This design comes from an exercise in tuning for small area on the open sky130 flow, not from production work.
The RTL was checked by simulation tests, not by an equivalence proof against the original design.
The series may have gaps, and a smaller design here may also do less where the tests do not look.
Power is estimated from default activity; no workload was simulated.

run_1/routing.png
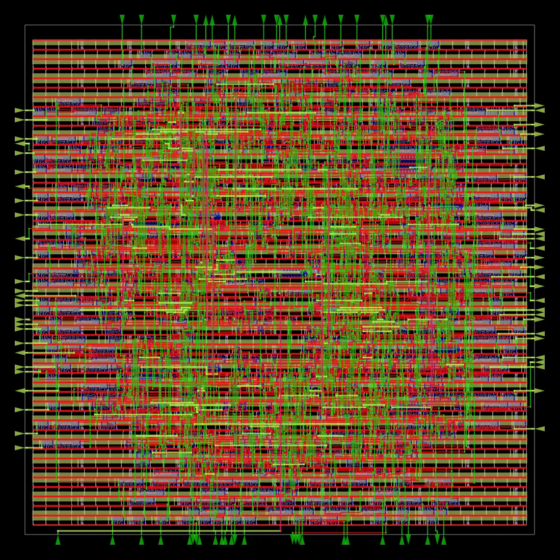
run_1/clk_routes.png
(4 px per um)
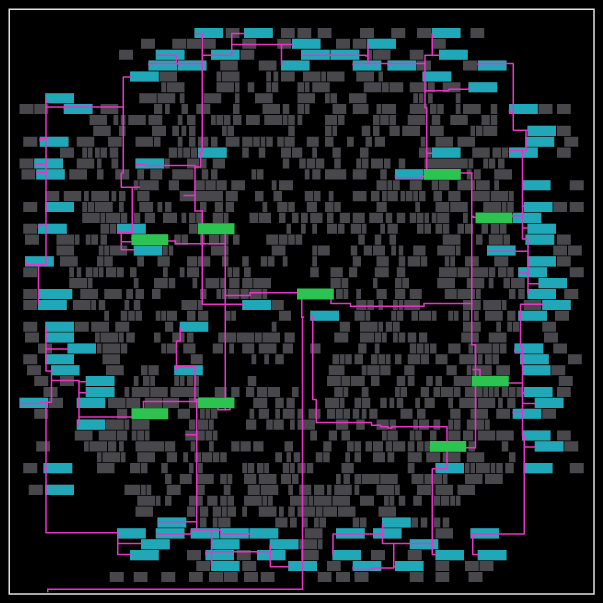
run_1/placement.png
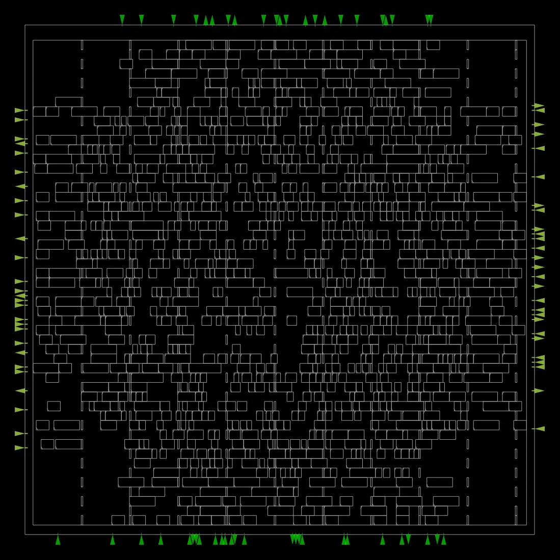
run_1/layer_met2.png
(3 px per um)
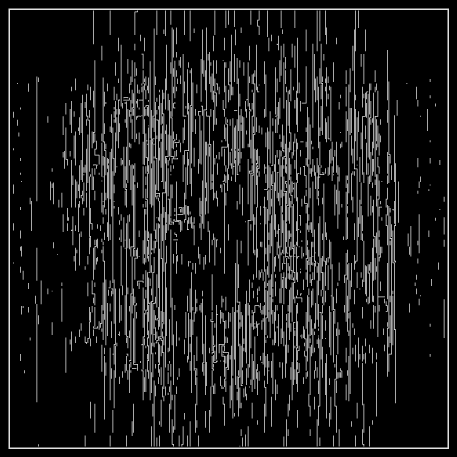
**design.v**
```verilog
module alu_pipe (
  input  logic        clk,
  input  logic [4:0]  sel,
  input  logic [31:0] data1,
  input  logic [31:0] data2,
  output logic [31:0] result
);
  logic [4:0]  sel_q;
  logic [31:0] data1_q, data2_q, alu_y;
  always_ff @(posedge clk) begin
    sel_q   <= sel;
    data1_q <= data1;
    data2_q <= data2;
    result  <= alu_y;
  end
  alu u_alu (.sel(sel_q), .data1(data1_q), .data2(data2_q), .result(alu_y));
endmodule

module alu (
  input  logic [4:0]  sel,      
  input  logic [31:0] data1,    
  input  logic [31:0] data2,    
  output logic [31:0] result    
);
  always_comb begin
    unique case (sel)
      5'd0: result = $signed(data1) + $signed(data2);   
      5'd1: result = $signed(data1) - $signed(data2);   
      5'd2: result = data1 & data2;                     
      5'd3: result = data1 | data2;                     
      5'd4: result = data1 ^ data2;                     
      5'd5: result = data1 << 1;                        
      5'd6: result = data1 >> 1;                        
      5'd7: result = $signed(data1) >>> 1;              
      5'd8: result = (data1 > data2) ? 32'd1 : 32'd0;   
      5'd9: result = (data2 > data1) ? 32'd1 : 32'd0;   
      default: result = 32'd0;                          
    endcase
  end
endmodule
```
**run.sh**
```bash
#!/bin/bash
# synth_recipe.tcl (not shown) runs the flow's synth.tcl, then flattens the netlist and writes it again
# the make line also repeats each setting of config.mk as NAME=value (left out here)
make -C /OpenROAD-flow-scripts/flow DESIGN_CONFIG=/design/flow/config.mk WORK_HOME=/design/flow/orfs CLKGATE_MAP_FILE= SYNTH_SCRIPT=/design/flow/synth_recipe.tcl finish
```
**config.mk**
```make
export PLATFORM = sky130hd
export DESIGN_NAME = alu_pipe
export DESIGN_NICKNAME = alu_pipe
export VERILOG_FILES = /design/flow/design.v
export SDC_FILE = /design/flow/constraint.sdc
export NUM_CORES = 4
export LEC_CHECK = 0
export CAP_MARGIN = 20
export CORE_MARGIN = 2
export CORE_UTILIZATION = 40
export SLEW_MARGIN = 20
```
**constraint.sdc**
```tcl
create_clock -name core_clock -period 4.0 [get_ports {clk}]
set_input_delay 0.8000 -clock core_clock [delete_from_list [all_inputs] [get_ports {clk}]]
set_output_delay 0.8000 -clock core_clock [all_outputs]
set_load 0.01 [all_outputs]
```
==> report_table.html, run 1 <==
<table>
<tr><th>Metric</th><th>Value</th></tr>
<tr><th colspan="2">Synthesis</th></tr>
<tr><td>Top post-synthesis cells by count</td><td>sky130_fd_sc_hd__ha_1 (129), sky130_fd_sc_hd__a21oi_1 (123), sky130_fd_sc_hd__dfxtp_1 (101)</td></tr>
<tr><td>Most repeated cell in the gate-level netlist after synthesis</td><td>sky130_fd_sc_hd__ha_1</td></tr>
<tr><td>Predominant post-synthesis flop cell</td><td>sky130_fd_sc_hd__dfxtp_1</td></tr>
<tr><td>Register bit count reported by yosys</td><td>101</td></tr>
<tr><td>Post-synthesis sequential area ratio</td><td>0.251</td></tr>
<tr><td>Post-synth net total</td><td>1211</td></tr>
<tr><td>Combinational family with the most area after synthesis</td><td>compound AO/OA/AOI/OAI gates</td></tr>
<tr><td>Mapped Area</td><td>8040 um2</td></tr>
<tr><td>Proportion of netlist area held by the largest area contributor</td><td>0.251</td></tr>
<tr><td>Compound-Gate Fraction of Synth Area</td><td>0.273</td></tr>
<tr><th colspan="2">Pwr</th></tr>
<tr><td>Part of the power in registers</td><td>0.376</td></tr>
<tr><td>Internal power</td><td>2.05 mW</td></tr>
<tr><td>Peak supply drop</td><td>0.000190 V</td></tr>
<tr><td>Flip-flop and latch power</td><td>1.13 mW</td></tr>
<tr><td>Pleak</td><td>4.14 nW</td></tr>
<tr><td>Overall power consumption</td><td>3.00 mW</td></tr>
<tr><td>Max power group</td><td>registers</td></tr>
<tr><th colspan="2">Placement</th></tr>
<tr><td>PortBufs</td><td>101</td></tr>
<tr><td>Final weighted congestion in routability-driven placement</td><td>0.909</td></tr>
<tr><td>Number of instances in the placed design</td><td>1329</td></tr>
<tr><td>Post-Place Cell Area</td><td>9220 um2</td></tr>
<tr><th colspan="2">CTS</th></tr>
<tr><td>Post-cts hold buffer count</td><td>0</td></tr>
<tr><td>Clock tree from TritonCTS</td><td>built</td></tr>
<tr><td>Buffer levels on the longest clock path</td><td>2</td></tr>
<tr><td>Postcts setup bufs</td><td>0</td></tr>
<tr><td>CTS Root Buffer Type</td><td>sky130_fd_sc_hd__clkbuf_16</td></tr>
<tr><td>Clock sinks</td><td>101</td></tr>
<tr><td>Cts bufs inserted</td><td>9</td></tr>
<tr><th colspan="2">Final layout</th></tr>
<tr><td>Diode count</td><td>0</td></tr>
<tr><td>Layout clock buffer count</td><td>12</td></tr>
<tr><td>Proportion of layout cells with a drive suffix above 1</td><td>0.0463</td></tr>
<tr><td>Highest-count cells in the layout ignoring fill and taps</td><td>sky130_fd_sc_hd__ha_1 (129), sky130_fd_sc_hd__a21oi_1 (123), sky130_fd_sc_hd__clkdlybuf4s50_1 (101)</td></tr>
<tr><td>FF+latch count</td><td>101</td></tr>
<tr><td>Post-route cell area</td><td>9560 um2</td></tr>
<tr><td>Layout area overhead</td><td>18.8%</td></tr>
<tr><td>Final Instance Count excl. Fillers</td><td>1344</td></tr>
<tr><td>Multi-input logic portion of the cell area</td><td>0.566</td></tr>
<tr><td>Clock-cell share of area</td><td>0.0350</td></tr>
<tr><td>Biggest cell category by area in the final layout</td><td>multi-input gates</td></tr>
<tr><td>Nets</td><td>1276</td></tr>
<tr><td>Multi-input logic area</td><td>5410 um2</td></tr>
<tr><td>Logic inverters</td><td>104</td></tr>
<tr><td>Post-Route Utilization</td><td>0.488</td></tr>
<tr><th colspan="2">Worst hold path</th></tr>
<tr><td>Hold Path End</td><td>result[13]</td></tr>
<tr><td>Path type of the worst min-delay path</td><td>flip-flop to flip-flop</td></tr>
<tr><th colspan="2">Floorplan</th></tr>
<tr><td>Count of boundary I/O pins</td><td>102</td></tr>
<tr><td>Number of core rows</td><td>51</td></tr>
<tr><td>Die outline area</td><td>21300 um2</td></tr>
<tr><td>Horizontal extent of the die</td><td>146 um</td></tr>
<tr><th colspan="2">Drt</th></tr>
<tr><td># DRC</td><td>0</td></tr>
<tr><td>Vias per std cell</td><td>5.58</td></tr>
<tr><td>Average wire length per cell after detail routing</td><td>17.8 um</td></tr>
<tr><td>Met2 wirelength from detailed routing</td><td>10400 um</td></tr>
<tr><td>Length of the first detailed-routing pass in iterations</td><td>6</td></tr>
<tr><th colspan="2">STA</th></tr>
<tr><td>Post-layout minimum cycle time</td><td>3380 ps</td></tr>
<tr><td>Number of max-slew violations in the final report</td><td>0</td></tr>
<tr><td>Rel. slew slack</td><td>0.243</td></tr>
<tr><th colspan="2">Worst setup path</th></tr>
<tr><td>Cell with the largest stage delay on the worst path</td><td>sky130_fd_sc_hd__a311o_1</td></tr>
<tr><td>Top cell by count, worst path</td><td>sky130_fd_sc_hd__inv_1</td></tr>
<tr><td>Endpoint of the worst-slack reg-to-reg timing path</td><td>result[28]</td></tr>
<tr><td>Worst path arrival time</td><td>3680 ps</td></tr>
<tr><td>Flop-to-flop setup slack</td><td>620 ps</td></tr>
<tr><td>Crit Path Max Fanout</td><td>4</td></tr>
<tr><td>Largest delay share family, worst path</td><td>compound AO/OA/AOI/OAI gates</td></tr>
<tr><td>Cells along the critical path</td><td>inv_1 -&gt; ha_1 -&gt; inv_1 -&gt; fa_1 -&gt; nor2b_1 -&gt; o311ai_1 -&gt; a31oi_1 -&gt; o31ai_1 -&gt; a21oi_1 -&gt; a311o_1 -&gt; a211oi_1 -&gt; mux2i_1 -&gt; nand3_1</td></tr>
<tr><td>Data required, critical path</td><td>4300 ps</td></tr>
<tr><td>R2R depth</td><td>13</td></tr>
<tr><th colspan="2">Global route</th></tr>
<tr><td>Antenna violations before repair</td><td>0</td></tr>
<tr><td>Maximum number of pins on one net before global-route repair</td><td>65</td></tr>
<tr><td>Met1 usage</td><td>0.324</td></tr>
<tr><th colspan="2">Run status</th></tr>
<tr><td>Outcome</td><td>finished clean</td></tr>
</table>
Notes on routing.png above:
overall fraction of global-route tracks in use: 0.223
total wire length after detailed routing: 23900 um
top routing layer in use: met4
met1 layer wirelength in the final routing: 11800 um

Notes on clk_routes.png above:
[clock wires] magenta | length: 1480 um
[flip-flops] cyan | count: 101
[clock drivers] green | count: 9
flops lie: all over the die
Clock Latency Late Sink: 360 ps
Setup Skew: 9.57 ps
share of total power in the clock network: 0.329
P_clk: 0.988 mW

Notes on placement.png above:
Core Footprint: 19600 um2
total number of tap cells: 265

Notes on layer_met2.png above:
longest straight run: 46.4 um
wire length on this layer: 10400 um
met2 track demand over resource in global routing: 0.342
DR vias: 7493

--- run 2 (diff from run 1) ---
==> design.v (replaced) <==
module alu_pipe (
  input  logic        clk,
  input  logic [4:0]  sel,
  input  logic [31:0] data1,
  input  logic [31:0] data2,
  output logic [31:0] result
);
  logic [4:0]  sel_q;
  logic [31:0] data1_q, data2_q, alu_y;
  always_ff @(posedge clk) begin
    sel_q   <= sel;
    data1_q <= data1;
    data2_q <= data2;
    result  <= alu_y;
  end
  alu u_alu (.sel(sel_q), .data1(data1_q), .data2(data2_q), .result(alu_y));
endmodule

module alu (
  input  logic [4:0]  sel,
  input  logic [31:0] data1,
  input  logic [31:0] data2,
  output logic [31:0] result
);
  logic lo, arith, inv, cin, s_and, s_or, s_xor, s_shl, s_shr, s_sra, s_gt, s_lt;
  assign lo    = (sel[4:3] == 2'b00);
  assign arith = lo & (sel[2:1] == 2'b00);             
  assign s_and = lo & (sel[2:0] == 3'd2);
  assign s_or  = lo & (sel[2:0] == 3'd3);
  assign s_xor = lo & (sel[2:0] == 3'd4);
  assign s_shl = lo & (sel[2:0] == 3'd5);
  assign s_shr = lo & sel[2] & sel[1];                  
  assign s_sra = lo & (sel[2:0] == 3'd7);
  assign s_gt  = (sel == 5'd8);
  assign s_lt  = (sel == 5'd9);
  assign inv   = (sel == 5'd1) | s_gt | s_lt;
  assign cin   = (sel == 5'd1) | s_lt;
  logic [31:0] a, x, p, g;
  assign a = data1;
  assign x = data2 ^ {32{inv}};
  assign p = a ^ x;
  assign g = a & x;
  localparam int K = 4;
  localparam int NB = 32 / K;
  logic [32:0] c;
  logic [NB:0] cb;
  assign cb[0] = cin;
  genvar i, j;
  generate
    for (i = 0; i < NB; i++) begin : blk
      logic [K-1:0] gc;   
      logic [K-1:0] pc;   
      for (j = 0; j < K; j++) begin : bit_
        if (j == 0) begin
          assign gc[j] = g[i*K];
          assign pc[j] = p[i*K];
        end else begin
          assign gc[j] = g[i*K+j] | (p[i*K+j] & gc[j-1]);
          assign pc[j] = p[i*K+j] & pc[j-1];
        end
      end
      assign cb[i+1] = gc[K-1] | (pc[K-1] & cb[i]);
      assign c[i*K] = cb[i];
      for (j = 1; j < K; j++) begin : rip
        assign c[i*K+j] = g[i*K+j-1] | (p[i*K+j-1] & c[i*K+j-1]);
      end
    end
  endgenerate
  assign c[32] = cb[NB];
  logic [31:0] sum, lg, sh;
  assign sum = p ^ c[31:0];
  assign lg  = ({32{s_and}} & (data1 & data2)) | ({32{s_or}} & (data1 | data2)) | ({32{s_xor}} & p);
  assign sh  = ({32{s_shl}} & {a[30:0], 1'b0}) | ({32{s_shr}} & {a[31] & s_sra, a[31:1]});
  logic cmp;
  assign cmp = (s_gt & c[32]) | (s_lt & ~c[32]);
  assign result = ({32{arith}} & sum) | lg | sh | {31'd0, cmp};
endmodule
run_2/layer_met2.png
(4 px per um)
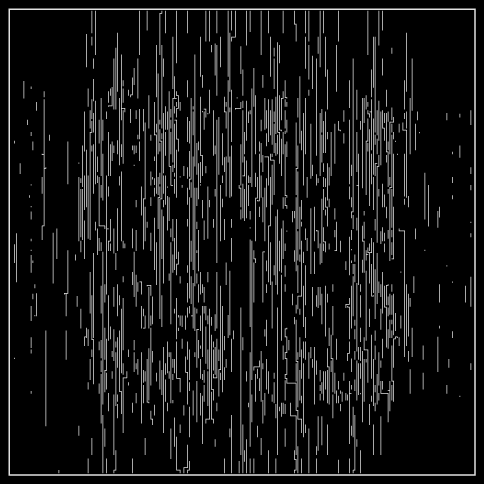
wire length on this layer: 6300 um
longest straight run: 38.2 um
DR vias: 4253
total wire length after detailed routing: 13300 um
met2 track demand over resource in global routing: 0.329

run_2/placement.png
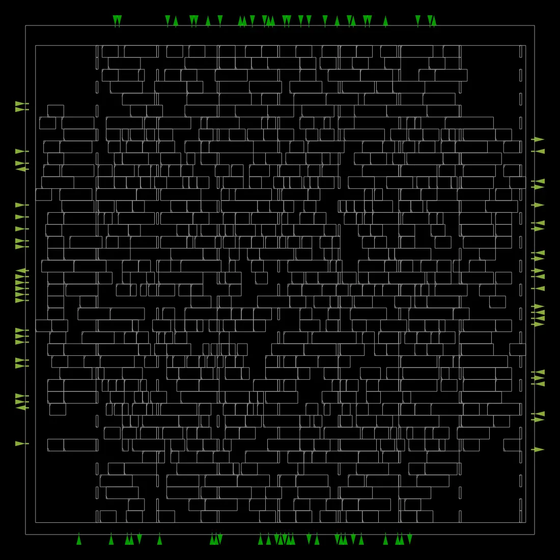
Core Footprint: 12200 um2
number of fillers in the final layout: 989

==> report_table.html, run 2 <==
<table>
<tr><th>Metric</th><th>Value</th></tr>
<tr><th colspan="2">CTS</th></tr>
<tr><td>H-tree lvl count</td><td>3</td></tr>
<tr><td>Postcts setup bufs</td><td>10 (+10)</td></tr>
<tr><td>Clock Latency Late Sink</td><td>360 ps (about the same)</td></tr>
<tr><td>Post-cts hold buffer count</td><td>0 (unchanged)</td></tr>
<tr><td>Clock sinks</td><td>101 (unchanged)</td></tr>
<tr><td>CTS Root Buffer Type</td><td>sky130_fd_sc_hd__clkbuf_16</td></tr>
<tr><td>Clock tree from TritonCTS</td><td>built</td></tr>
<tr><td>Buffer levels on the longest clock path</td><td>2 (unchanged)</td></tr>
<tr><td>Cts bufs inserted</td><td>9 (unchanged)</td></tr>
<tr><th colspan="2">Pwr</th></tr>
<tr><td>Part of the power in registers</td><td>0.418 (+0.042)</td></tr>
<tr><td>Flip-flop and latch power</td><td>1.13 mW (about the same)</td></tr>
<tr><td>Net Sw Power</td><td>0.693 mW</td></tr>
<tr><td>Overall power consumption</td><td>2.71 mW (-9.8%)</td></tr>
<tr><td>P_clk</td><td>0.897 mW (-9.2%)</td></tr>
<tr><td>Pwr per Cell Area</td><td>362 nW/um2</td></tr>
<tr><td>Peak supply drop</td><td>0.000317 V (+67%)</td></tr>
<tr><td>Internal power</td><td>2.02 mW (-1.6%)</td></tr>
<tr><td>Max power group</td><td>registers</td></tr>
<tr><td>Pleak</td><td>3.12 nW (-25%)</td></tr>
<tr><td>Share of total power in the clock network</td><td>0.331 (+0.002)</td></tr>
<tr><td>Comb power frac</td><td>0.251</td></tr>
<tr><th colspan="2">Drt</th></tr>
<tr><td>Iteration-0 DRC Markers</td><td>200</td></tr>
<tr><td>Length of routed met3 wiring</td><td>641 um</td></tr>
<tr><td>Length of the first detailed-routing pass in iterations</td><td>4 (-2)</td></tr>
<tr><td>Top routing layer in use</td><td>met4</td></tr>
<tr><td># DRC</td><td>0 (unchanged)</td></tr>
<tr><td>Vias per std cell</td><td>5.21 (-6.5%)</td></tr>
<tr><td>Average wire length per cell after detail routing</td><td>16.3 um (-8.5%)</td></tr>
<tr><td>Residual antenna-violating net count after detailed routing</td><td>0</td></tr>
<tr><td>Met1 layer wirelength in the final routing</td><td>6150 um (-48%)</td></tr>
<tr><th colspan="2">Final layout</th></tr>
<tr><td>Leading cell type in the layout, fill and taps excluded</td><td>sky130_fd_sc_hd__clkdlybuf4s50_1</td></tr>
<tr><td>Final Instance Count excl. Fillers</td><td>816 (-39%)</td></tr>
<tr><td>Signal buffers share of area</td><td>0.227</td></tr>
<tr><td>Layout clock buffer count</td><td>11 (-1)</td></tr>
<tr><td>Biggest cell category by area in the final layout</td><td>multi-input gates</td></tr>
<tr><td>Nets</td><td>772 (-39%)</td></tr>
<tr><td>Layout area overhead</td><td>49.0%</td></tr>
<tr><td>Largest registers</td><td>data1_q: 32 flops, data2_q: 32 flops, result: 32 flops</td></tr>
<tr><td>Multi-input logic area</td><td>3210 um2 (-41%)</td></tr>
<tr><td>Sequential cell area</td><td>2030 um2</td></tr>
<tr><td>FF+latch count</td><td>101 (unchanged)</td></tr>
<tr><td>Non-clock buffers</td><td>185</td></tr>
<tr><td>Proportion of layout cells with a drive suffix above 1</td><td>0.255 (+0.208)</td></tr>
<tr><td>Multi-input logic portion of the cell area</td><td>0.429 (-0.137)</td></tr>
<tr><td>Highest-count cells in the layout ignoring fill and taps</td><td>sky130_fd_sc_hd__clkdlybuf4s50_1 (101), sky130_fd_sc_hd__dfxtp_1 (98), sky130_fd_sc_hd__buf_4 (79)</td></tr>
<tr><td>Logic inverters</td><td>9 (-91%)</td></tr>
<tr><td>Clock-cell share of area</td><td>0.0405 (+0.00550)</td></tr>
<tr><td>Diode count</td><td>0 (unchanged)</td></tr>
<tr><th colspan="2">Worst setup path</th></tr>
<tr><td>Worst Setup Start Kind</td><td>flip-flop</td></tr>
<tr><td>Cell with the largest stage delay on the worst path</td><td>sky130_fd_sc_hd__or3_4</td></tr>
<tr><td>Cells along the critical path</td><td>or3_4 -&gt; nor2_4 -&gt; buf_12 -&gt; buf_8 -&gt; xor2_2 -&gt; ha_4 -&gt; buf_4 -&gt; nand4_1 -&gt; or2_4 -&gt; o22a_1 -&gt; buf_4 -&gt; o211ai_2 -&gt; nand2b_4 -&gt; inv_2 -&gt; fa_2 -&gt; fa_2 -&gt; fa_2 -&gt; a32o_1 -&gt; a221oi_2 -&gt; nand2_1</td></tr>
<tr><td>Worst path arrival time</td><td>4410 ps (+730 ps)</td></tr>
<tr><td>Capture point of the worst path</td><td>result[27]</td></tr>
<tr><td>Data required, critical path</td><td>4250 ps (-50 ps)</td></tr>
<tr><td>Crit Path Max Fanout</td><td>7 (+3)</td></tr>
<tr><td>Largest delay share family, worst path</td><td>adder cells</td></tr>
<tr><td>Endpoint of the worst-slack reg-to-reg timing path</td><td>result[27]</td></tr>
<tr><td>Top cell by count, worst path</td><td>sky130_fd_sc_hd__fa_2</td></tr>
<tr><td>Crit path from</td><td>sel_q[2]</td></tr>
<tr><td>R2R depth</td><td>20 (+7)</td></tr>
<tr><td>R2R Path Start</td><td>sel_q[2]</td></tr>
<tr><td>Slowest Stage Delay on Critical Path</td><td>400 ps</td></tr>
<tr><td>Critical path type</td><td>flip-flop to flip-flop</td></tr>
<tr><td>Flop-to-flop setup slack</td><td>-160 ps (-780 ps)</td></tr>
<tr><th colspan="2">Worst hold path</th></tr>
<tr><td>Hold-critical path depth</td><td>2</td></tr>
<tr><td>Hold Path End</td><td>result[30]</td></tr>
<tr><td>Path type of the worst min-delay path</td><td>flip-flop to flip-flop</td></tr>
<tr><th colspan="2">Floorplan</th></tr>
<tr><td>Total number of tap cells</td><td>168 (-37%)</td></tr>
<tr><td>Die outline area</td><td>13500 um2 (-37%)</td></tr>
<tr><td>Horizontal extent of the die</td><td>116 um (-20%)</td></tr>
<tr><td>Initial Utilization</td><td>0.413</td></tr>
<tr><td>Vertical extent of the die</td><td>116 um</td></tr>
<tr><td>Count of boundary I/O pins</td><td>102 (unchanged)</td></tr>
<tr><th colspan="2">Synthesis</th></tr>
<tr><td>Register bit count reported by yosys</td><td>101 (unchanged)</td></tr>
<tr><td>Post-synth net total</td><td>600 (-50%)</td></tr>
<tr><td>Most repeated cell in the gate-level netlist after synthesis</td><td>sky130_fd_sc_hd__dfxtp_1</td></tr>
<tr><td>Compound-Gate Fraction of Synth Area</td><td>0.182 (-0.0906)</td></tr>
<tr><td>Top post-synthesis cells by count</td><td>sky130_fd_sc_hd__dfxtp_1 (101), sky130_fd_sc_hd__a21oi_1 (39), sky130_fd_sc_hd__nor2_1 (38)</td></tr>
<tr><td>Proportion of netlist area held by the largest area contributor</td><td>0.402 (+0.151)</td></tr>
<tr><td>Post-synthesis sequential area ratio</td><td>0.402 (+0.151)</td></tr>
<tr><td>Mapped Area</td><td>5020 um2 (-38%)</td></tr>
<tr><td>Number of unique standard cell types used by synthesis</td><td>43</td></tr>
<tr><td>Yosys top cell by area</td><td>sky130_fd_sc_hd__dfxtp_1</td></tr>
<tr><td>Async SR Flop Fraction</td><td>0</td></tr>
<tr><td>Synth top area cells</td><td>sky130_fd_sc_hd__dfxtp_1 (40%), sky130_fd_sc_hd__fa_1 (9.6%), sky130_fd_sc_hd__ha_1 (8.0%)</td></tr>
<tr><td>Combinational family with the most area after synthesis</td><td>adder cells</td></tr>
<tr><td>Predominant post-synthesis flop cell</td><td>sky130_fd_sc_hd__dfxtp_1</td></tr>
<tr><th colspan="2">Global route</th></tr>
<tr><td>Aggregate global routing overflow</td><td>0</td></tr>
<tr><td>Maximum number of pins on one net before global-route repair</td><td>61 (-6.2%)</td></tr>
<tr><td>Met1 usage</td><td>0.284 (-0.0402)</td></tr>
<tr><td>Met3 GRT Util</td><td>0.0476</td></tr>
<tr><td>Layer with the highest usage</td><td>met2</td></tr>
<tr><td>Antenna violations before repair</td><td>0 (unchanged)</td></tr>
<tr><td>Vias in the first global route</td><td>4221</td></tr>
<tr><th colspan="2">Run status</th></tr>
<tr><td>Reasons for failing layout checks</td><td>negative setup slack</td></tr>
<tr><td>Outcome</td><td>finished with violations</td></tr>
<tr><th colspan="2">STA</th></tr>
<tr><td>Final hold slack</td><td>549 ps</td></tr>
<tr><td>Post-layout minimum cycle time</td><td>4160 ps (+783 ps)</td></tr>
<tr><td>Rel. slew slack</td><td>0.339 (+0.0956)</td></tr>
<tr><td>Number of max-slew violations in the final report</td><td>0 (unchanged)</td></tr>
<tr><td>Highest achievable clock rate</td><td>240 MHz</td></tr>
<tr><td>Setup Skew</td><td>8.72 ps (-0.843 ps)</td></tr>
<tr><td>Number of setup violations in the final report</td><td>9</td></tr>
<tr><td>Number of failing hold endpoints at the final stage</td><td>0</td></tr>
<tr><td>Final setup margin</td><td>-162 ps</td></tr>
<tr><th colspan="2">Placement</th></tr>
<tr><td>Half-perimeter wire length after detailed placement</td><td>9430 um</td></tr>
<tr><td>Final weighted congestion in routability-driven placement</td><td>0.883 (-2.9%)</td></tr>
<tr><td>Number of instances in the placed design</td><td>788 (-41%)</td></tr>
<tr><td>Post-Place Cell Area</td><td>6800 um2 (-26%)</td></tr>
<tr><td>PortBufs</td><td>101 (unchanged)</td></tr>
</table>
run_2/placement_by_type.png
(4 px per um) Fill, decap, tap and diode cells in gray.
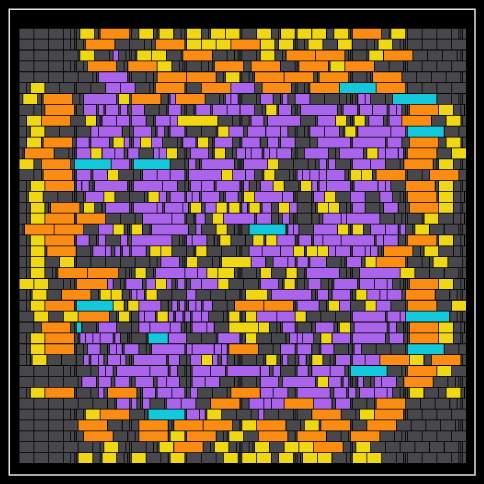
| class | color | cells |
|---|---|---|
| sequential cells | orange | 101 |
| combinational and other logic | purple | 349 |
| remaining buffers and delay cells | yellow | 185 |
| clock drivers and dummy loads | cyan | 13 |
post-route cell area: 7480 um2
number of core rows: 40
Post-Route Utilization: 0.615
share of cell area taken by flip-flops and latches: 0.271

run_2/routing.png
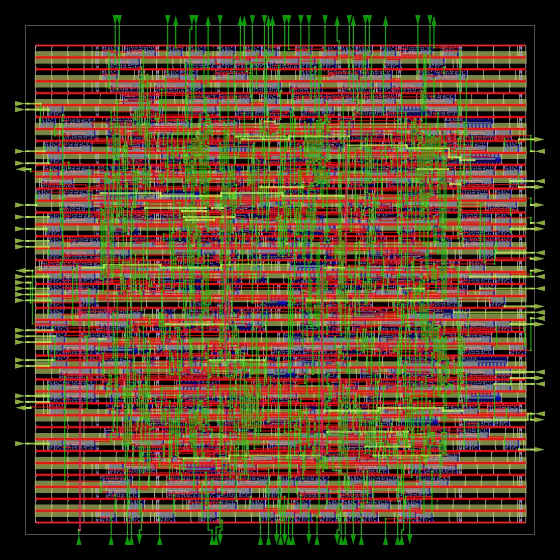
overall fraction of global-route tracks in use: 0.208
met2 wirelength from detailed routing: 6300 um

--- run 3 (diff from run 2) ---
--- a/config.mk
+++ b/config.mk
@@ -5,6 +5,7 @@
 export SDC_FILE = /design/flow/constraint.sdc
 export NUM_CORES = 4
 export LEC_CHECK = 0
+export ABC_AREA = 1
 export CAP_MARGIN = 20
 export CORE_MARGIN = 2
 export CORE_UTILIZATION = 40
run_3/routing.png
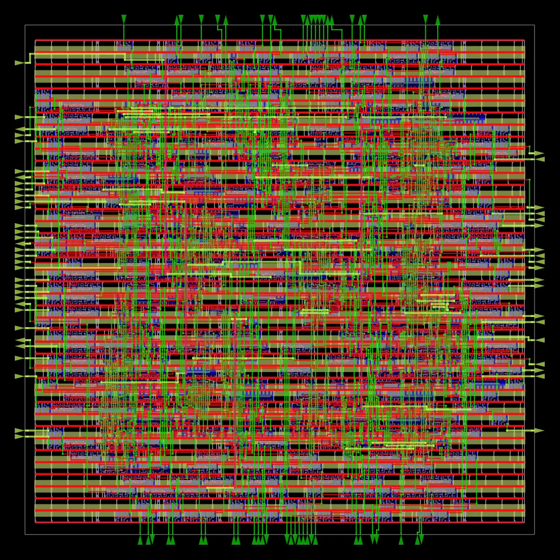
overall fraction of global-route tracks in use: 0.207
met2 wirelength from detailed routing: 6470 um
average wire length per cell after detail routing: 16.4 um
length of routed met3 wiring: 855 um

run_3/sizes.png
(4 px per um)
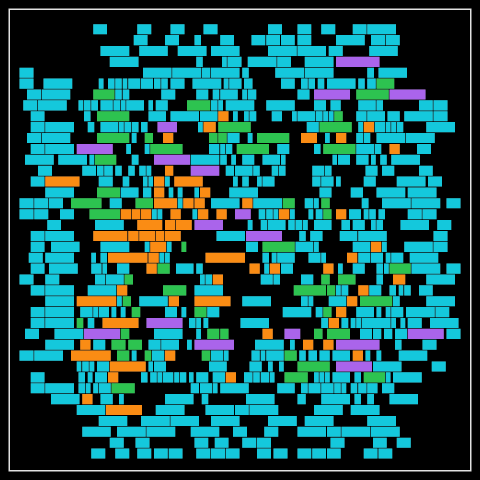
| size | color | cells | share |
|---|---|---|---|
| _6 and larger | purple | 17 | 2.6% |
| _0 and _1 cells | cyan | 528 | 79% |
| _2 cells | green | 55 | 8.3% |
| _3 and _4 cells | orange | 66 | 9.9% |
final setup margin: -131 ps
Layout area overhead: 45.0%
post-route cell area: 7140 um2

==> report_table.html, run 3 <==
<table>
<tr><th>Metric</th><th>Value</th></tr>
<tr><th colspan="2">Run status</th></tr>
<tr><td>Outcome</td><td>finished with violations</td></tr>
<tr><td>Reasons for failing layout checks</td><td>negative setup slack</td></tr>
<tr><th colspan="2">CTS</th></tr>
<tr><td>Clock tree from TritonCTS</td><td>built</td></tr>
<tr><td>H-tree lvl count</td><td>3 (unchanged)</td></tr>
<tr><td>Buffer levels on the longest clock path</td><td>2 (unchanged)</td></tr>
<tr><td>CTS Root Buffer Type</td><td>sky130_fd_sc_hd__clkbuf_16</td></tr>
<tr><td>Clock Latency Late Sink</td><td>350 ps (about the same)</td></tr>
<tr><td>Postcts setup bufs</td><td>2 (-8)</td></tr>
<tr><td>Post-cts hold buffer count</td><td>0 (unchanged)</td></tr>
<tr><th colspan="2">Final layout</th></tr>
<tr><td>Biggest cell category by area in the final layout</td><td>multi-input gates</td></tr>
<tr><td>Multi-input logic area</td><td>3030 um2 (-5.9%)</td></tr>
<tr><td>Clock-cell share of area</td><td>0.0456 (+0.00510)</td></tr>
<tr><td>Logic inverters</td><td>40 (+31)</td></tr>
<tr><td>Largest registers</td><td>data1_q: 32 flops, data2_q: 32 flops, result: 32 flops</td></tr>
<tr><td>Non-clock buffers</td><td>148 (-20%)</td></tr>
<tr><td>Leading cell type in the layout, fill and taps excluded</td><td>sky130_fd_sc_hd__clkdlybuf4s50_1</td></tr>
<tr><td>Proportion of layout cells with a drive suffix above 1</td><td>0.207 (-0.0474)</td></tr>
<tr><td>Layout clock buffer count</td><td>10 (-1)</td></tr>
<tr><td>Multi-input logic portion of the cell area</td><td>0.424 (-0.00576)</td></tr>
<tr><td>Highest-count cells in the layout ignoring fill and taps</td><td>sky130_fd_sc_hd__clkdlybuf4s50_1 (101), sky130_fd_sc_hd__dfxtp_1 (97), sky130_fd_sc_hd__nand2_1 (57)</td></tr>
<tr><td>Sequential cell area</td><td>2030 um2 (+0.31%)</td></tr>
<tr><td>Post-Route Utilization</td><td>0.594 (-0.0210)</td></tr>
<tr><td>Signal buffers share of area</td><td>0.198 (-0.0285)</td></tr>
<tr><th colspan="2">Worst setup path</th></tr>
<tr><td>Slowest Stage Delay on Critical Path</td><td>410 ps (about the same)</td></tr>
<tr><td>Endpoint of the worst-slack reg-to-reg timing path</td><td>result[27]</td></tr>
<tr><td>Cell with the largest stage delay on the worst path</td><td>sky130_fd_sc_hd__fa_2</td></tr>
<tr><td>Worst Setup Start Kind</td><td>flip-flop</td></tr>
<tr><td>Largest delay share family, worst path</td><td>adder cells</td></tr>
<tr><td>Flop-to-flop setup slack</td><td>-130 ps (+30 ps)</td></tr>
<tr><td>Capture point of the worst path</td><td>result[27]</td></tr>
<tr><td>Critical path type</td><td>flip-flop to flip-flop</td></tr>
<tr><td>Data required, critical path</td><td>4230 ps (-20 ps)</td></tr>
<tr><td>R2R Path Start</td><td>sel_q[0]</td></tr>
<tr><td>R2R depth</td><td>27 (+35%)</td></tr>
<tr><td>Crit path from</td><td>sel_q[0]</td></tr>
<tr><td>Top cell by count, worst path</td><td>sky130_fd_sc_hd__nand2_2</td></tr>
<tr><th colspan="2">Drt</th></tr>
<tr><td># DRC</td><td>0 (unchanged)</td></tr>
<tr><td>Vias per std cell</td><td>5.27 (+1.1%)</td></tr>
<tr><td>Top routing layer in use</td><td>met4</td></tr>
<tr><td>Met1 layer wirelength in the final routing</td><td>5790 um (-5.9%)</td></tr>
<tr><td>Iteration-0 DRC Markers</td><td>238 (+19%)</td></tr>
<tr><td>Length of the first detailed-routing pass in iterations</td><td>4 (unchanged)</td></tr>
<tr><th colspan="2">Floorplan</th></tr>
<tr><td>Die outline area</td><td>13200 um2 (-1.9%)</td></tr>
<tr><td>Initial Utilization</td><td>0.410 (-0.00306)</td></tr>
<tr><td>Vertical extent of the die</td><td>115 um (-0.96%)</td></tr>
<tr><td>Core Footprint</td><td>12000 um2 (-1.2%)</td></tr>
<tr><td>Number of core rows</td><td>40 (unchanged)</td></tr>
<tr><td>Horizontal extent of the die</td><td>115 um (-0.96%)</td></tr>
<tr><th colspan="2">Placement</th></tr>
<tr><td>Post-Place Cell Area</td><td>6460 um2 (-4.9%)</td></tr>
<tr><td>Half-perimeter wire length after detailed placement</td><td>9430 um (about the same)</td></tr>
<tr><td>PortBufs</td><td>101 (unchanged)</td></tr>
<tr><td>Number of instances in the placed design</td><td>790 (+0.25%)</td></tr>
<tr><td>Final weighted congestion in routability-driven placement</td><td>0.847 (-4.1%)</td></tr>
<tr><th colspan="2">Synthesis</th></tr>
<tr><td>Async SR Flop Fraction</td><td>0 (unchanged)</td></tr>
<tr><td>Number of unique standard cell types used by synthesis</td><td>35 (-19%)</td></tr>
<tr><td>Yosys top cell by area</td><td>sky130_fd_sc_hd__dfxtp_1</td></tr>
<tr><td>Synth top area cells</td><td>sky130_fd_sc_hd__dfxtp_1 (41%), sky130_fd_sc_hd__fa_1 (9.8%), sky130_fd_sc_hd__ha_1 (8.1%)</td></tr>
<tr><td>Top post-synthesis cells by count</td><td>sky130_fd_sc_hd__dfxtp_1 (101), sky130_fd_sc_hd__nand2_1 (63), sky130_fd_sc_hd__o21ai_0 (40)</td></tr>
<tr><td>Proportion of netlist area held by the largest area contributor</td><td>0.410 (+0.00807)</td></tr>
<tr><td>Post-synth net total</td><td>645 (+7.5%)</td></tr>
<tr><td>Most repeated cell in the gate-level netlist after synthesis</td><td>sky130_fd_sc_hd__dfxtp_1</td></tr>
<tr><td>Gate count of the mapped netlist</td><td>519</td></tr>
<tr><td>Mapped Area</td><td>4930 um2 (-2.0%)</td></tr>
<tr><td>Simple-Gate Fraction of Synth Area</td><td>0.132</td></tr>
<tr><td>Register bit count reported by yosys</td><td>101 (unchanged)</td></tr>
<tr><td>Compound-Gate Fraction of Synth Area</td><td>0.165 (-0.0174)</td></tr>
<tr><td>Xor and xnor fraction of the mapped netlist area</td><td>0.0693</td></tr>
<tr><td>Post-synthesis sequential area ratio</td><td>0.410 (+0.00807)</td></tr>
<tr><th colspan="2">Worst hold path</th></tr>
<tr><td>Path type of the worst min-delay path</td><td>flip-flop to flip-flop</td></tr>
<tr><td>Hold Path End</td><td>result[23]</td></tr>
<tr><th colspan="2">Pwr</th></tr>
<tr><td>P_clk</td><td>0.931 mW (+3.8%)</td></tr>
<tr><td>Part of the power in registers</td><td>0.425 (+0.007)</td></tr>
<tr><td>Max power group</td><td>registers</td></tr>
<tr><td>Pwr per Cell Area</td><td>372 nW/um2 (+2.8%)</td></tr>
<tr><td>Internal power</td><td>1.96 mW (-2.7%)</td></tr>
<tr><td>Net Sw Power</td><td>0.695 mW (+0.36%)</td></tr>
<tr><td>Comb power frac</td><td>0.224 (-0.027)</td></tr>
<tr><td>Peak supply drop</td><td>0.000267 V (-16%)</td></tr>
<tr><td>Pleak</td><td>2.94 nW (-5.5%)</td></tr>
<tr><td>Share of total power in the clock network</td><td>0.350 (+0.019)</td></tr>
<tr><th colspan="2">STA</th></tr>
<tr><td>Number of failing hold endpoints at the final stage</td><td>0 (unchanged)</td></tr>
<tr><td>Highest achievable clock rate</td><td>242 MHz (+0.76%)</td></tr>
<tr><td>Post-layout minimum cycle time</td><td>4130 ps (-31.6 ps)</td></tr>
<tr><td>Setup Skew</td><td>7.54 ps (-1.18 ps)</td></tr>
<tr><td>Final hold slack</td><td>512 ps (-36.4 ps)</td></tr>
<tr><td>Final setup margin</td><td>-131 ps (+31.6 ps)</td></tr>
<tr><td>Number of max-slew violations in the final report</td><td>0 (unchanged)</td></tr>
<tr><td>Number of setup violations in the final report</td><td>3 (-6)</td></tr>
<tr><th colspan="2">Global route</th></tr>
<tr><td>Met1 usage</td><td>0.271 (-0.0134)</td></tr>
<tr><td>Antenna violations before repair</td><td>0 (unchanged)</td></tr>
<tr><td>Maximum number of pins on one net before global-route repair</td><td>34 (-44%)</td></tr>
<tr><td>Vias in the first global route</td><td>4283 (+1.5%)</td></tr>
</table>
run_3/layer_met2.png
(4 px per um)
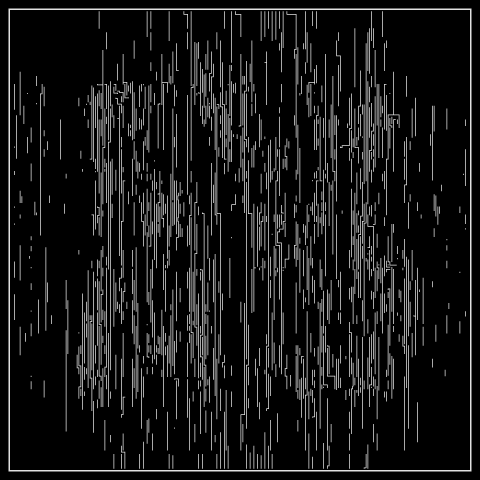
longest straight run: 52.0 um
wire length on this layer: 6470 um
share of all routed wire: 49%
main direction: vertical
met2 track demand over resource in global routing: 0.341
total wire length after detailed routing: 13300 um
DR vias: 4282

run_3/placement.png
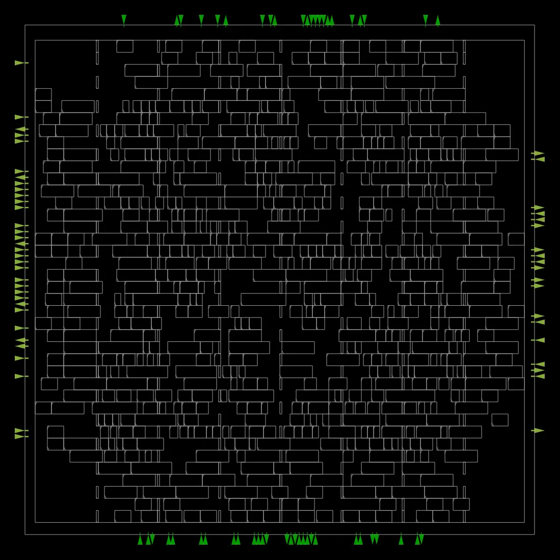
total number of tap cells: 147
share of cell area taken by flip-flops and latches: 0.285
Final Instance Count excl. Fillers: 813
FF+latch count: 101
number of fillers in the final layout: 1035

--- run 4 (diff from run 3) ---
==> flow/run.sh (new file) <==
#!/bin/bash
# Own layout flow: the standard ORFS flow with a few make-variable overrides.
#  - ADDER_MAP_FILE empty: no full/half-adder cell extraction; ABC maps the adder logic.
#  - port buffers use the smallest buffer (buf_1) instead of the resizer's pick.
#  - power/area recovery after global routing.
set -euo pipefail
bash standard.sh \
  ADDER_MAP_FILE= \
  "BUFFER_PORTS_ARGS=-buffer_cell sky130_fd_sc_hd__buf_1" \
  RECOVER_POWER=100 \
  finish > standard_flow.log 2>&1
==> standard.sh (new file) <==
#!/bin/bash
# synth_recipe.tcl (not shown) runs the flow's synth.tcl, then flattens the netlist and writes it again
# the make line also repeats each setting of config.mk as NAME=value (left out here)
make -C /OpenROAD-flow-scripts/flow DESIGN_CONFIG=/design/flow/config.mk WORK_HOME=/design/flow/orfs CLKGATE_MAP_FILE= SYNTH_SCRIPT=/design/flow/synth_recipe.tcl "${@:-finish}"
removed: run.sh
run_4/clk_routes.png
(6 px per um)
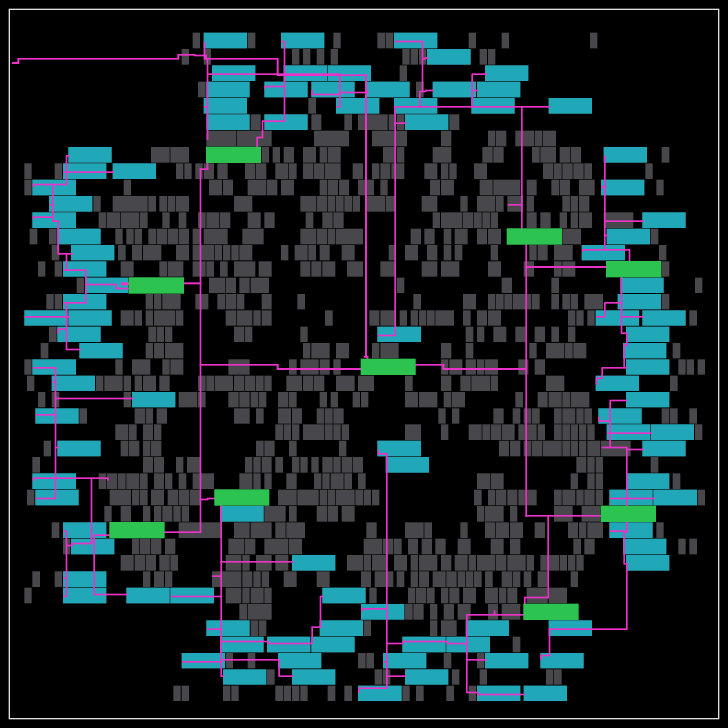
[flip-flops] cyan | count: 101
[clock wires] magenta | length: 1150 um
[clock drivers] green | count: 9
routed clock nets: 10
Setup Skew: 6.40 ps
share of total power in the clock network: 0.354
P_clk: 0.844 mW
Clock Latency Late Sink: 350 ps

run_4/layer_met2.png
(4 px per um)
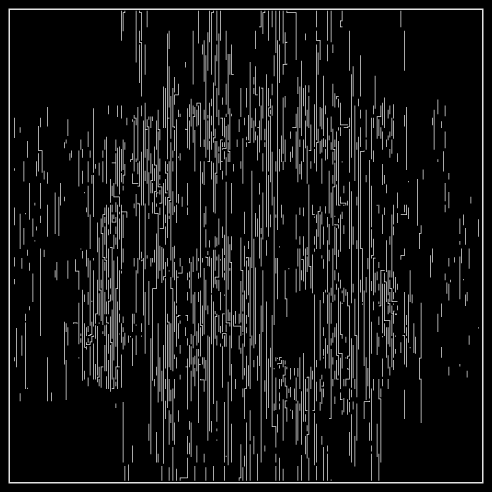
main direction: vertical
nets with wire on the layer: 720
longest straight run: 59.5 um
share of all routed wire: 46%
wire length on this layer: 6440 um
met2 track demand over resource in global routing: 0.351
DR vias: 5036
total wire length after detailed routing: 14000 um

==> report_table.html, run 4 <==
<table>
<tr><th>Metric</th><th>Value</th></tr>
<tr><th colspan="2">Synthesis</th></tr>
<tr><td>Compound-Gate Fraction of Synth Area</td><td>0.181 (+0.0157)</td></tr>
<tr><td>Xor and xnor fraction of the mapped netlist area</td><td>0.0530 (-0.0164)</td></tr>
<tr><td>Number of unique standard cell types used by synthesis</td><td>47 (+34%)</td></tr>
<tr><td>Mapped Area</td><td>5200 um2 (+5.5%)</td></tr>
<tr><td>Proportion of netlist area held by the largest area contributor</td><td>0.389 (-0.0213)</td></tr>
<tr><td>Post-synth net total</td><td>768 (+19%)</td></tr>
<tr><td>Synth top area cells</td><td>sky130_fd_sc_hd__dfxtp_1 (39%), sky130_fd_sc_hd__nand2_1 (10%), sky130_fd_sc_hd__nand3_1 (6.4%)</td></tr>
<tr><td>Simple-Gate Fraction of Synth Area</td><td>0.287 (+0.154)</td></tr>
<tr><td>Post-synthesis sequential area ratio</td><td>0.389 (-0.0213)</td></tr>
<tr><td>YS warnings</td><td>1</td></tr>
<tr><td>Gate count of the mapped netlist</td><td>698 (+34%)</td></tr>
<tr><td>Async SR Flop Fraction</td><td>0 (unchanged)</td></tr>
<tr><td>Register bit count reported by yosys</td><td>101 (unchanged)</td></tr>
<tr><td>Top post-synthesis cells by count</td><td>sky130_fd_sc_hd__nand2_1 (142), sky130_fd_sc_hd__dfxtp_1 (101), sky130_fd_sc_hd__inv_1 (75)</td></tr>
<tr><td>Most repeated cell in the gate-level netlist after synthesis</td><td>sky130_fd_sc_hd__nand2_1</td></tr>
<tr><td>Yosys top cell by area</td><td>sky130_fd_sc_hd__dfxtp_1</td></tr>
<tr><th colspan="2">Drt</th></tr>
<tr><td>Vias per std cell</td><td>5.15 (-2.1%)</td></tr>
<tr><td>Length of the first detailed-routing pass in iterations</td><td>5 (+1)</td></tr>
<tr><td>Iteration-0 DRC Markers</td><td>333 (+40%)</td></tr>
<tr><td>Length of routed met3 wiring</td><td>837 um (-2.1%)</td></tr>
<tr><td># DRC</td><td>0 (unchanged)</td></tr>
<tr><td>Top routing layer in use</td><td>met4</td></tr>
<tr><td>Met2 wirelength from detailed routing</td><td>6440 um (-0.46%)</td></tr>
<tr><td>Met1 layer wirelength in the final routing</td><td>6320 um (+9.0%)</td></tr>
<tr><td>Average wire length per cell after detail routing</td><td>14.4 um (-12%)</td></tr>
<tr><th colspan="2">STA</th></tr>
<tr><td>Final setup TNS</td><td>0 ps</td></tr>
<tr><td>Final hold slack</td><td>532 ps (+20.3 ps)</td></tr>
<tr><td>Final setup margin</td><td>497 ps (+628 ps)</td></tr>
<tr><td>Highest achievable clock rate</td><td>285 MHz (+18%)</td></tr>
<tr><td>Number of setup violations in the final report</td><td>0 (-3)</td></tr>
<tr><td>Number of max-slew violations in the final report</td><td>0 (unchanged)</td></tr>
<tr><td>Actual slew at the worst max-slew pin</td><td>786 ps</td></tr>
<tr><td>Post-layout minimum cycle time</td><td>3500 ps (-628 ps)</td></tr>
<tr><td>Number of failing hold endpoints at the final stage</td><td>0 (unchanged)</td></tr>
<tr><th colspan="2">Pwr</th></tr>
<tr><td>Peak supply drop</td><td>0.000231 V (-14%)</td></tr>
<tr><td>Internal power</td><td>1.71 mW (-13%)</td></tr>
<tr><td>Max power group</td><td>registers</td></tr>
<tr><td>Pleak</td><td>2.71 nW (-7.9%)</td></tr>
<tr><td>Net Sw Power</td><td>0.674 mW (-3.0%)</td></tr>
<tr><td>Comb power frac</td><td>0.179 (-0.045)</td></tr>
<tr><td>Pwr per Cell Area</td><td>396 nW/um2 (+6.3%)</td></tr>
<tr><td>Part of the power in registers</td><td>0.467 (+0.042)</td></tr>
<tr><th colspan="2">CTS</th></tr>
<tr><td>Postcts setup bufs</td><td>0 (-2)</td></tr>
<tr><td>CTS Root Buffer Type</td><td>sky130_fd_sc_hd__clkbuf_16</td></tr>
<tr><td>H-tree lvl count</td><td>3 (unchanged)</td></tr>
<tr><td>Buffer levels on the longest clock path</td><td>2 (unchanged)</td></tr>
<tr><td>Post-cts hold buffer count</td><td>0 (unchanged)</td></tr>
<tr><td>Clock tree from TritonCTS</td><td>built</td></tr>
<tr><th colspan="2">Final layout</th></tr>
<tr><td>Non-clock buffers</td><td>112 (-24%)</td></tr>
<tr><td>FF+latch count</td><td>101 (unchanged)</td></tr>
<tr><td>Logic inverters</td><td>80 (+100%)</td></tr>
<tr><td>Diode count</td><td>0</td></tr>
<tr><td>Highest-count cells in the layout ignoring fill and taps</td><td>sky130_fd_sc_hd__nand2_1 (146), sky130_fd_sc_hd__dfxtp_1 (101), sky130_fd_sc_hd__buf_1 (101)</td></tr>
<tr><td>Leading cell type in the layout, fill and taps excluded</td><td>sky130_fd_sc_hd__nand2_1</td></tr>
<tr><td>Sequential cell area</td><td>2020 um2 (-0.49%)</td></tr>
<tr><td>Multi-input logic area</td><td>2730 um2 (-9.9%)</td></tr>
<tr><td>Nets</td><td>870</td></tr>
<tr><td>Largest registers</td><td>data1_q: 32 flops, data2_q: 32 flops, result: 32 flops</td></tr>
<tr><td>Biggest cell category by area in the final layout</td><td>multi-input gates</td></tr>
<tr><td>Signal buffers share of area</td><td>0.0766 (-0.122)</td></tr>
<tr><td>Layout clock buffer count</td><td>13 (+3)</td></tr>
<tr><td>Clock-cell share of area</td><td>0.0494 (+0.00387)</td></tr>
<tr><td>Multi-input logic portion of the cell area</td><td>0.452 (+0.0286)</td></tr>
<tr><td>Proportion of layout cells with a drive suffix above 1</td><td>0.107 (-0.100)</td></tr>
<tr><td>Layout area overhead</td><td>15.9%</td></tr>
<tr><th colspan="2">Worst setup path</th></tr>
<tr><td>Capture point of the worst path</td><td>result[0]</td></tr>
<tr><td>Slowest Stage Delay on Critical Path</td><td>400 ps (about the same)</td></tr>
<tr><td>Critical path type</td><td>flip-flop to flip-flop</td></tr>
<tr><td>Largest delay share family, worst path</td><td>simple AND/OR/NAND/NOR gates</td></tr>
<tr><td>Data required, critical path</td><td>4270 ps (+40 ps)</td></tr>
<tr><td>R2R depth</td><td>25 (-7.4%)</td></tr>
<tr><td>Worst Setup Start Kind</td><td>flip-flop</td></tr>
<tr><td>Cell with the largest stage delay on the worst path</td><td>sky130_fd_sc_hd__nand2_8</td></tr>
<tr><td>Flop-to-flop setup slack</td><td>500 ps (+630 ps)</td></tr>
<tr><td>Worst path arrival time</td><td>3770 ps</td></tr>
<tr><td>Crit path from</td><td>sel_q[1]</td></tr>
<tr><td>Endpoint of the worst-slack reg-to-reg timing path</td><td>result[0]</td></tr>
<tr><td>R2R Path Start</td><td>sel_q[1]</td></tr>
<tr><th colspan="2">Global route</th></tr>
<tr><td>Met1 usage</td><td>0.256 (-0.0151)</td></tr>
<tr><td>Antenna violations before repair</td><td>0 (unchanged)</td></tr>
<tr><td>Vias in the first global route</td><td>5077 (+19%)</td></tr>
<tr><td>Aggregate global routing overflow</td><td>0</td></tr>
<tr><td>Overall fraction of global-route tracks in use</td><td>0.209 (+0.00227)</td></tr>
<tr><td>Maximum number of pins on one net before global-route repair</td><td>36 (+5.9%)</td></tr>
<tr><td>Layer with the highest usage</td><td>met2</td></tr>
<tr><th colspan="2">Floorplan</th></tr>
<tr><td>Vertical extent of the die</td><td>118 um (+2.6%)</td></tr>
<tr><td>Horizontal extent of the die</td><td>118 um (+2.6%)</td></tr>
<tr><td>Die outline area</td><td>13900 um2 (+5.3%)</td></tr>
<tr><td>Initial Utilization</td><td>0.410 (about the same)</td></tr>
<tr><th colspan="2">Placement</th></tr>
<tr><td>Number of instances in the placed design</td><td>961 (+22%)</td></tr>
<tr><td>Post-Place Cell Area</td><td>5740 um2 (-11%)</td></tr>
<tr><td>PortBufs</td><td>101 (unchanged)</td></tr>
<tr><td>Final weighted congestion in routability-driven placement</td><td>0.949 (+12%)</td></tr>
<tr><td>Worst setup slack after placement</td><td>587 ps</td></tr>
<tr><td>Half-perimeter wire length after detailed placement</td><td>10400 um (+10%)</td></tr>
<tr><th colspan="2">Worst hold path</th></tr>
<tr><td>Hold Path End</td><td>data1_q[17]</td></tr>
<tr><td>Path type of the worst min-delay path</td><td>input port to flip-flop</td></tr>
<tr><th colspan="2">Run status</th></tr>
<tr><td>Outcome</td><td>finished clean</td></tr>
</table>
run_4/placement_by_type.png
(4 px per um) Fill, decap, tap and diode cells in gray.
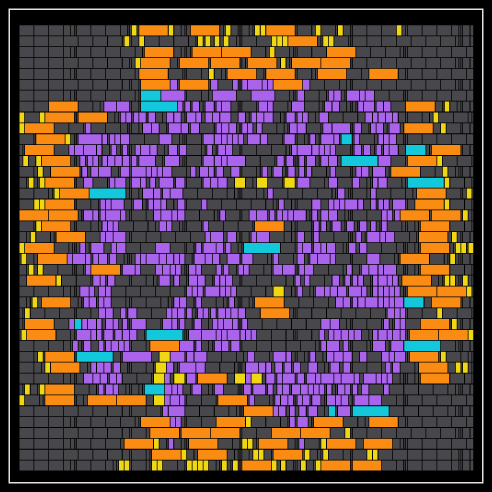
| class | color | cells |
|---|---|---|
| remaining buffers and delay cells | yellow | 112 |
| clock drivers and dummy loads | cyan | 16 |
| sequential cells | orange | 101 |
| combinational and other logic | purple | 576 |
post-route cell area: 6020 um2
number of core rows: 41
Post-Route Utilization: 0.475
share of cell area taken by flip-flops and latches: 0.336
Core Footprint: 12700 um2

run_4/placement.png
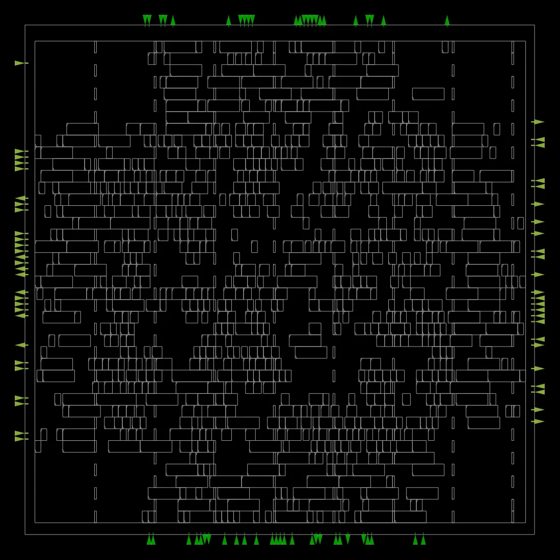
total number of tap cells: 172
number of fillers in the final layout: 1293
Final Instance Count excl. Fillers: 977

--- run 5 (diff from run 4) ---
==> design.v (replaced) <==
module alu_pipe (
  input  logic        clk,
  input  logic [4:0]  sel,
  input  logic [31:0] data1,
  input  logic [31:0] data2,
  output logic [31:0] result
);
  logic [4:0]  sel_q;
  logic [31:0] data1_q, data2_q, alu_y;
  always_ff @(posedge clk) begin
    sel_q   <= sel;
    data1_q <= data1;
    data2_q <= data2;
    result  <= alu_y;
  end
  alu u_alu (.sel(sel_q), .data1(data1_q), .data2(data2_q), .result(alu_y));
endmodule

module alu (
  input  logic [4:0]  sel,
  input  logic [31:0] data1,
  input  logic [31:0] data2,
  output logic [31:0] result
);
  logic lo, arith, inv, cin, e_p, e_g, s_shl, s_shr, s_sra, s_gt, s_lt;
  assign lo    = (sel[4:3] == 2'b00);
  assign arith = lo & ~sel[2] & ~sel[1];               
  assign e_g   = lo & ~sel[2] & sel[1];                
  assign e_p   = lo & ((~sel[2] & sel[1] & sel[0]) | (sel[2] & ~sel[1] & ~sel[0]));  
  assign s_shl = lo & sel[2] & ~sel[1] & sel[0];       
  assign s_shr = lo & sel[2] & sel[1];                 
  assign s_sra = sel[0];                               
  assign s_gt  = (sel == 5'd8);
  assign s_lt  = (sel == 5'd9);
  assign inv   = (lo & ~sel[2] & ~sel[1] & sel[0]) | s_gt | s_lt;    
  assign cin   = (lo & ~sel[2] & ~sel[1] & sel[0]) | s_lt;           
  logic [31:0] a, x, p, g;
  assign a = data1;
  assign x = data2 ^ {32{inv}};
  assign p = a ^ x;
  assign g = a & x;
  localparam int NB = 8;
  function automatic int S(input int k);
    case (k)
      0: S = 0;  1: S = 3;  2: S = 7;  3: S = 11; 4: S = 16;
      5: S = 21; 6: S = 26; 7: S = 30; default: S = 32;
    endcase
  endfunction
  logic [32:0] c;
  logic [NB:0] cb;
  assign cb[0] = cin;
  genvar i, j;
  generate
    for (i = 0; i < NB; i++) begin : blk
      assign c[S(i)] = cb[i];
      for (j = S(i); j < S(i+1); j++) begin : rip
        if (j + 1 < S(i+1)) assign c[j+1] = g[j] | (p[j] & c[j]);
      end
      if (i == 0) begin : first
        assign cb[i+1] = g[S(i+1)-1] | (p[S(i+1)-1] & c[S(i+1)-1]);
      end else begin : skip
        logic [S(i+1)-S(i)-1:0] gc, pc;
        for (j = 0; j < S(i+1)-S(i); j++) begin : grp
          if (j == 0) begin
            assign gc[j] = g[S(i)];
            assign pc[j] = p[S(i)];
          end else begin
            assign gc[j] = g[S(i)+j] | (p[S(i)+j] & gc[j-1]);
            assign pc[j] = p[S(i)+j] & pc[j-1];
          end
        end
        assign cb[i+1] = gc[S(i+1)-S(i)-1] | (pc[S(i+1)-S(i)-1] & cb[i]);
      end
    end
  endgenerate
  assign c[32] = cb[NB];
  logic [31:0] s, u, v;
  logic cmp;
  assign s = p ^ c[31:0];
  assign u = ({32{e_p}} & p) | ({32{e_g}} & g);
  assign v = ({32{s_shl}} & {a[30:0], 1'b0}) | ({32{s_shr}} & {a[31] & s_sra, a[31:1]});
  assign cmp = (s_gt & c[32]) | (s_lt & ~c[32]);
  assign result = ({32{arith}} & s) | u | v | {31'd0, cmp};
endmodule
run_5/routing.png
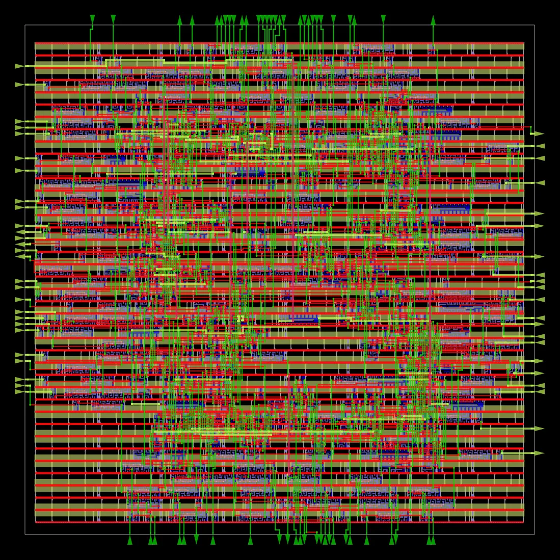
average wire length per cell after detail routing: 12.8 um
overall fraction of global-route tracks in use: 0.178
met1 layer wirelength in the final routing: 5020 um

run_5/placement_by_type.png
(4 px per um) Fill, decap, tap and diode cells in gray.
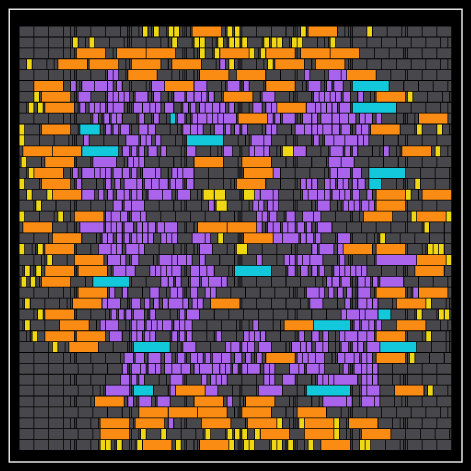
| class | color | cells |
|---|---|---|
| clock drivers and dummy loads | cyan | 16 |
| remaining buffers and delay cells | yellow | 108 |
| sequential cells | orange | 101 |
| combinational and other logic | purple | 501 |
number of core rows: 39
Core Footprint: 11500 um2
share of cell area taken by flip-flops and latches: 0.364

==> report_table.html, run 5 <==
<table>
<tr><th>Metric</th><th>Value</th></tr>
<tr><th colspan="2">Run status</th></tr>
<tr><td>Outcome</td><td>finished clean</td></tr>
<tr><th colspan="2">Pwr</th></tr>
<tr><td>Share of total power in the clock network</td><td>0.390 (+0.036)</td></tr>
<tr><td>Max power group</td><td>registers</td></tr>
<tr><td>Peak supply drop</td><td>0.000289 V (+25%)</td></tr>
<tr><td>P_clk</td><td>0.961 mW (+14%)</td></tr>
<tr><td>Internal power</td><td>1.80 mW (+5.5%)</td></tr>
<tr><th colspan="2">Synthesis</th></tr>
<tr><td>Post-synthesis sequential area ratio</td><td>0.427 (+0.0377)</td></tr>
<tr><td>Simple-Gate Fraction of Synth Area</td><td>0.237 (-0.0499)</td></tr>
<tr><td>Synth top area cells</td><td>sky130_fd_sc_hd__dfxtp_1 (43%), sky130_fd_sc_hd__nand2_1 (10%), sky130_fd_sc_hd__inv_1 (7.0%)</td></tr>
<tr><td>Number of unique standard cell types used by synthesis</td><td>42 (-11%)</td></tr>
<tr><td>Proportion of netlist area held by the largest area contributor</td><td>0.427 (+0.0377)</td></tr>
<tr><td>Register bit count reported by yosys</td><td>101 (unchanged)</td></tr>
<tr><td>Post-synth net total</td><td>689 (-10%)</td></tr>
<tr><td>Yosys top cell by area</td><td>sky130_fd_sc_hd__dfxtp_1</td></tr>
<tr><td>Mapped Area</td><td>4740 um2 (-8.8%)</td></tr>
<tr><td>Gate count of the mapped netlist</td><td>619 (-11%)</td></tr>
<tr><td>YS warnings</td><td>1 (unchanged)</td></tr>
<tr><td>Top post-synthesis cells by count</td><td>sky130_fd_sc_hd__nand2_1 (131), sky130_fd_sc_hd__dfxtp_1 (101), sky130_fd_sc_hd__inv_1 (88)</td></tr>
<tr><th colspan="2">Floorplan</th></tr>
<tr><td>Vertical extent of the die</td><td>113 um (-4.4%)</td></tr>
<tr><td>Die outline area</td><td>12700 um2 (-8.5%)</td></tr>
<tr><th colspan="2">Placement</th></tr>
<tr><td>Post-Place Cell Area</td><td>5250 um2 (-8.6%)</td></tr>
<tr><td>Worst setup slack after placement</td><td>748 ps (+161 ps)</td></tr>
<tr><td>Final weighted congestion in routability-driven placement</td><td>0.872 (-8.1%)</td></tr>
<tr><td>Half-perimeter wire length after detailed placement</td><td>8140 um (-21%)</td></tr>
<tr><th colspan="2">Drt</th></tr>
<tr><td>Vias per std cell</td><td>4.93 (-4.4%)</td></tr>
<tr><td>Met2 wirelength from detailed routing</td><td>5090 um (-21%)</td></tr>
<tr><td>Length of routed met3 wiring</td><td>763 um (-8.8%)</td></tr>
<tr><td># DRC</td><td>0 (unchanged)</td></tr>
<tr><td>Iteration-0 DRC Markers</td><td>259 (-22%)</td></tr>
<tr><th colspan="2">Final layout</th></tr>
<tr><td>Multi-input logic portion of the cell area</td><td>0.401 (-0.0509)</td></tr>
<tr><td>Signal buffers share of area</td><td>0.0770 (+0.000357)</td></tr>
<tr><td>Final Instance Count excl. Fillers</td><td>869 (-11%)</td></tr>
<tr><td>Largest registers</td><td>data1_q: 32 flops, data2_q: 32 flops, result: 32 flops</td></tr>
<tr><td>Biggest cell category by area in the final layout</td><td>multi-input gates</td></tr>
<tr><td>Nets</td><td>791 (-9.1%)</td></tr>
<tr><td>FF+latch count</td><td>101 (unchanged)</td></tr>
<tr><td>Sequential cell area</td><td>2020 um2 (unchanged)</td></tr>
<tr><td>Logic inverters</td><td>97 (+21%)</td></tr>
<tr><td>Number of fillers in the final layout</td><td>1141 (-12%)</td></tr>
<tr><td>Post-Route Utilization</td><td>0.485 (+0.00921)</td></tr>
<tr><td>Highest-count cells in the layout ignoring fill and taps</td><td>sky130_fd_sc_hd__nand2_1 (136), sky130_fd_sc_hd__dfxtp_1 (101), sky130_fd_sc_hd__buf_1 (101)</td></tr>
<tr><td>Proportion of layout cells with a drive suffix above 1</td><td>0.0826 (-0.0242)</td></tr>
<tr><td>Diode count</td><td>0 (unchanged)</td></tr>
<tr><td>Leading cell type in the layout, fill and taps excluded</td><td>sky130_fd_sc_hd__nand2_1</td></tr>
<tr><th colspan="2">CTS</th></tr>
<tr><td>CTS Root Buffer Type</td><td>sky130_fd_sc_hd__clkbuf_16</td></tr>
<tr><td>Postcts setup bufs</td><td>0 (unchanged)</td></tr>
<tr><td>Post-cts hold buffer count</td><td>0 (unchanged)</td></tr>
<tr><td>Buffer levels on the longest clock path</td><td>2 (unchanged)</td></tr>
<tr><td>Clock Latency Late Sink</td><td>350 ps (about the same)</td></tr>
<tr><td>Clock tree from TritonCTS</td><td>built</td></tr>
<tr><th colspan="2">Worst setup path</th></tr>
<tr><td>Worst Setup Start Kind</td><td>flip-flop</td></tr>
<tr><td>Worst path arrival time</td><td>3610 ps (-160 ps)</td></tr>
<tr><td>R2R Path Start</td><td>sel_q[0]</td></tr>
<tr><td>Cell with the largest stage delay on the worst path</td><td>sky130_fd_sc_hd__nand2_4</td></tr>
<tr><td>Largest delay share family, worst path</td><td>simple AND/OR/NAND/NOR gates</td></tr>
<tr><td>Data required, critical path</td><td>4240 ps (-30 ps)</td></tr>
<tr><td>Capture point of the worst path</td><td>result[25]</td></tr>
<tr><td>R2R depth</td><td>31 (+24%)</td></tr>
<tr><th colspan="2">Global route</th></tr>
<tr><td>Maximum number of pins on one net before global-route repair</td><td>27 (-25%)</td></tr>
<tr><td>Antenna violations before repair</td><td>0 (unchanged)</td></tr>
<tr><th colspan="2">STA</th></tr>
<tr><td>Number of max-slew violations in the final report</td><td>0 (unchanged)</td></tr>
<tr><td>Number of failing hold endpoints at the final stage</td><td>0 (unchanged)</td></tr>
</table>
run_5/sizes.png
(4 px per um)
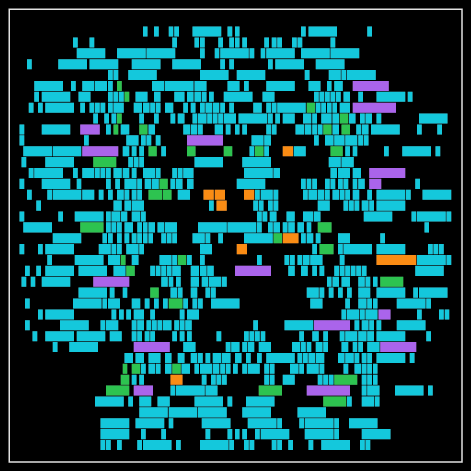
| size | color | cells | share |
|---|---|---|---|
| _3 and _4 cells | orange | 9 | 1.2% |
| _0 and _1 cells | cyan | 666 | 92% |
| _2 cells | green | 36 | 5.0% |
| _6 and larger | purple | 15 | 2.1% |
Layout area overhead: 17.3%
Non-clock buffers: 108
final setup margin: 626 ps
post-route cell area: 5560 um2

run_5/layer_met2.png
(4 px per um)
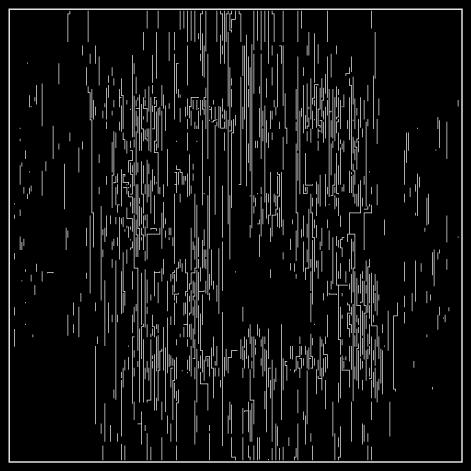
longest straight run: 45.9 um
main direction: vertical
total wire length after detailed routing: 11100 um
DR vias: 4282
met2 track demand over resource in global routing: 0.276

--- run 6 (diff from run 5) ---
==> flow/run.sh (replaced) <==
#!/bin/bash
# Own layout flow: the standard ORFS flow (standard.sh) with these changes:
#  - synthesis: the standard flow's synthesis script, with ABC mapping by flow/abc.script
#    (flow/synth_abc.tcl) and no full/half-adder cell extraction (ADDER_MAP_FILE empty);
#  - port buffers are the smallest buffer, buf_1;
#  - clock tree from clkbuf_8 cells, without dummy loads;
#  - power (and so area) recovery after global routing.
# Each tool's full output is in the ORFS logs under orfs/logs/; make's output is in standard_flow.log.
set -euo pipefail
here=$(pwd)
export OWN_ABC_SCRIPT=$here/flow/abc.script
bash standard.sh \
  SYNTH_SCRIPT=$here/flow/synth_abc.tcl \
  ADDER_MAP_FILE= \
  "BUFFER_PORTS_ARGS=-buffer_cell sky130_fd_sc_hd__buf_1" \
  "CTS_ARGS=-sink_clustering_enable -repair_clock_nets -buf_list sky130_fd_sc_hd__clkbuf_8 -root_buf sky130_fd_sc_hd__clkbuf_8 -dont_use_dummy_load" \
  RECOVER_POWER=100 \
  finish > standard_flow.log 2>&1
==> flow/abc.script (new file) <==
strash
dch -f
map -B 0.9
topo
stime -c
==> flow/synth_abc.tcl (new file) <==
# The standard flow's synthesis script (synth_recipe.tcl), with ABC's technology-mapping script
# replaced by the one named in OWN_ABC_SCRIPT.
proc synth {args} { yosys synth -nofsm -noshare {*}$args }

proc abc {args} {
  set i [lsearch -exact $args -script]
  if { $i >= 0 && [info exists ::env(OWN_ABC_SCRIPT)] } {
    lset args [expr {$i + 1}] $::env(OWN_ABC_SCRIPT)
  }
  puts "abc wrapper: abc $args"
  yosys abc {*}$args
}
source $::env(SCRIPTS_DIR)/synth.tcl
# left out here: clear keep_hierarchy, flatten, clean up, hide names made inside functions, write 1_2_yosys.v
--- a/config.mk
+++ b/config.mk
@@ -5,7 +5,6 @@
 export SDC_FILE = /design/flow/constraint.sdc
 export NUM_CORES = 4
 export LEC_CHECK = 0
-export ABC_AREA = 1
 export CAP_MARGIN = 20
 export CORE_MARGIN = 2
 export CORE_UTILIZATION = 40
run_6/clk_routes.png
(6 px per um)
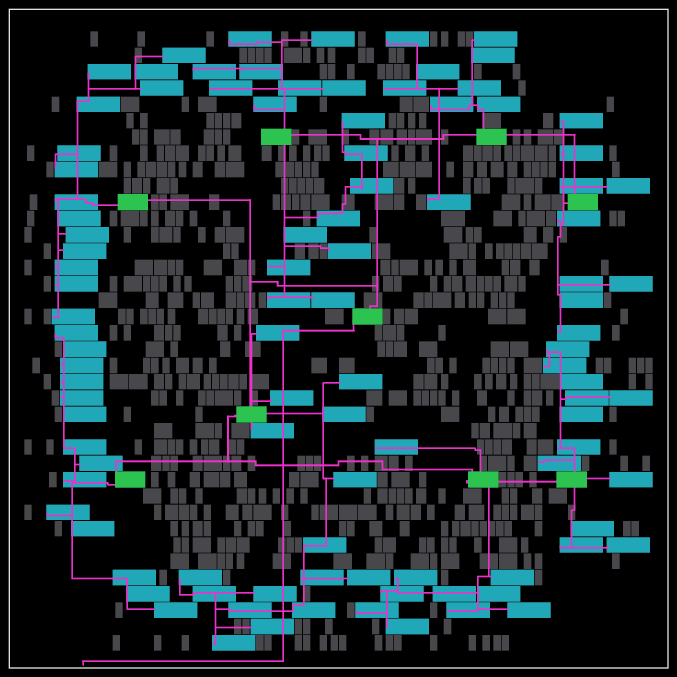
[clock wires] magenta | length: 1130 um
[clock drivers] green | count: 9
[flip-flops] cyan | count: 101
routed clock nets: 10
flops lie: all over the die
Clock Latency Late Sink: 390 ps
Setup Skew: 33.3 ps
share of total power in the clock network: 0.251

run_6/placement.png
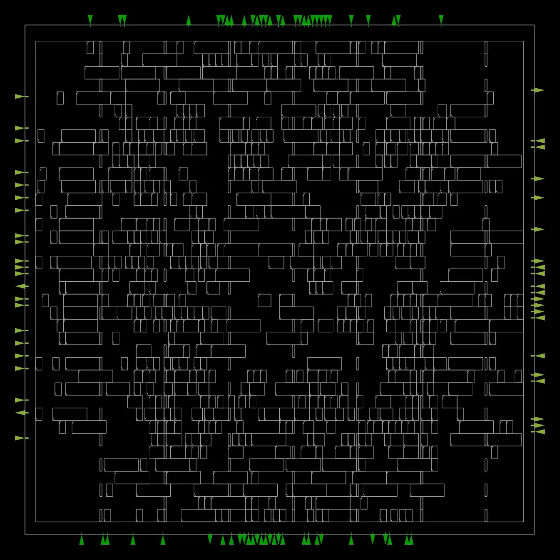
Final Instance Count excl. Fillers: 855
Core Footprint: 10800 um2

==> report_table.html, run 6 <==
<table>
<tr><th>Metric</th><th>Value</th></tr>
<tr><th colspan="2">Worst hold path</th></tr>
<tr><td>Hold Path End</td><td>data1_q[5]</td></tr>
<tr><td>Origin of the worst min-delay path</td><td>data1[5]</td></tr>
<tr><td>Path type of the worst min-delay path</td><td>input port to flip-flop</td></tr>
<tr><th colspan="2">Synthesis</th></tr>
<tr><td>Proportion of netlist area held by the largest area contributor</td><td>0.454 (+0.0268)</td></tr>
<tr><td>Async SR Flop Fraction</td><td>0</td></tr>
<tr><td>Synth top area cells</td><td>sky130_fd_sc_hd__dfxtp_1 (45%), sky130_fd_sc_hd__nand2_1 (12%), sky130_fd_sc_hd__clkinv_1 (7.5%)</td></tr>
<tr><td>Simple-Gate Fraction of Synth Area</td><td>0.234 (-0.00252)</td></tr>
<tr><td>Post-synth net total</td><td>667 (-3.2%)</td></tr>
<tr><td>Predominant post-synthesis flop cell</td><td>sky130_fd_sc_hd__dfxtp_1</td></tr>
<tr><td>Gate count of the mapped netlist</td><td>597 (-3.6%)</td></tr>
<tr><td>Post-synthesis sequential area ratio</td><td>0.454 (+0.0268)</td></tr>
<tr><td>Top post-synthesis cells by count</td><td>sky130_fd_sc_hd__nand2_1 (145), sky130_fd_sc_hd__dfxtp_1 (101), sky130_fd_sc_hd__clkinv_1 (89)</td></tr>
<tr><td>Number of unique standard cell types used by synthesis</td><td>21 (-50%)</td></tr>
<tr><td>Xor and xnor fraction of the mapped netlist area</td><td>0.0727</td></tr>
<tr><td>YS warnings</td><td>1 (unchanged)</td></tr>
<tr><td>Count of flip-flops with a built-in enable after synthesis</td><td>0</td></tr>
<tr><td>Mapped Area</td><td>4460 um2 (-5.9%)</td></tr>
<tr><td>Yosys top cell by area</td><td>sky130_fd_sc_hd__dfxtp_1</td></tr>
<tr><td>Most repeated cell in the gate-level netlist after synthesis</td><td>sky130_fd_sc_hd__nand2_1</td></tr>
<tr><td>Register bit count reported by yosys</td><td>101 (unchanged)</td></tr>
<tr><td>Combinational family with the most area after synthesis</td><td>simple AND/OR/NAND/NOR gates</td></tr>
<tr><th colspan="2">Placement</th></tr>
<tr><td>PortBufs</td><td>101</td></tr>
<tr><td>Worst setup slack after placement</td><td>310 ps (-438 ps)</td></tr>
<tr><td>Post-Place Cell Area</td><td>5080 um2 (-3.2%)</td></tr>
<tr><td>Half-perimeter wire length after detailed placement</td><td>7930 um (-2.6%)</td></tr>
<tr><td>Final weighted congestion in routability-driven placement</td><td>0.839 (-3.8%)</td></tr>
<tr><th colspan="2">Global route</th></tr>
<tr><td>Maximum number of pins on one net before global-route repair</td><td>33 (+22%)</td></tr>
<tr><td>Antenna violations before repair</td><td>0 (unchanged)</td></tr>
<tr><td>First-pass GRT wire length</td><td>17700 um</td></tr>
<tr><td>Layer with the highest usage</td><td>met2</td></tr>
<tr><td>Overall fraction of global-route tracks in use</td><td>0.192 (+0.0141)</td></tr>
<tr><td>Met3 GRT Util</td><td>0.0611</td></tr>
<tr><td>Met1 usage</td><td>0.228</td></tr>
<tr><th colspan="2">Final layout</th></tr>
<tr><td>Biggest cell category by area in the final layout</td><td>multi-input gates</td></tr>
<tr><td>Sequential cell area</td><td>2020 um2 (unchanged)</td></tr>
<tr><td>Leading cell type in the layout, fill and taps excluded</td><td>sky130_fd_sc_hd__nand2_1</td></tr>
<tr><td>Multi-input logic area</td><td>2110 um2</td></tr>
<tr><td>Number of fillers in the final layout</td><td>1133 (-0.70%)</td></tr>
<tr><td>Clock-cell share of area</td><td>0.0238</td></tr>
<tr><td>Largest registers</td><td>data1_q: 32 flops, data2_q: 32 flops, result: 32 flops</td></tr>
<tr><td>Nets</td><td>787 (-0.51%)</td></tr>
<tr><td>Multi-input logic portion of the cell area</td><td>0.406 (+0.00472)</td></tr>
<tr><td>Diode count</td><td>0 (unchanged)</td></tr>
<tr><td>FF+latch count</td><td>101 (unchanged)</td></tr>
<tr><td>Post-Route Utilization</td><td>0.479 (-0.00521)</td></tr>
<tr><td>Proportion of layout cells with a drive suffix above 1</td><td>0.0322 (-0.0505)</td></tr>
<tr><td>Share of cell area taken by flip-flops and latches</td><td>0.389 (+0.0252)</td></tr>
<tr><td>Multi-input combinational cell count</td><td>407</td></tr>
<tr><td>Logic inverters</td><td>89 (-8.2%)</td></tr>
<tr><td>Highest-count cells in the layout ignoring fill and taps</td><td>sky130_fd_sc_hd__nand2_1 (144), sky130_fd_sc_hd__dfxtp_1 (101), sky130_fd_sc_hd__buf_1 (101)</td></tr>
<tr><td>Signal buffers share of area</td><td>0.0831 (+0.00606)</td></tr>
<tr><td>Post-route cell area</td><td>5200 um2 (-6.5%)</td></tr>
<tr><th colspan="2">Drt</th></tr>
<tr><td># DRC</td><td>0 (unchanged)</td></tr>
<tr><td>Iteration-0 DRC Markers</td><td>169 (-35%)</td></tr>
<tr><td>Met1 layer wirelength in the final routing</td><td>4710 um (-6.1%)</td></tr>
<tr><td>Met2 wirelength from detailed routing</td><td>5150 um (+1.2%)</td></tr>
<tr><td>Average wire length per cell after detail routing</td><td>12.7 um (-0.65%)</td></tr>
<tr><td>Vias per std cell</td><td>4.96 (+0.66%)</td></tr>
<tr><td>Length of routed met3 wiring</td><td>786 um (+3.0%)</td></tr>
<tr><td>Total wire length after detailed routing</td><td>10900 um (-2.3%)</td></tr>
<tr><th colspan="2">Worst setup path</th></tr>
<tr><td>Cell with the largest stage delay on the worst path</td><td>sky130_fd_sc_hd__dfxtp_1</td></tr>
<tr><td>Data required, critical path</td><td>4310 ps (+70 ps)</td></tr>
<tr><td>Flop-to-flop setup slack</td><td>480 ps</td></tr>
<tr><td>Slowest Stage Delay on Critical Path</td><td>370 ps</td></tr>
<tr><td>Worst Setup Start Kind</td><td>flip-flop</td></tr>
<tr><td>R2R Path Start</td><td>sel_q[0]</td></tr>
<tr><td>Cells along the critical path</td><td>clkinv_1 -&gt; nor2_1 -&gt; nand2_1 -&gt; nand2_4 -&gt; buf_4 -&gt; xnor2_1 -&gt; nand2_1 -&gt; clkinv_1 -&gt; nor2_1 -&gt; nand2_1 -&gt; nor3_1 -&gt; nand2_1 -&gt; nand2_1 -&gt; nand2_1 -&gt; nand2_1 -&gt; nand2_1 -&gt; nand2_1 -&gt; nand2_1 -&gt; nand2_1 -&gt; nand2_1 -&gt; o21ai_1 -&gt; nand3_1 -&gt; a21o_2 -&gt; nand3_1</td></tr>
<tr><td>Element type at the critical path end</td><td>flip-flop</td></tr>
<tr><td>Largest delay share family, worst path</td><td>simple AND/OR/NAND/NOR gates</td></tr>
<tr><td>Critical path type</td><td>flip-flop to flip-flop</td></tr>
<tr><td>Crit Path Max Fanout</td><td>14</td></tr>
<tr><td>Path length in cells of the critical path</td><td>24</td></tr>
<tr><td>Capture point of the worst path</td><td>result[0]</td></tr>
<tr><td>Crit path from</td><td>sel_q[0]</td></tr>
<tr><td>Worst path arrival time</td><td>3820 ps (+210 ps)</td></tr>
<tr><td>R2R depth</td><td>24 (-23%)</td></tr>
<tr><th colspan="2">CTS</th></tr>
<tr><td>CTS Root Buffer Type</td><td>sky130_fd_sc_hd__clkbuf_8</td></tr>
<tr><td>Clock tree from TritonCTS</td><td>built</td></tr>
<tr><td>Cts bufs inserted</td><td>9</td></tr>
<tr><td>Postcts setup bufs</td><td>0 (unchanged)</td></tr>
<tr><td>Post-cts hold buffer count</td><td>0 (unchanged)</td></tr>
<tr><td>Worst-path clk slew</td><td>100 ps</td></tr>
<tr><td>PostCTS Resize Cnt</td><td>0</td></tr>
<tr><td>Buffer levels on the longest clock path</td><td>2 (unchanged)</td></tr>
<tr><td>Clock sinks</td><td>101</td></tr>
<tr><th colspan="2">STA</th></tr>
<tr><td>Final setup TNS</td><td>0 ps</td></tr>
<tr><td>Highest achievable clock rate</td><td>284 MHz</td></tr>
<tr><td>Number of max-slew violations in the final report</td><td>0 (unchanged)</td></tr>
<tr><td>Final cycle utilization of the critical path</td><td>0.879</td></tr>
<tr><td>Number of failing hold endpoints at the final stage</td><td>0 (unchanged)</td></tr>
<tr><td>Post-layout minimum cycle time</td><td>3520 ps</td></tr>
<tr><td>Final setup margin</td><td>484 ps (-142 ps)</td></tr>
<tr><th colspan="2">Run status</th></tr>
<tr><td>Outcome</td><td>finished clean</td></tr>
<tr><th colspan="2">Pwr</th></tr>
<tr><td>Switching Share</td><td>0.289</td></tr>
<tr><td>Max power group</td><td>registers</td></tr>
<tr><td>Flip-flop and latch power</td><td>1.10 mW</td></tr>
<tr><td>Comb power frac</td><td>0.197</td></tr>
<tr><td>P_clk</td><td>0.498 mW (-48%)</td></tr>
<tr><td>Pwr per Cell Area</td><td>382 nW/um2</td></tr>
<tr><td>Peak supply drop</td><td>0.000232 V (-20%)</td></tr>
<tr><td>Internal power</td><td>1.41 mW (-22%)</td></tr>
<tr><th colspan="2">Floorplan</th></tr>
<tr><td>Die outline area</td><td>12000 um2 (-5.7%)</td></tr>
<tr><td>Count of boundary I/O pins</td><td>102</td></tr>
<tr><td>Number of core rows</td><td>38 (-2.6%)</td></tr>
<tr><td>Vertical extent of the die</td><td>110 um (-2.9%)</td></tr>
<tr><th colspan="2">Flow run</th></tr>
<tr><td>Count of maximum capacitance violations</td><td>0</td></tr>
</table>
run_6/layer_met2.png
(4 px per um)
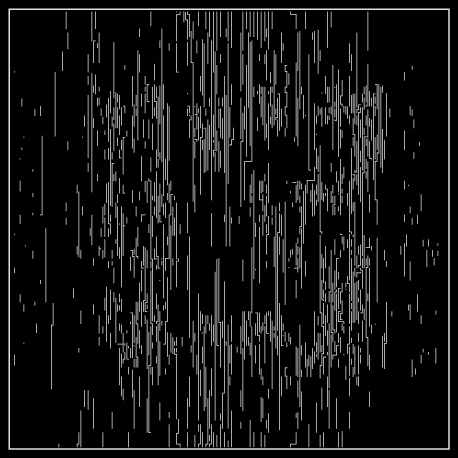
main direction: vertical
share of all routed wire: 47%
wire length on this layer: 5150 um
nets with wire on the layer: 642
DR vias: 4241
met2 track demand over resource in global routing: 0.318

run_6/sizes.png
(4 px per um)
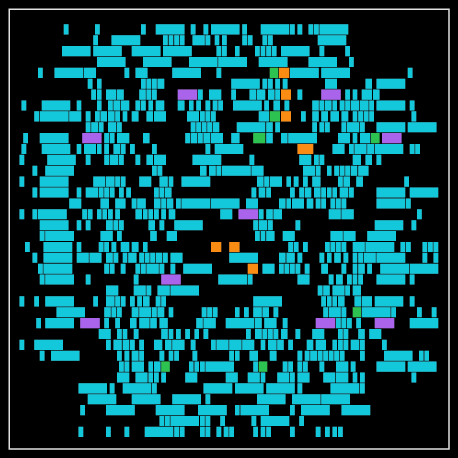
| size | color | cells | share |
|---|---|---|---|
| _3 and _4 cells | orange | 7 | 0.98% |
| _2 cells | green | 7 | 0.98% |
| _0 and _1 cells | cyan | 692 | 97% |
| _6 and larger | purple | 9 | 1.3% |
Layout area overhead: 16.6%
Non-clock buffers: 109

## Run 7: large edit since run 6, in outline
design.v: 84 -> 419 lines; modules unchanged: 1
  alu: edited, 66 -> 365 lines
  alu_xor2: new, 3 lines
  alu_xnor2: new, 3 lines
  alu_nand2: new, 3 lines
  alu_nor2: new, 3 lines
  alu_inv: new, 3 lines
  alu_aoi21: new, 3 lines
  alu_oai21: new, 3 lines
  alu_oai22: new, 3 lines
  alu_aoi221: new, 3 lines
  alu_aoi222: new, 3 lines
  alu_nand2b: new, 3 lines
  alu_mux2: new, 3 lines
==> module alu_nand2 as of run 7 <==
module alu_nand2 (input logic A, B, output logic Y);
  assign Y = ~(A & B);
endmodule
==> module alu_nor2 as of run 7 <==
module alu_nor2 (input logic A, B, output logic Y);
  assign Y = ~(A | B);
endmodule
==> module alu_aoi222 as of run 7 <==
module alu_aoi222 (input logic A1, A2, B1, B2, C1, C2, output logic Y);
  assign Y = ~((A1 & A2) | (B1 & B2) | (C1 & C2));
endmodule
==> module alu_nand2b as of run 7 <==
module alu_nand2b (input logic A_N, B, output logic Y);
  assign Y = A_N | ~B;
endmodule
==> module alu_inv as of run 7 <==
module alu_inv (input logic A, output logic Y);
  assign Y = ~A;
endmodule
==> module alu_aoi21 as of run 7 <==
module alu_aoi21 (input logic A1, A2, B1, output logic Y);
  assign Y = ~((A1 & A2) | B1);
endmodule
==> module alu_xor2 as of run 7 <==
module alu_xor2 (input logic A, B, output logic Y);
  assign Y = A ^ B;
endmodule
==> module alu_aoi221 as of run 7 <==
module alu_aoi221 (input logic A1, A2, B1, B2, C1, output logic Y);
  assign Y = ~((A1 & A2) | (B1 & B2) | C1);
endmodule
==> module alu_xnor2 as of run 7 <==
module alu_xnor2 (input logic A, B, output logic Y);
  assign Y = ~(A ^ B);
endmodule
==> module alu_oai21 as of run 7 <==
module alu_oai21 (input logic A1, A2, B1, output logic Y);
  assign Y = ~((A1 | A2) & B1);
endmodule
==> module alu_mux2 as of run 7 <==
module alu_mux2 (input logic A0, A1, S, output logic X);
  assign X = S ? A1 : A0;
endmodule
==> module alu_oai22 as of run 7 <==
module alu_oai22 (input logic A1, A2, B1, B2, output logic Y);
  assign Y = ~((A1 | A2) & (B1 | B2));
endmodule
--- a/flow/run.sh
+++ b/flow/run.sh
@@ -1,6 +1,7 @@
 #!/bin/bash
 # Own layout flow: the standard ORFS flow (standard.sh) with these changes:
-#  - synthesis: the standard flow's synthesis script, with ABC mapping by flow/abc.script
-#    (flow/synth_abc.tcl) and no full/half-adder cell extraction (ADDER_MAP_FILE empty);
+#  - synthesis (flow/synth_cells.tcl): the standard flow's synthesis script, except that the ALU's gate
+#    modules are mapped one-to-one onto sky130hd cells (flow/cells_map.v) before Yosys's synth,
+#    ABC maps the rest with flow/abc.script, and no full/half-adder cells are extracted;
 #  - port buffers are the smallest buffer, buf_1;
 #  - clock tree from clkbuf_8 cells, without dummy loads;
@@ -10,6 +11,7 @@
 here=$(pwd)
 export OWN_ABC_SCRIPT=$here/flow/abc.script
+export OWN_CELL_MAP=$here/flow/cells_map.v
 bash standard.sh \
-  SYNTH_SCRIPT=$here/flow/synth_abc.tcl \
+  SYNTH_SCRIPT=$here/flow/synth_cells.tcl \
   ADDER_MAP_FILE= \
   "BUFFER_PORTS_ARGS=-buffer_cell sky130_fd_sc_hd__buf_1" \
==> flow/cells_map.v (new file) <==
// Generated by gen/gen2.py map: maps the ALU's gate modules (alu_*) onto sky130hd cells.
module alu_xor2 (input A, B, output Y);
  sky130_fd_sc_hd__xor2_1 _TECHMAP_REPLACE_ (.A(A), .B(B), .X(Y));
endmodule
module alu_xnor2 (input A, B, output Y);
  sky130_fd_sc_hd__xnor2_1 _TECHMAP_REPLACE_ (.A(A), .B(B), .Y(Y));
endmodule
module alu_nand2 (input A, B, output Y);
  sky130_fd_sc_hd__nand2_1 _TECHMAP_REPLACE_ (.A(A), .B(B), .Y(Y));
endmodule
module alu_nor2 (input A, B, output Y);
  sky130_fd_sc_hd__nor2_1 _TECHMAP_REPLACE_ (.A(A), .B(B), .Y(Y));
endmodule
module alu_inv (input A, output Y);
  sky130_fd_sc_hd__inv_1 _TECHMAP_REPLACE_ (.A(A), .Y(Y));
endmodule
module alu_aoi21 (input A1, A2, B1, output Y);
  sky130_fd_sc_hd__a21oi_1 _TECHMAP_REPLACE_ (.A1(A1), .A2(A2), .B1(B1), .Y(Y));
endmodule
module alu_oai21 (input A1, A2, B1, output Y);
  sky130_fd_sc_hd__o21ai_1 _TECHMAP_REPLACE_ (.A1(A1), .A2(A2), .B1(B1), .Y(Y));
endmodule
module alu_oai22 (input A1, A2, B1, B2, output Y);
  sky130_fd_sc_hd__o22ai_1 _TECHMAP_REPLACE_ (.A1(A1), .A2(A2), .B1(B1), .B2(B2), .Y(Y));
endmodule
module alu_aoi22 (input A1, A2, B1, B2, output Y);
  sky130_fd_sc_hd__a22oi_1 _TECHMAP_REPLACE_ (.A1(A1), .A2(A2), .B1(B1), .B2(B2), .Y(Y));
endmodule
module alu_aoi221 (input A1, A2, B1, B2, C1, output Y);
  sky130_fd_sc_hd__a221oi_1 _TECHMAP_REPLACE_ (.A1(A1), .A2(A2), .B1(B1), .B2(B2), .C1(C1), .Y(Y));
endmodule
module alu_aoi222 (input A1, A2, B1, B2, C1, C2, output Y);
  sky130_fd_sc_hd__a222oi_1 _TECHMAP_REPLACE_ (.A1(A1), .A2(A2), .B1(B1), .B2(B2), .C1(C1), .C2(C2), .Y(Y));
endmodule
module alu_nand2b (input A_N, B, output Y);
  sky130_fd_sc_hd__nand2b_1 _TECHMAP_REPLACE_ (.A_N(A_N), .B(B), .Y(Y));
endmodule
module alu_mux2 (input A0, A1, S, output X);
  sky130_fd_sc_hd__mux2_1 _TECHMAP_REPLACE_ (.A0(A0), .A1(A1), .S(S), .X(X));
endmodule
==> flow/synth_cells.tcl (new file) <==
# The standard flow's synthesis script (synth_recipe.tcl) with two changes for this design:
#  - before Yosys's first synth pass, the ALU's gate modules (alu_xor2, alu_oai21, ...) are
#    mapped one-to-one onto the sky130hd cells of the same function (OWN_CELL_MAP), so the
#    hand-built adder and output multiplexer keep their structure;
#  - ABC maps the remaining logic (the operation decode) with the script in OWN_ABC_SCRIPT.
set ::own_cells_mapped 0
proc synth {args} {
  if { !$::own_cells_mapped } {
    set ::own_cells_mapped 1
    yosys techmap -map $::env(OWN_CELL_MAP) alu
  }
  yosys synth -nofsm -noshare {*}$args
}
proc abc {args} {
  set i [lsearch -exact $args -script]
  if { $i >= 0 && [info exists ::env(OWN_ABC_SCRIPT)] } {
    lset args [expr {$i + 1}] $::env(OWN_ABC_SCRIPT)
  }
  puts "abc wrapper: abc $args"
  yosys abc {*}$args
}
source $::env(SCRIPTS_DIR)/synth.tcl
# left out here: clear keep_hierarchy, flatten, clean up, hide names made inside functions, write 1_2_yosys.v
--- a/config.mk
+++ b/config.mk
@@ -9,3 +9,4 @@
 export CORE_MARGIN = 2
 export CORE_UTILIZATION = 40
+export SETUP_SLACK_MARGIN = -0.3
 export SLEW_MARGIN = 20
removed: flow/synth_abc.tcl
run_7/clk_routes.png
(6 px per um)
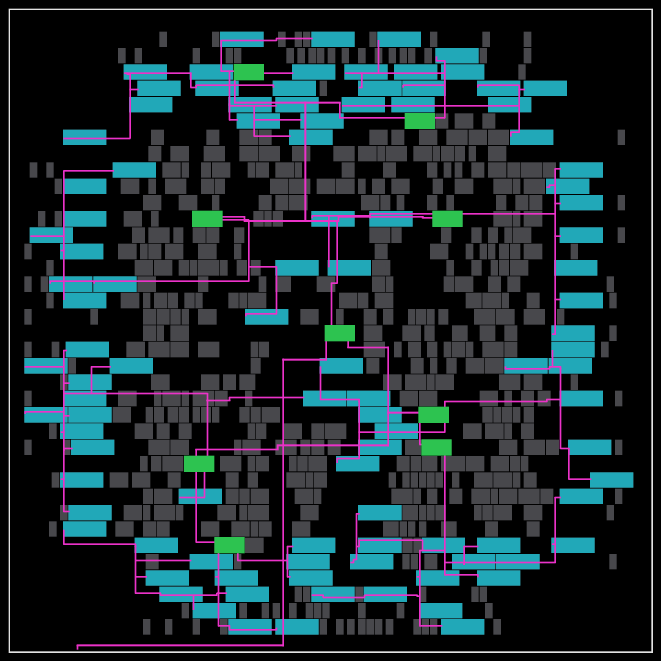
[flip-flops] cyan | count: 101
[clock wires] magenta | length: 1140 um
[clock drivers] green | count: 9
routed clock nets: 10
flops lie: all over the die
Setup Skew: 18.1 ps
share of total power in the clock network: 0.238
P_clk: 0.499 mW
Clock Latency Late Sink: 360 ps

run_7/placement_by_type.png
(4 px per um) Fill, decap, tap and diode cells in gray.
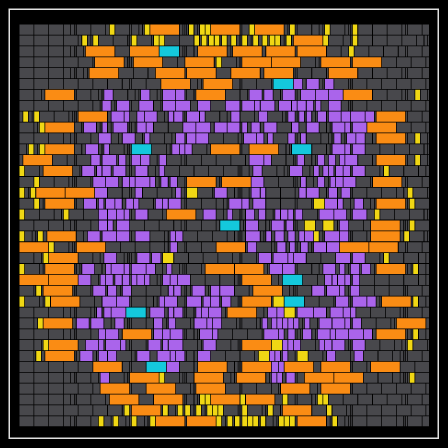
| class | color | cells |
|---|---|---|
| sequential cells | orange | 101 |
| combinational and other logic | purple | 343 |
| clock drivers | cyan | 9 |
| remaining buffers and delay cells | yellow | 112 |
number of core rows: 37
share of cell area taken by flip-flops and latches: 0.404
post-route cell area: 5010 um2
Post-Route Utilization: 0.485
Core Footprint: 10300 um2

==> report_table.html, run 7 <==
<table>
<tr><th>Metric</th><th>Value</th></tr>
<tr><th colspan="2">Synthesis</th></tr>
<tr><td>Post-synth net total</td><td>514 (-23%)</td></tr>
<tr><td>Xor and xnor fraction of the mapped netlist area</td><td>0.199 (+0.126)</td></tr>
<tr><td>Gate count of the mapped netlist</td><td>444 (-26%)</td></tr>
<tr><td>Yosys top cell by area</td><td>sky130_fd_sc_hd__dfxtp_1</td></tr>
<tr><td>Combinational family with the most area after synthesis</td><td>XOR/XNOR gates</td></tr>
<tr><td>Number of unique standard cell types used by synthesis</td><td>16 (-24%)</td></tr>
<tr><td>Async SR Flop Fraction</td><td>0 (unchanged)</td></tr>
<tr><td>Most repeated cell in the gate-level netlist after synthesis</td><td>sky130_fd_sc_hd__dfxtp_1</td></tr>
<tr><td>Register bit count reported by yosys</td><td>101 (unchanged)</td></tr>
<tr><td>Top post-synthesis cells by count</td><td>sky130_fd_sc_hd__dfxtp_1 (101), sky130_fd_sc_hd__xnor2_1 (54), sky130_fd_sc_hd__nand2_1 (48)</td></tr>
<tr><td>Count of flip-flops with a built-in enable after synthesis</td><td>0 (unchanged)</td></tr>
<tr><td>Predominant post-synthesis flop cell</td><td>sky130_fd_sc_hd__dfxtp_1</td></tr>
<tr><td>Post-synthesis sequential area ratio</td><td>0.477 (+0.0237)</td></tr>
<tr><td>Mapped Area</td><td>4240 um2 (-5.0%)</td></tr>
<tr><th colspan="2">Global route</th></tr>
<tr><td>Antenna violations before repair</td><td>0 (unchanged)</td></tr>
<tr><td>Aggregate global routing overflow</td><td>0</td></tr>
<tr><td>Overall fraction of global-route tracks in use</td><td>0.180 (-0.0115)</td></tr>
<tr><td>First-pass GRT wire length</td><td>16200 um (-8.8%)</td></tr>
<tr><td>Maximum number of pins on one net before global-route repair</td><td>33 (unchanged)</td></tr>
<tr><td>Met1 usage</td><td>0.206 (-0.0218)</td></tr>
<tr><td>Vias in the first global route</td><td>3621</td></tr>
<tr><td>Met3 GRT Util</td><td>0.0444 (-0.0167)</td></tr>
<tr><th colspan="2">Pwr</th></tr>
<tr><td>Peak supply drop</td><td>0.000159 V (-31%)</td></tr>
<tr><td>Switching Share</td><td>0.294 (+0.00415)</td></tr>
<tr><td>Max power group</td><td>registers</td></tr>
<tr><td>Internal power</td><td>1.48 mW (+4.9%)</td></tr>
<tr><td>Comb power frac</td><td>0.229 (+0.032)</td></tr>
<tr><th colspan="2">Drt</th></tr>
<tr><td>DR vias</td><td>3695 (-13%)</td></tr>
<tr><td>Met1 layer wirelength in the final routing</td><td>4160 um (-12%)</td></tr>
<tr><td>Iteration-0 DRC Markers</td><td>355 (+110%)</td></tr>
<tr><td>Length of routed met3 wiring</td><td>613 um (-22%)</td></tr>
<tr><td>Vias per std cell</td><td>5.27 (+6.3%)</td></tr>
<tr><td>Met2 wirelength from detailed routing</td><td>5120 um (-0.56%)</td></tr>
<tr><td>Average wire length per cell after detail routing</td><td>14.4 um (+13%)</td></tr>
<tr><td># DRC</td><td>0 (unchanged)</td></tr>
<tr><th colspan="2">CTS</th></tr>
<tr><td>Clock tree from TritonCTS</td><td>built</td></tr>
<tr><td>Buffer levels on the longest clock path</td><td>2 (unchanged)</td></tr>
<tr><td>PostCTS Resize Cnt</td><td>0 (unchanged)</td></tr>
<tr><td>Post-cts hold buffer count</td><td>0 (unchanged)</td></tr>
<tr><td>Clock sinks</td><td>101 (unchanged)</td></tr>
<tr><td>Postcts setup bufs</td><td>0 (unchanged)</td></tr>
<tr><td>CTS Root Buffer Type</td><td>sky130_fd_sc_hd__clkbuf_8</td></tr>
<tr><td>Worst-path clk slew</td><td>90 ps (about the same)</td></tr>
<tr><td>Cts bufs inserted</td><td>9 (unchanged)</td></tr>
<tr><th colspan="2">Worst setup path</th></tr>
<tr><td>R2R depth</td><td>18 (-25%)</td></tr>
<tr><td>Path length in cells of the critical path</td><td>18 (-25%)</td></tr>
<tr><td>Worst path arrival time</td><td>3990 ps (+170 ps)</td></tr>
<tr><td>Cell with the largest stage delay on the worst path</td><td>sky130_fd_sc_hd__dfxtp_1</td></tr>
<tr><td>Capture point of the worst path</td><td>result[31]</td></tr>
<tr><td>Flop-to-flop setup slack</td><td>250 ps (-230 ps)</td></tr>
<tr><td>Slowest Stage Delay on Critical Path</td><td>340 ps (-30 ps)</td></tr>
<tr><td>Crit path from</td><td>sel_q[2]</td></tr>
<tr><td>Worst Setup Start Kind</td><td>flip-flop</td></tr>
<tr><td>Largest delay share family, worst path</td><td>compound AO/OA/AOI/OAI gates</td></tr>
<tr><td>Cells along the critical path</td><td>nor2_1 -&gt; nand3_1 -&gt; nand2_2 -&gt; buf_4 -&gt; xor2_1 -&gt; xnor2_1 -&gt; o21ai_1 -&gt; a21oi_1 -&gt; o21ai_1 -&gt; a21oi_1 -&gt; inv_1 -&gt; a21oi_2 -&gt; o21ai_1 -&gt; a21oi_2 -&gt; o21ai_1 -&gt; xnor2_1 -&gt; a222oi_1 -&gt; nand2b_1</td></tr>
<tr><td>Element type at the critical path end</td><td>flip-flop</td></tr>
<tr><td>Data required, critical path</td><td>4240 ps (-70 ps)</td></tr>
<tr><td>R2R Path Start</td><td>sel_q[2]</td></tr>
<tr><td>Crit Path Max Fanout</td><td>11 (-3)</td></tr>
<tr><td>Critical path type</td><td>flip-flop to flip-flop</td></tr>
<tr><th colspan="2">Final layout</th></tr>
<tr><td>Logic inverters</td><td>14 (-84%)</td></tr>
<tr><td>Multi-input logic portion of the cell area</td><td>0.436 (+0.0294)</td></tr>
<tr><td>Largest registers</td><td>data1_q: 32 flops, data2_q: 32 flops, result: 32 flops</td></tr>
<tr><td>Final Instance Count excl. Fillers</td><td>701 (-18%)</td></tr>
<tr><td>Signal buffers share of area</td><td>0.0915 (+0.00840)</td></tr>
<tr><td>Non-clock buffers</td><td>112 (+2.8%)</td></tr>
<tr><td>Clock-cell share of area</td><td>0.0247 (+0.000905)</td></tr>
<tr><td>Diode count</td><td>0 (unchanged)</td></tr>
<tr><td>Multi-input combinational cell count</td><td>329 (-19%)</td></tr>
<tr><td>Nets</td><td>637 (-19%)</td></tr>
<tr><td>Multi-input logic area</td><td>2180 um2 (+3.3%)</td></tr>
<tr><td>Biggest cell category by area in the final layout</td><td>multi-input gates</td></tr>
<tr><td>Highest-count cells in the layout ignoring fill and taps</td><td>sky130_fd_sc_hd__dfxtp_1 (101), sky130_fd_sc_hd__buf_1 (101), sky130_fd_sc_hd__xnor2_1 (54)</td></tr>
<tr><td>Proportion of layout cells with a drive suffix above 1</td><td>0.0442 (+0.0121)</td></tr>
<tr><td>Sequential cell area</td><td>2020 um2 (unchanged)</td></tr>
<tr><th colspan="2">Placement</th></tr>
<tr><td>Worst setup slack after placement</td><td>141 ps (-169 ps)</td></tr>
<tr><td>Final weighted congestion in routability-driven placement</td><td>0.799 (-4.7%)</td></tr>
<tr><td>Half-perimeter wire length after detailed placement</td><td>7200 um (-9.2%)</td></tr>
<tr><td>Post-Place Cell Area</td><td>4880 um2 (-3.9%)</td></tr>
<tr><td>PortBufs</td><td>101 (unchanged)</td></tr>
<tr><th colspan="2">Run status</th></tr>
<tr><td>Outcome</td><td>finished clean</td></tr>
<tr><th colspan="2">STA</th></tr>
<tr><td>Post-layout minimum cycle time</td><td>3750 ps (+231 ps)</td></tr>
<tr><td>Number of max-slew violations in the final report</td><td>0 (unchanged)</td></tr>
<tr><td>Final setup TNS</td><td>0 ps (unchanged)</td></tr>
<tr><td>Final setup margin</td><td>253 ps (-231 ps)</td></tr>
<tr><td>Number of failing hold endpoints at the final stage</td><td>0 (unchanged)</td></tr>
<tr><td>Final cycle utilization of the critical path</td><td>0.937 (+0.0577)</td></tr>
<tr><th colspan="2">Worst hold path</th></tr>
<tr><td>Path type of the worst min-delay path</td><td>input port to flip-flop</td></tr>
<tr><td>Origin of the worst min-delay path</td><td>data1[30]</td></tr>
<tr><td>Hold Path End</td><td>data1_q[30]</td></tr>
<tr><th colspan="2">Floorplan</th></tr>
<tr><td>Vertical extent of the die</td><td>107 um (-2.4%)</td></tr>
<tr><td>Count of boundary I/O pins</td><td>102 (unchanged)</td></tr>
<tr><td>Die outline area</td><td>11400 um2 (-4.8%)</td></tr>
<tr><th colspan="2">Flow run</th></tr>
<tr><td>Count of maximum capacitance violations</td><td>0 (unchanged)</td></tr>
</table>
run_7/placement.png
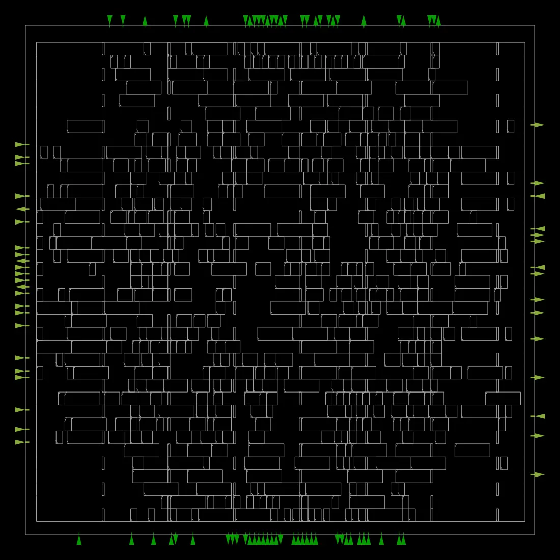
number of fillers in the final layout: 1027
total number of tap cells: 136

run_7/layer_met2.png
(4 px per um)
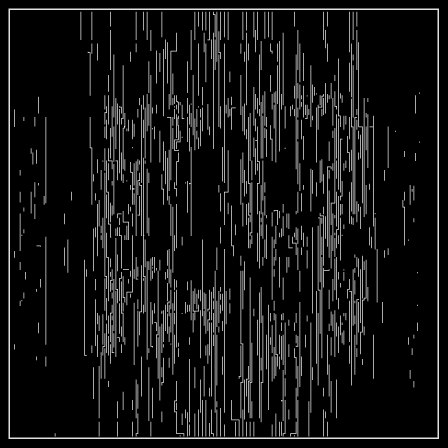
share of all routed wire: 51%
longest straight run: 40.8 um
nets with wire on the layer: 550
main direction: vertical
wire length on this layer: 5120 um
total wire length after detailed routing: 10100 um
met2 track demand over resource in global routing: 0.322

--- run 8 (diff from run 7) ---
--- a/config.mk
+++ b/config.mk
@@ -8,5 +8,4 @@
 export CAP_MARGIN = 20
 export CORE_MARGIN = 2
 export CORE_UTILIZATION = 40
-export SETUP_SLACK_MARGIN = -0.3
 export SLEW_MARGIN = 20
run_8/clk_routes.png
(6 px per um)
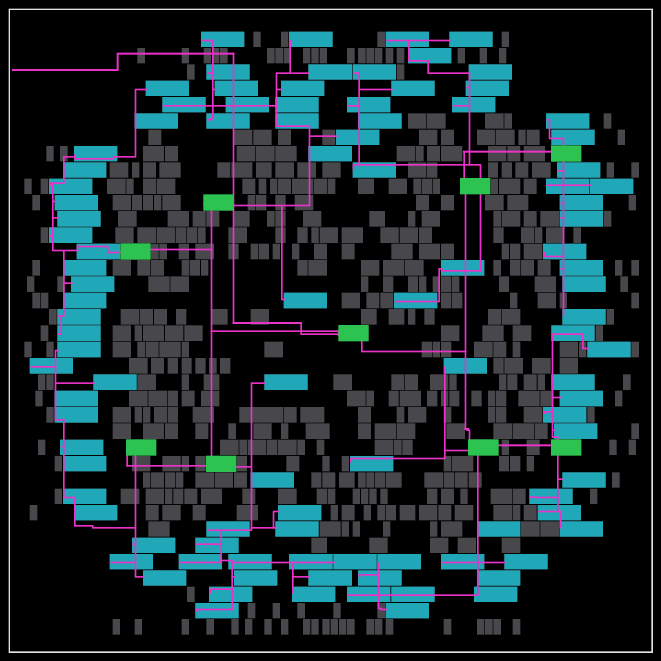
[flip-flops] cyan | count: 101
[clock wires] magenta | length: 1030 um
[clock drivers] green | count: 9
flops lie: all over the die
share of total power in the clock network: 0.233
Setup Skew: 20.1 ps
P_clk: 0.487 mW

run_8/routing.png
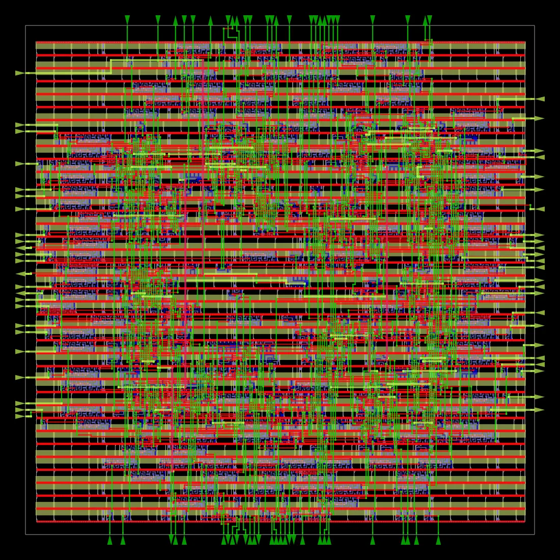
met2 wirelength from detailed routing: 5020 um
overall fraction of global-route tracks in use: 0.179
total wire length after detailed routing: 9920 um
average wire length per cell after detail routing: 14.1 um

==> report_table.html, run 8 <==
<table>
<tr><th>Metric</th><th>Value</th></tr>
<tr><th colspan="2">Worst setup path</th></tr>
<tr><td>Slowest Stage Delay on Critical Path</td><td>350 ps (about the same)</td></tr>
<tr><td>Data required, critical path</td><td>4220 ps (-20 ps)</td></tr>
<tr><td>Worst path arrival time</td><td>3850 ps (-140 ps)</td></tr>
<tr><td>Path length in cells of the critical path</td><td>19 (+1)</td></tr>
<tr><td>Largest delay share family, worst path</td><td>compound AO/OA/AOI/OAI gates</td></tr>
<tr><td>Critical path type</td><td>flip-flop to flip-flop</td></tr>
<tr><td>Crit path from</td><td>sel_q[2]</td></tr>
<tr><td>R2R depth</td><td>19 (+1)</td></tr>
<tr><td>Cell with the largest stage delay on the worst path</td><td>sky130_fd_sc_hd__dfxtp_1</td></tr>
<tr><td>Element type at the critical path end</td><td>flip-flop</td></tr>
<tr><td>Worst Setup Start Kind</td><td>flip-flop</td></tr>
<tr><td>Crit Path Max Fanout</td><td>4 (-7)</td></tr>
<tr><td>Cells along the critical path</td><td>nor2_1 -&gt; nand3_1 -&gt; nand2_4 -&gt; xor2_1 -&gt; xnor2_1 -&gt; o21ai_1 -&gt; inv_1 -&gt; o21ai_1 -&gt; a21oi_1 -&gt; o21ai_1 -&gt; a21oi_2 -&gt; inv_1 -&gt; a21oi_2 -&gt; o21ai_1 -&gt; inv_1 -&gt; o21ai_1 -&gt; xnor2_1 -&gt; a222oi_1 -&gt; nand2b_1</td></tr>
<tr><th colspan="2">CTS</th></tr>
<tr><td>Postcts setup bufs</td><td>0 (unchanged)</td></tr>
<tr><td>Clock tree from TritonCTS</td><td>built</td></tr>
<tr><td>Buffer levels on the longest clock path</td><td>2 (unchanged)</td></tr>
<tr><td>PostCTS Resize Cnt</td><td>0 (unchanged)</td></tr>
<tr><td>Clock sinks</td><td>101 (unchanged)</td></tr>
<tr><td>CTS Root Buffer Type</td><td>sky130_fd_sc_hd__clkbuf_8</td></tr>
<tr><td>Post-cts hold buffer count</td><td>0 (unchanged)</td></tr>
<tr><td>Cts bufs inserted</td><td>9 (unchanged)</td></tr>
<tr><td>Clock Latency Late Sink</td><td>360 ps (about the same)</td></tr>
<tr><th colspan="2">Final layout</th></tr>
<tr><td>Multi-input combinational cell count</td><td>329 (unchanged)</td></tr>
<tr><td>Multi-input logic portion of the cell area</td><td>0.434 (-0.00140)</td></tr>
<tr><td>Multi-input logic area</td><td>2190 um2 (+0.40%)</td></tr>
<tr><td>Nets</td><td>639 (+0.31%)</td></tr>
<tr><td>Proportion of layout cells with a drive suffix above 1</td><td>0.0494 (+0.00513)</td></tr>
<tr><td>Biggest cell category by area in the final layout</td><td>multi-input gates</td></tr>
<tr><td>Clock-cell share of area</td><td>0.0246 (-0.000178)</td></tr>
<tr><td>Sequential cell area</td><td>2020 um2 (unchanged)</td></tr>
<tr><td>Highest-count cells in the layout ignoring fill and taps</td><td>sky130_fd_sc_hd__dfxtp_1 (101), sky130_fd_sc_hd__buf_1 (101), sky130_fd_sc_hd__xnor2_1 (54)</td></tr>
<tr><td>Diode count</td><td>0 (unchanged)</td></tr>
<tr><td>Post-route cell area</td><td>5040 um2 (+0.72%)</td></tr>
<tr><td>Logic inverters</td><td>14 (unchanged)</td></tr>
<tr><td>Largest registers</td><td>data1_q: 32 flops, data2_q: 32 flops, result: 32 flops</td></tr>
<tr><th colspan="2">Synthesis</th></tr>
<tr><td>Mapped Area</td><td>4240 um2 (unchanged)</td></tr>
<tr><td>Predominant post-synthesis flop cell</td><td>sky130_fd_sc_hd__dfxtp_1</td></tr>
<tr><td>Top post-synthesis cells by count</td><td>sky130_fd_sc_hd__dfxtp_1 (101), sky130_fd_sc_hd__xnor2_1 (54), sky130_fd_sc_hd__nand2_1 (48)</td></tr>
<tr><td>Register bit count reported by yosys</td><td>101 (unchanged)</td></tr>
<tr><td>Most repeated cell in the gate-level netlist after synthesis</td><td>sky130_fd_sc_hd__dfxtp_1</td></tr>
<tr><td>Gate count of the mapped netlist</td><td>444 (unchanged)</td></tr>
<tr><td>Yosys top cell by area</td><td>sky130_fd_sc_hd__dfxtp_1</td></tr>
<tr><td>Combinational family with the most area after synthesis</td><td>XOR/XNOR gates</td></tr>
<tr><td>Post-synthesis sequential area ratio</td><td>0.477 (unchanged)</td></tr>
<tr><td>Xor and xnor fraction of the mapped netlist area</td><td>0.199 (unchanged)</td></tr>
<tr><td>Async SR Flop Fraction</td><td>0 (unchanged)</td></tr>
<tr><td>Count of flip-flops with a built-in enable after synthesis</td><td>0 (unchanged)</td></tr>
<tr><th colspan="2">Run status</th></tr>
<tr><td>Outcome</td><td>finished clean</td></tr>
<tr><th colspan="2">Global route</th></tr>
<tr><td>Maximum number of pins on one net before global-route repair</td><td>33 (unchanged)</td></tr>
<tr><td>Antenna violations before repair</td><td>0 (unchanged)</td></tr>
<tr><td>Vias in the first global route</td><td>3662 (+1.1%)</td></tr>
<tr><td>Aggregate global routing overflow</td><td>0 (unchanged)</td></tr>
<tr><td>Met1 usage</td><td>0.199 (-0.00729)</td></tr>
<tr><th colspan="2">Drt</th></tr>
<tr><td>Vias per std cell</td><td>5.21 (-1.2%)</td></tr>
<tr><td># DRC</td><td>0 (unchanged)</td></tr>
<tr><td>Length of routed met3 wiring</td><td>544 um (-11%)</td></tr>
<tr><td>Met1 layer wirelength in the final routing</td><td>4200 um (+1.1%)</td></tr>
<tr><td>Iteration-0 DRC Markers</td><td>283 (-20%)</td></tr>
<tr><th colspan="2">Worst hold path</th></tr>
<tr><td>Path type of the worst min-delay path</td><td>input port to flip-flop</td></tr>
<tr><th colspan="2">Pwr</th></tr>
<tr><td>Max power group</td><td>registers</td></tr>
<tr><td>Switching Share</td><td>0.290 (-0.00398)</td></tr>
<tr><td>Peak supply drop</td><td>0.000240 V (+51%)</td></tr>
<tr><td>Comb power frac</td><td>0.231 (+0.002)</td></tr>
<tr><th colspan="2">STA</th></tr>
<tr><td>Post-layout minimum cycle time</td><td>3630 ps (-121 ps)</td></tr>
<tr><td>Number of max-slew violations in the final report</td><td>0 (unchanged)</td></tr>
<tr><td>Final setup margin</td><td>373 ps (+121 ps)</td></tr>
<tr><td>Number of failing hold endpoints at the final stage</td><td>0 (unchanged)</td></tr>
<tr><td>Final setup TNS</td><td>0 ps (unchanged)</td></tr>
<tr><th colspan="2">Flow run</th></tr>
<tr><td>Count of maximum capacitance violations</td><td>0 (unchanged)</td></tr>
<tr><th colspan="2">Placement</th></tr>
<tr><td>Final weighted congestion in routability-driven placement</td><td>0.812 (+1.6%)</td></tr>
<tr><td>PortBufs</td><td>101 (unchanged)</td></tr>
<tr><td>Post-Place Cell Area</td><td>4890 um2 (+0.26%)</td></tr>
<tr><th colspan="2">Floorplan</th></tr>
<tr><td>Count of boundary I/O pins</td><td>102 (unchanged)</td></tr>
<tr><td>Core Footprint</td><td>10300 um2 (unchanged)</td></tr>
<tr><td>Die outline area</td><td>11400 um2 (unchanged)</td></tr>
</table>
run_8/placement.png
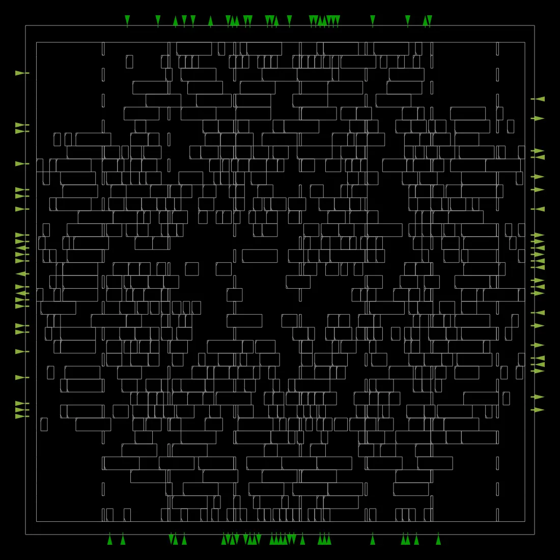
Post-Route Utilization: 0.489
Final Instance Count excl. Fillers: 703
share of cell area taken by flip-flops and latches: 0.401
number of fillers in the final layout: 1010

run_8/layer_met2.png
(4 px per um)
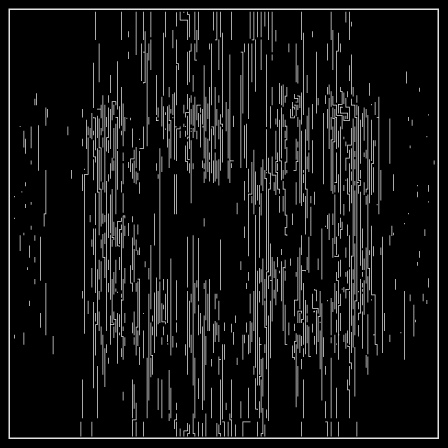
share of all routed wire: 51%
main direction: vertical
met2 track demand over resource in global routing: 0.323
DR vias: 3661

==> run 9: too many edits to list; what changed since run 8 <==
design.v: 419 -> 382 lines; modules unchanged: 11
  alu: edited, 365 -> 331 lines
  alu_oai221: new, 3 lines
  removed: alu_oai22, alu_nand2b
==> module alu_oai221 as of run 9 <==
module alu_oai221 (input logic A1, A2, B1, B2, C1, output logic Y);
  assign Y = ~((A1 | A2) & (B1 | B2) & C1);
endmodule
--- a/flow/cells_map.v
+++ b/flow/cells_map.v
@@ -36,4 +36,7 @@
   sky130_fd_sc_hd__nand2b_1 _TECHMAP_REPLACE_ (.A_N(A_N), .B(B), .Y(Y));
 endmodule
+module alu_oai221 (input A1, A2, B1, B2, C1, output Y);
+  sky130_fd_sc_hd__o221ai_1 _TECHMAP_REPLACE_ (.A1(A1), .A2(A2), .B1(B1), .B2(B2), .C1(C1), .Y(Y));
+endmodule
 module alu_mux2 (input A0, A1, S, output X);
   sky130_fd_sc_hd__mux2_1 _TECHMAP_REPLACE_ (.A0(A0), .A1(A1), .S(S), .X(X));
run_9/sizes.png
(6 px per um)
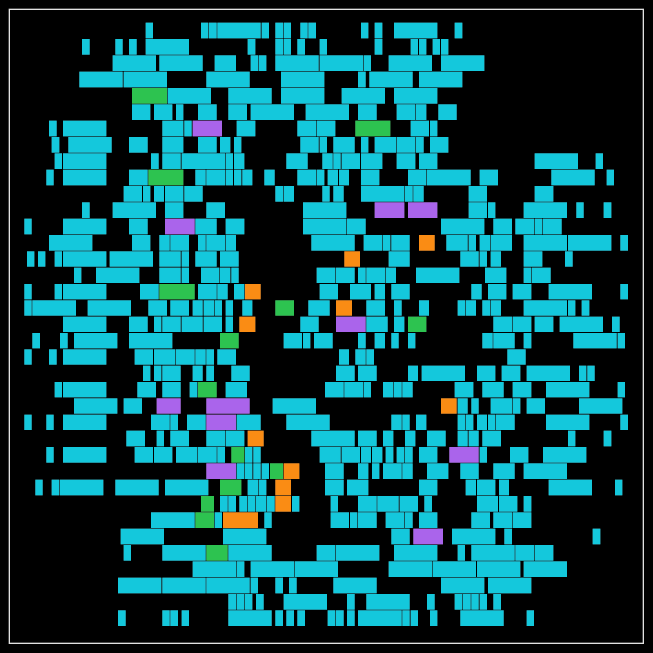
| size | color | cells | share |
|---|---|---|---|
| _3 and _4 cells | orange | 11 | 2.1% |
| _0 and _1 cells | cyan | 497 | 93% |
| _2 cells | green | 14 | 2.6% |
| _6 and larger | purple | 11 | 2.1% |
final setup margin: 233 ps
post-route cell area: 4970 um2
Layout area overhead: 20.7%
Non-clock buffers: 112

run_9/layer_met2.png
(4 px per um)
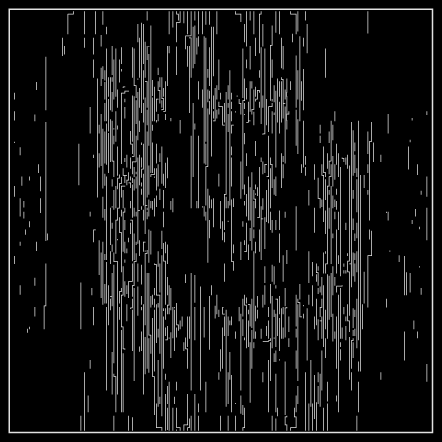
longest straight run: 54.7 um
nets with wire on the layer: 517
share of all routed wire: 49%
met2 track demand over resource in global routing: 0.300
DR vias: 3579
total wire length after detailed routing: 10000 um

==> report_table.html, run 9 <==
<table>
<tr><th>Metric</th><th>Value</th></tr>
<tr><th colspan="2">Run status</th></tr>
<tr><td>Outcome</td><td>finished clean</td></tr>
<tr><th colspan="2">CTS</th></tr>
<tr><td>PostCTS Resize Cnt</td><td>0 (unchanged)</td></tr>
<tr><td>Postcts setup bufs</td><td>0 (unchanged)</td></tr>
<tr><td>Post-cts hold buffer count</td><td>0 (unchanged)</td></tr>
<tr><td>CTS Root Buffer Type</td><td>sky130_fd_sc_hd__clkbuf_8</td></tr>
<tr><td>Buffer levels on the longest clock path</td><td>2 (unchanged)</td></tr>
<tr><td>Clock sinks</td><td>101 (unchanged)</td></tr>
<tr><td>Cts bufs inserted</td><td>9 (unchanged)</td></tr>
<tr><td>Clock Latency Late Sink</td><td>360 ps (about the same)</td></tr>
<tr><td>Clock tree from TritonCTS</td><td>built</td></tr>
<tr><th colspan="2">Global route</th></tr>
<tr><td>Aggregate global routing overflow</td><td>0 (unchanged)</td></tr>
<tr><td>Overall fraction of global-route tracks in use</td><td>0.178 (-0.00165)</td></tr>
<tr><td>Antenna violations before repair</td><td>0 (unchanged)</td></tr>
<tr><td>Maximum number of pins on one net before global-route repair</td><td>33 (unchanged)</td></tr>
<tr><td>Vias in the first global route</td><td>3406 (-7.0%)</td></tr>
<tr><td>Met1 usage</td><td>0.222 (+0.0230)</td></tr>
<tr><th colspan="2">Drt</th></tr>
<tr><td>Met1 layer wirelength in the final routing</td><td>4330 um (+3.1%)</td></tr>
<tr><td>Iteration-0 DRC Markers</td><td>280 (-1.1%)</td></tr>
<tr><td>Vias per std cell</td><td>5.35 (+2.7%)</td></tr>
<tr><td># DRC</td><td>0 (unchanged)</td></tr>
<tr><td>Met2 wirelength from detailed routing</td><td>4920 um (-1.9%)</td></tr>
<tr><td>Length of routed met3 wiring</td><td>578 um (+6.3%)</td></tr>
<tr><td>Average wire length per cell after detail routing</td><td>15.0 um (+6.1%)</td></tr>
<tr><th colspan="2">Worst setup path</th></tr>
<tr><td>Largest delay share family, worst path</td><td>compound AO/OA/AOI/OAI gates</td></tr>
<tr><td>Slowest Stage Delay on Critical Path</td><td>350 ps (about the same)</td></tr>
<tr><td>Crit path from</td><td>sel_q[2]</td></tr>
<tr><td>Element type at the critical path end</td><td>flip-flop</td></tr>
<tr><td>Cells along the critical path</td><td>nor2_2 -&gt; nand3_2 -&gt; nand2_8 -&gt; buf_6 -&gt; xor2_1 -&gt; xnor2_2 -&gt; o21ai_1 -&gt; a21oi_1 -&gt; o21ai_1 -&gt; a21oi_2 -&gt; inv_1 -&gt; a21oi_1 -&gt; buf_4 -&gt; inv_1 -&gt; a21oi_1 -&gt; o21ai_1 -&gt; xnor2_1 -&gt; a222oi_1 -&gt; o221ai_1</td></tr>
<tr><td>Flop-to-flop setup slack</td><td>230 ps</td></tr>
<tr><td>Crit Path Max Fanout</td><td>16 (+12)</td></tr>
<tr><td>R2R Path Start</td><td>sel_q[2]</td></tr>
<tr><td>Cell with the largest stage delay on the worst path</td><td>sky130_fd_sc_hd__dfxtp_1</td></tr>
<tr><td>Worst path arrival time</td><td>3970 ps (+120 ps)</td></tr>
<tr><td>Path length in cells of the critical path</td><td>19 (unchanged)</td></tr>
<tr><td>Worst Setup Start Kind</td><td>flip-flop</td></tr>
<tr><td>Critical path type</td><td>flip-flop to flip-flop</td></tr>
<tr><td>R2R depth</td><td>19 (unchanged)</td></tr>
<tr><td>Data required, critical path</td><td>4200 ps (-20 ps)</td></tr>
<tr><th colspan="2">Placement</th></tr>
<tr><td>Final weighted congestion in routability-driven placement</td><td>0.819 (+0.85%)</td></tr>
<tr><td>PortBufs</td><td>101 (unchanged)</td></tr>
<tr><th colspan="2">Pwr</th></tr>
<tr><td>Max power group</td><td>registers</td></tr>
<tr><td>Switching Share</td><td>0.294 (+0.00396)</td></tr>
<tr><td>Internal power</td><td>1.49 mW</td></tr>
<tr><td>P_clk</td><td>0.492 mW (+1%)</td></tr>
<tr><td>Peak supply drop</td><td>0.000180 V (-25%)</td></tr>
<tr><td>Comb power frac</td><td>0.234 (+0.003)</td></tr>
<tr><th colspan="2">Final layout</th></tr>
<tr><td>Highest-count cells in the layout ignoring fill and taps</td><td>sky130_fd_sc_hd__dfxtp_1 (101), sky130_fd_sc_hd__buf_1 (101), sky130_fd_sc_hd__xnor2_1 (50)</td></tr>
<tr><td>Biggest cell category by area in the final layout</td><td>multi-input gates</td></tr>
<tr><td>Multi-input logic portion of the cell area</td><td>0.430 (-0.00452)</td></tr>
<tr><td>Clock-cell share of area</td><td>0.0249 (+0.000371)</td></tr>
<tr><td>Proportion of layout cells with a drive suffix above 1</td><td>0.0675 (+0.0182)</td></tr>
<tr><td>Nets</td><td>605 (-5.3%)</td></tr>
<tr><td>Largest registers</td><td>data1_q: 32 flops, data2_q: 32 flops, result: 32 flops</td></tr>
<tr><td>Multi-input logic area</td><td>2130 um2 (-2.5%)</td></tr>
<tr><td>Diode count</td><td>0 (unchanged)</td></tr>
<tr><td>Multi-input combinational cell count</td><td>297 (-9.7%)</td></tr>
<tr><th colspan="2">STA</th></tr>
<tr><td>Post-layout minimum cycle time</td><td>3770 ps (+140 ps)</td></tr>
<tr><td>Final setup TNS</td><td>0 ps (unchanged)</td></tr>
<tr><td>Number of max-slew violations in the final report</td><td>0 (unchanged)</td></tr>
<tr><td>Setup Skew</td><td>23.6 ps (+3.50 ps)</td></tr>
<tr><th colspan="2">Synthesis</th></tr>
<tr><td>Xor and xnor fraction of the mapped netlist area</td><td>0.204 (+0.00579)</td></tr>
<tr><td>Yosys top cell by area</td><td>sky130_fd_sc_hd__dfxtp_1</td></tr>
<tr><td>Gate count of the mapped netlist</td><td>412 (-7.2%)</td></tr>
<tr><td>Register bit count reported by yosys</td><td>101 (unchanged)</td></tr>
<tr><td>Predominant post-synthesis flop cell</td><td>sky130_fd_sc_hd__dfxtp_1</td></tr>
<tr><td>Compound-Gate Fraction of Synth Area</td><td>0.216</td></tr>
<tr><td>Async SR Flop Fraction</td><td>0 (unchanged)</td></tr>
<tr><td>Post-synthesis sequential area ratio</td><td>0.491 (+0.0139)</td></tr>
<tr><td>Combinational family with the most area after synthesis</td><td>compound AO/OA/AOI/OAI gates</td></tr>
<tr><td>Top post-synthesis cells by count</td><td>sky130_fd_sc_hd__dfxtp_1 (101), sky130_fd_sc_hd__xnor2_1 (54), sky130_fd_sc_hd__nand2_1 (48)</td></tr>
<tr><th colspan="2">Worst hold path</th></tr>
<tr><td>Origin of the worst min-delay path</td><td>data1[8]</td></tr>
<tr><th colspan="2">Flow run</th></tr>
<tr><td>Count of maximum capacitance violations</td><td>0 (unchanged)</td></tr>
<tr><th colspan="2">Floorplan</th></tr>
<tr><td>Count of boundary I/O pins</td><td>102 (unchanged)</td></tr>
<tr><td>Die outline area</td><td>11100 um2 (-2.7%)</td></tr>
</table>
run_9/placement_by_type.png
(4 px per um) Fill, decap, tap and diode cells in gray.
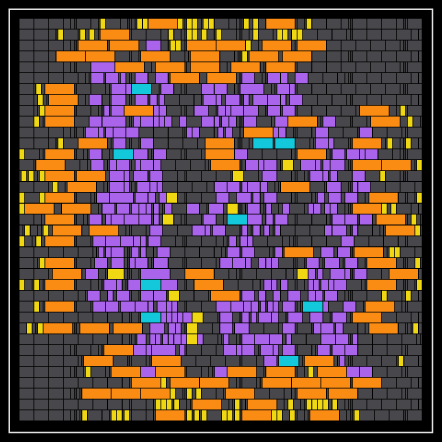
| class | color | cells |
|---|---|---|
| sequential cells | orange | 101 |
| remaining buffers and delay cells | yellow | 112 |
| clock drivers | cyan | 9 |
| combinational and other logic | purple | 311 |
Core Footprint: 10100 um2
share of cell area taken by flip-flops and latches: 0.407
Post-Route Utilization: 0.490

run_9/placement.png
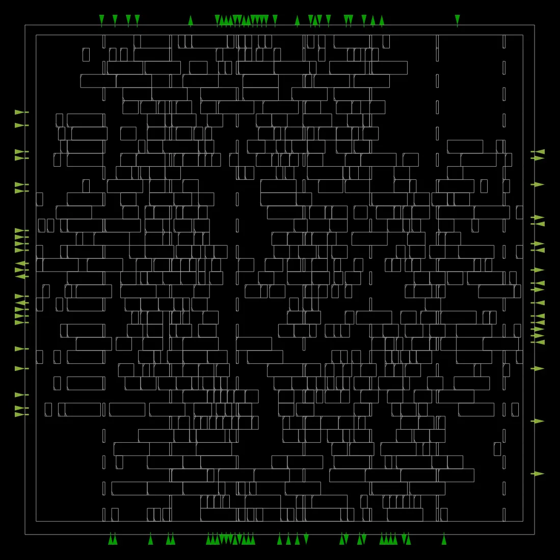
number of fillers in the final layout: 989
Final Instance Count excl. Fillers: 669

static timing again, ports no longer ideal:
No port has a modelled driver above. Below, the same layouts with a new extraction and two added sets of constraints.
Step 1 (the two cells are an assumption about what drives the block):
set clk [get_ports {clk}]
set_driving_cell -lib_cell sky130_fd_sc_hd__clkbuf_16 $clk
set_driving_cell -lib_cell sky130_fd_sc_hd__buf_2 [delete_from_list [all_inputs] $clk]
Step 2 moves the port delays by t, midway between the first and last clock arrival at a register: inputs arrive t later, outputs are due t later. That takes back most of the time a late clock gives input paths.
a / b / c = ideal / step 1 / step 2; a / b = the first two.
run | t (ns) | slack for setup (ns) | slew at the worst register clock pin (ns)
run 1 | 0.397 | 0.621 / 0.621 / 0.621 | 0.07 / 0.07
run 2 | 0.394 | -0.162 / -0.162 / -0.162 | 0.06 / 0.06
run 3 | 0.390 | -0.131 / -0.131 / -0.131 | 0.07 / 0.07
run 4 | 0.390 | 0.497 / 0.497 / 0.497 | 0.07 / 0.07
run 5 | 0.391 | 0.626 / 0.626 / 0.626 | 0.07 / 0.07
run 6 | 0.410 | 0.484 / 0.484 / 0.484 | 0.10 / 0.10
run 7 | 0.385 | 0.253 / 0.253 / 0.253 | 0.09 / 0.09
run 8 | 0.383 | 0.373 / 0.373 / 0.373 | 0.09 / 0.09
run 9 | 0.384 | 0.233 / 0.233 / 0.233 | 0.09 / 0.09
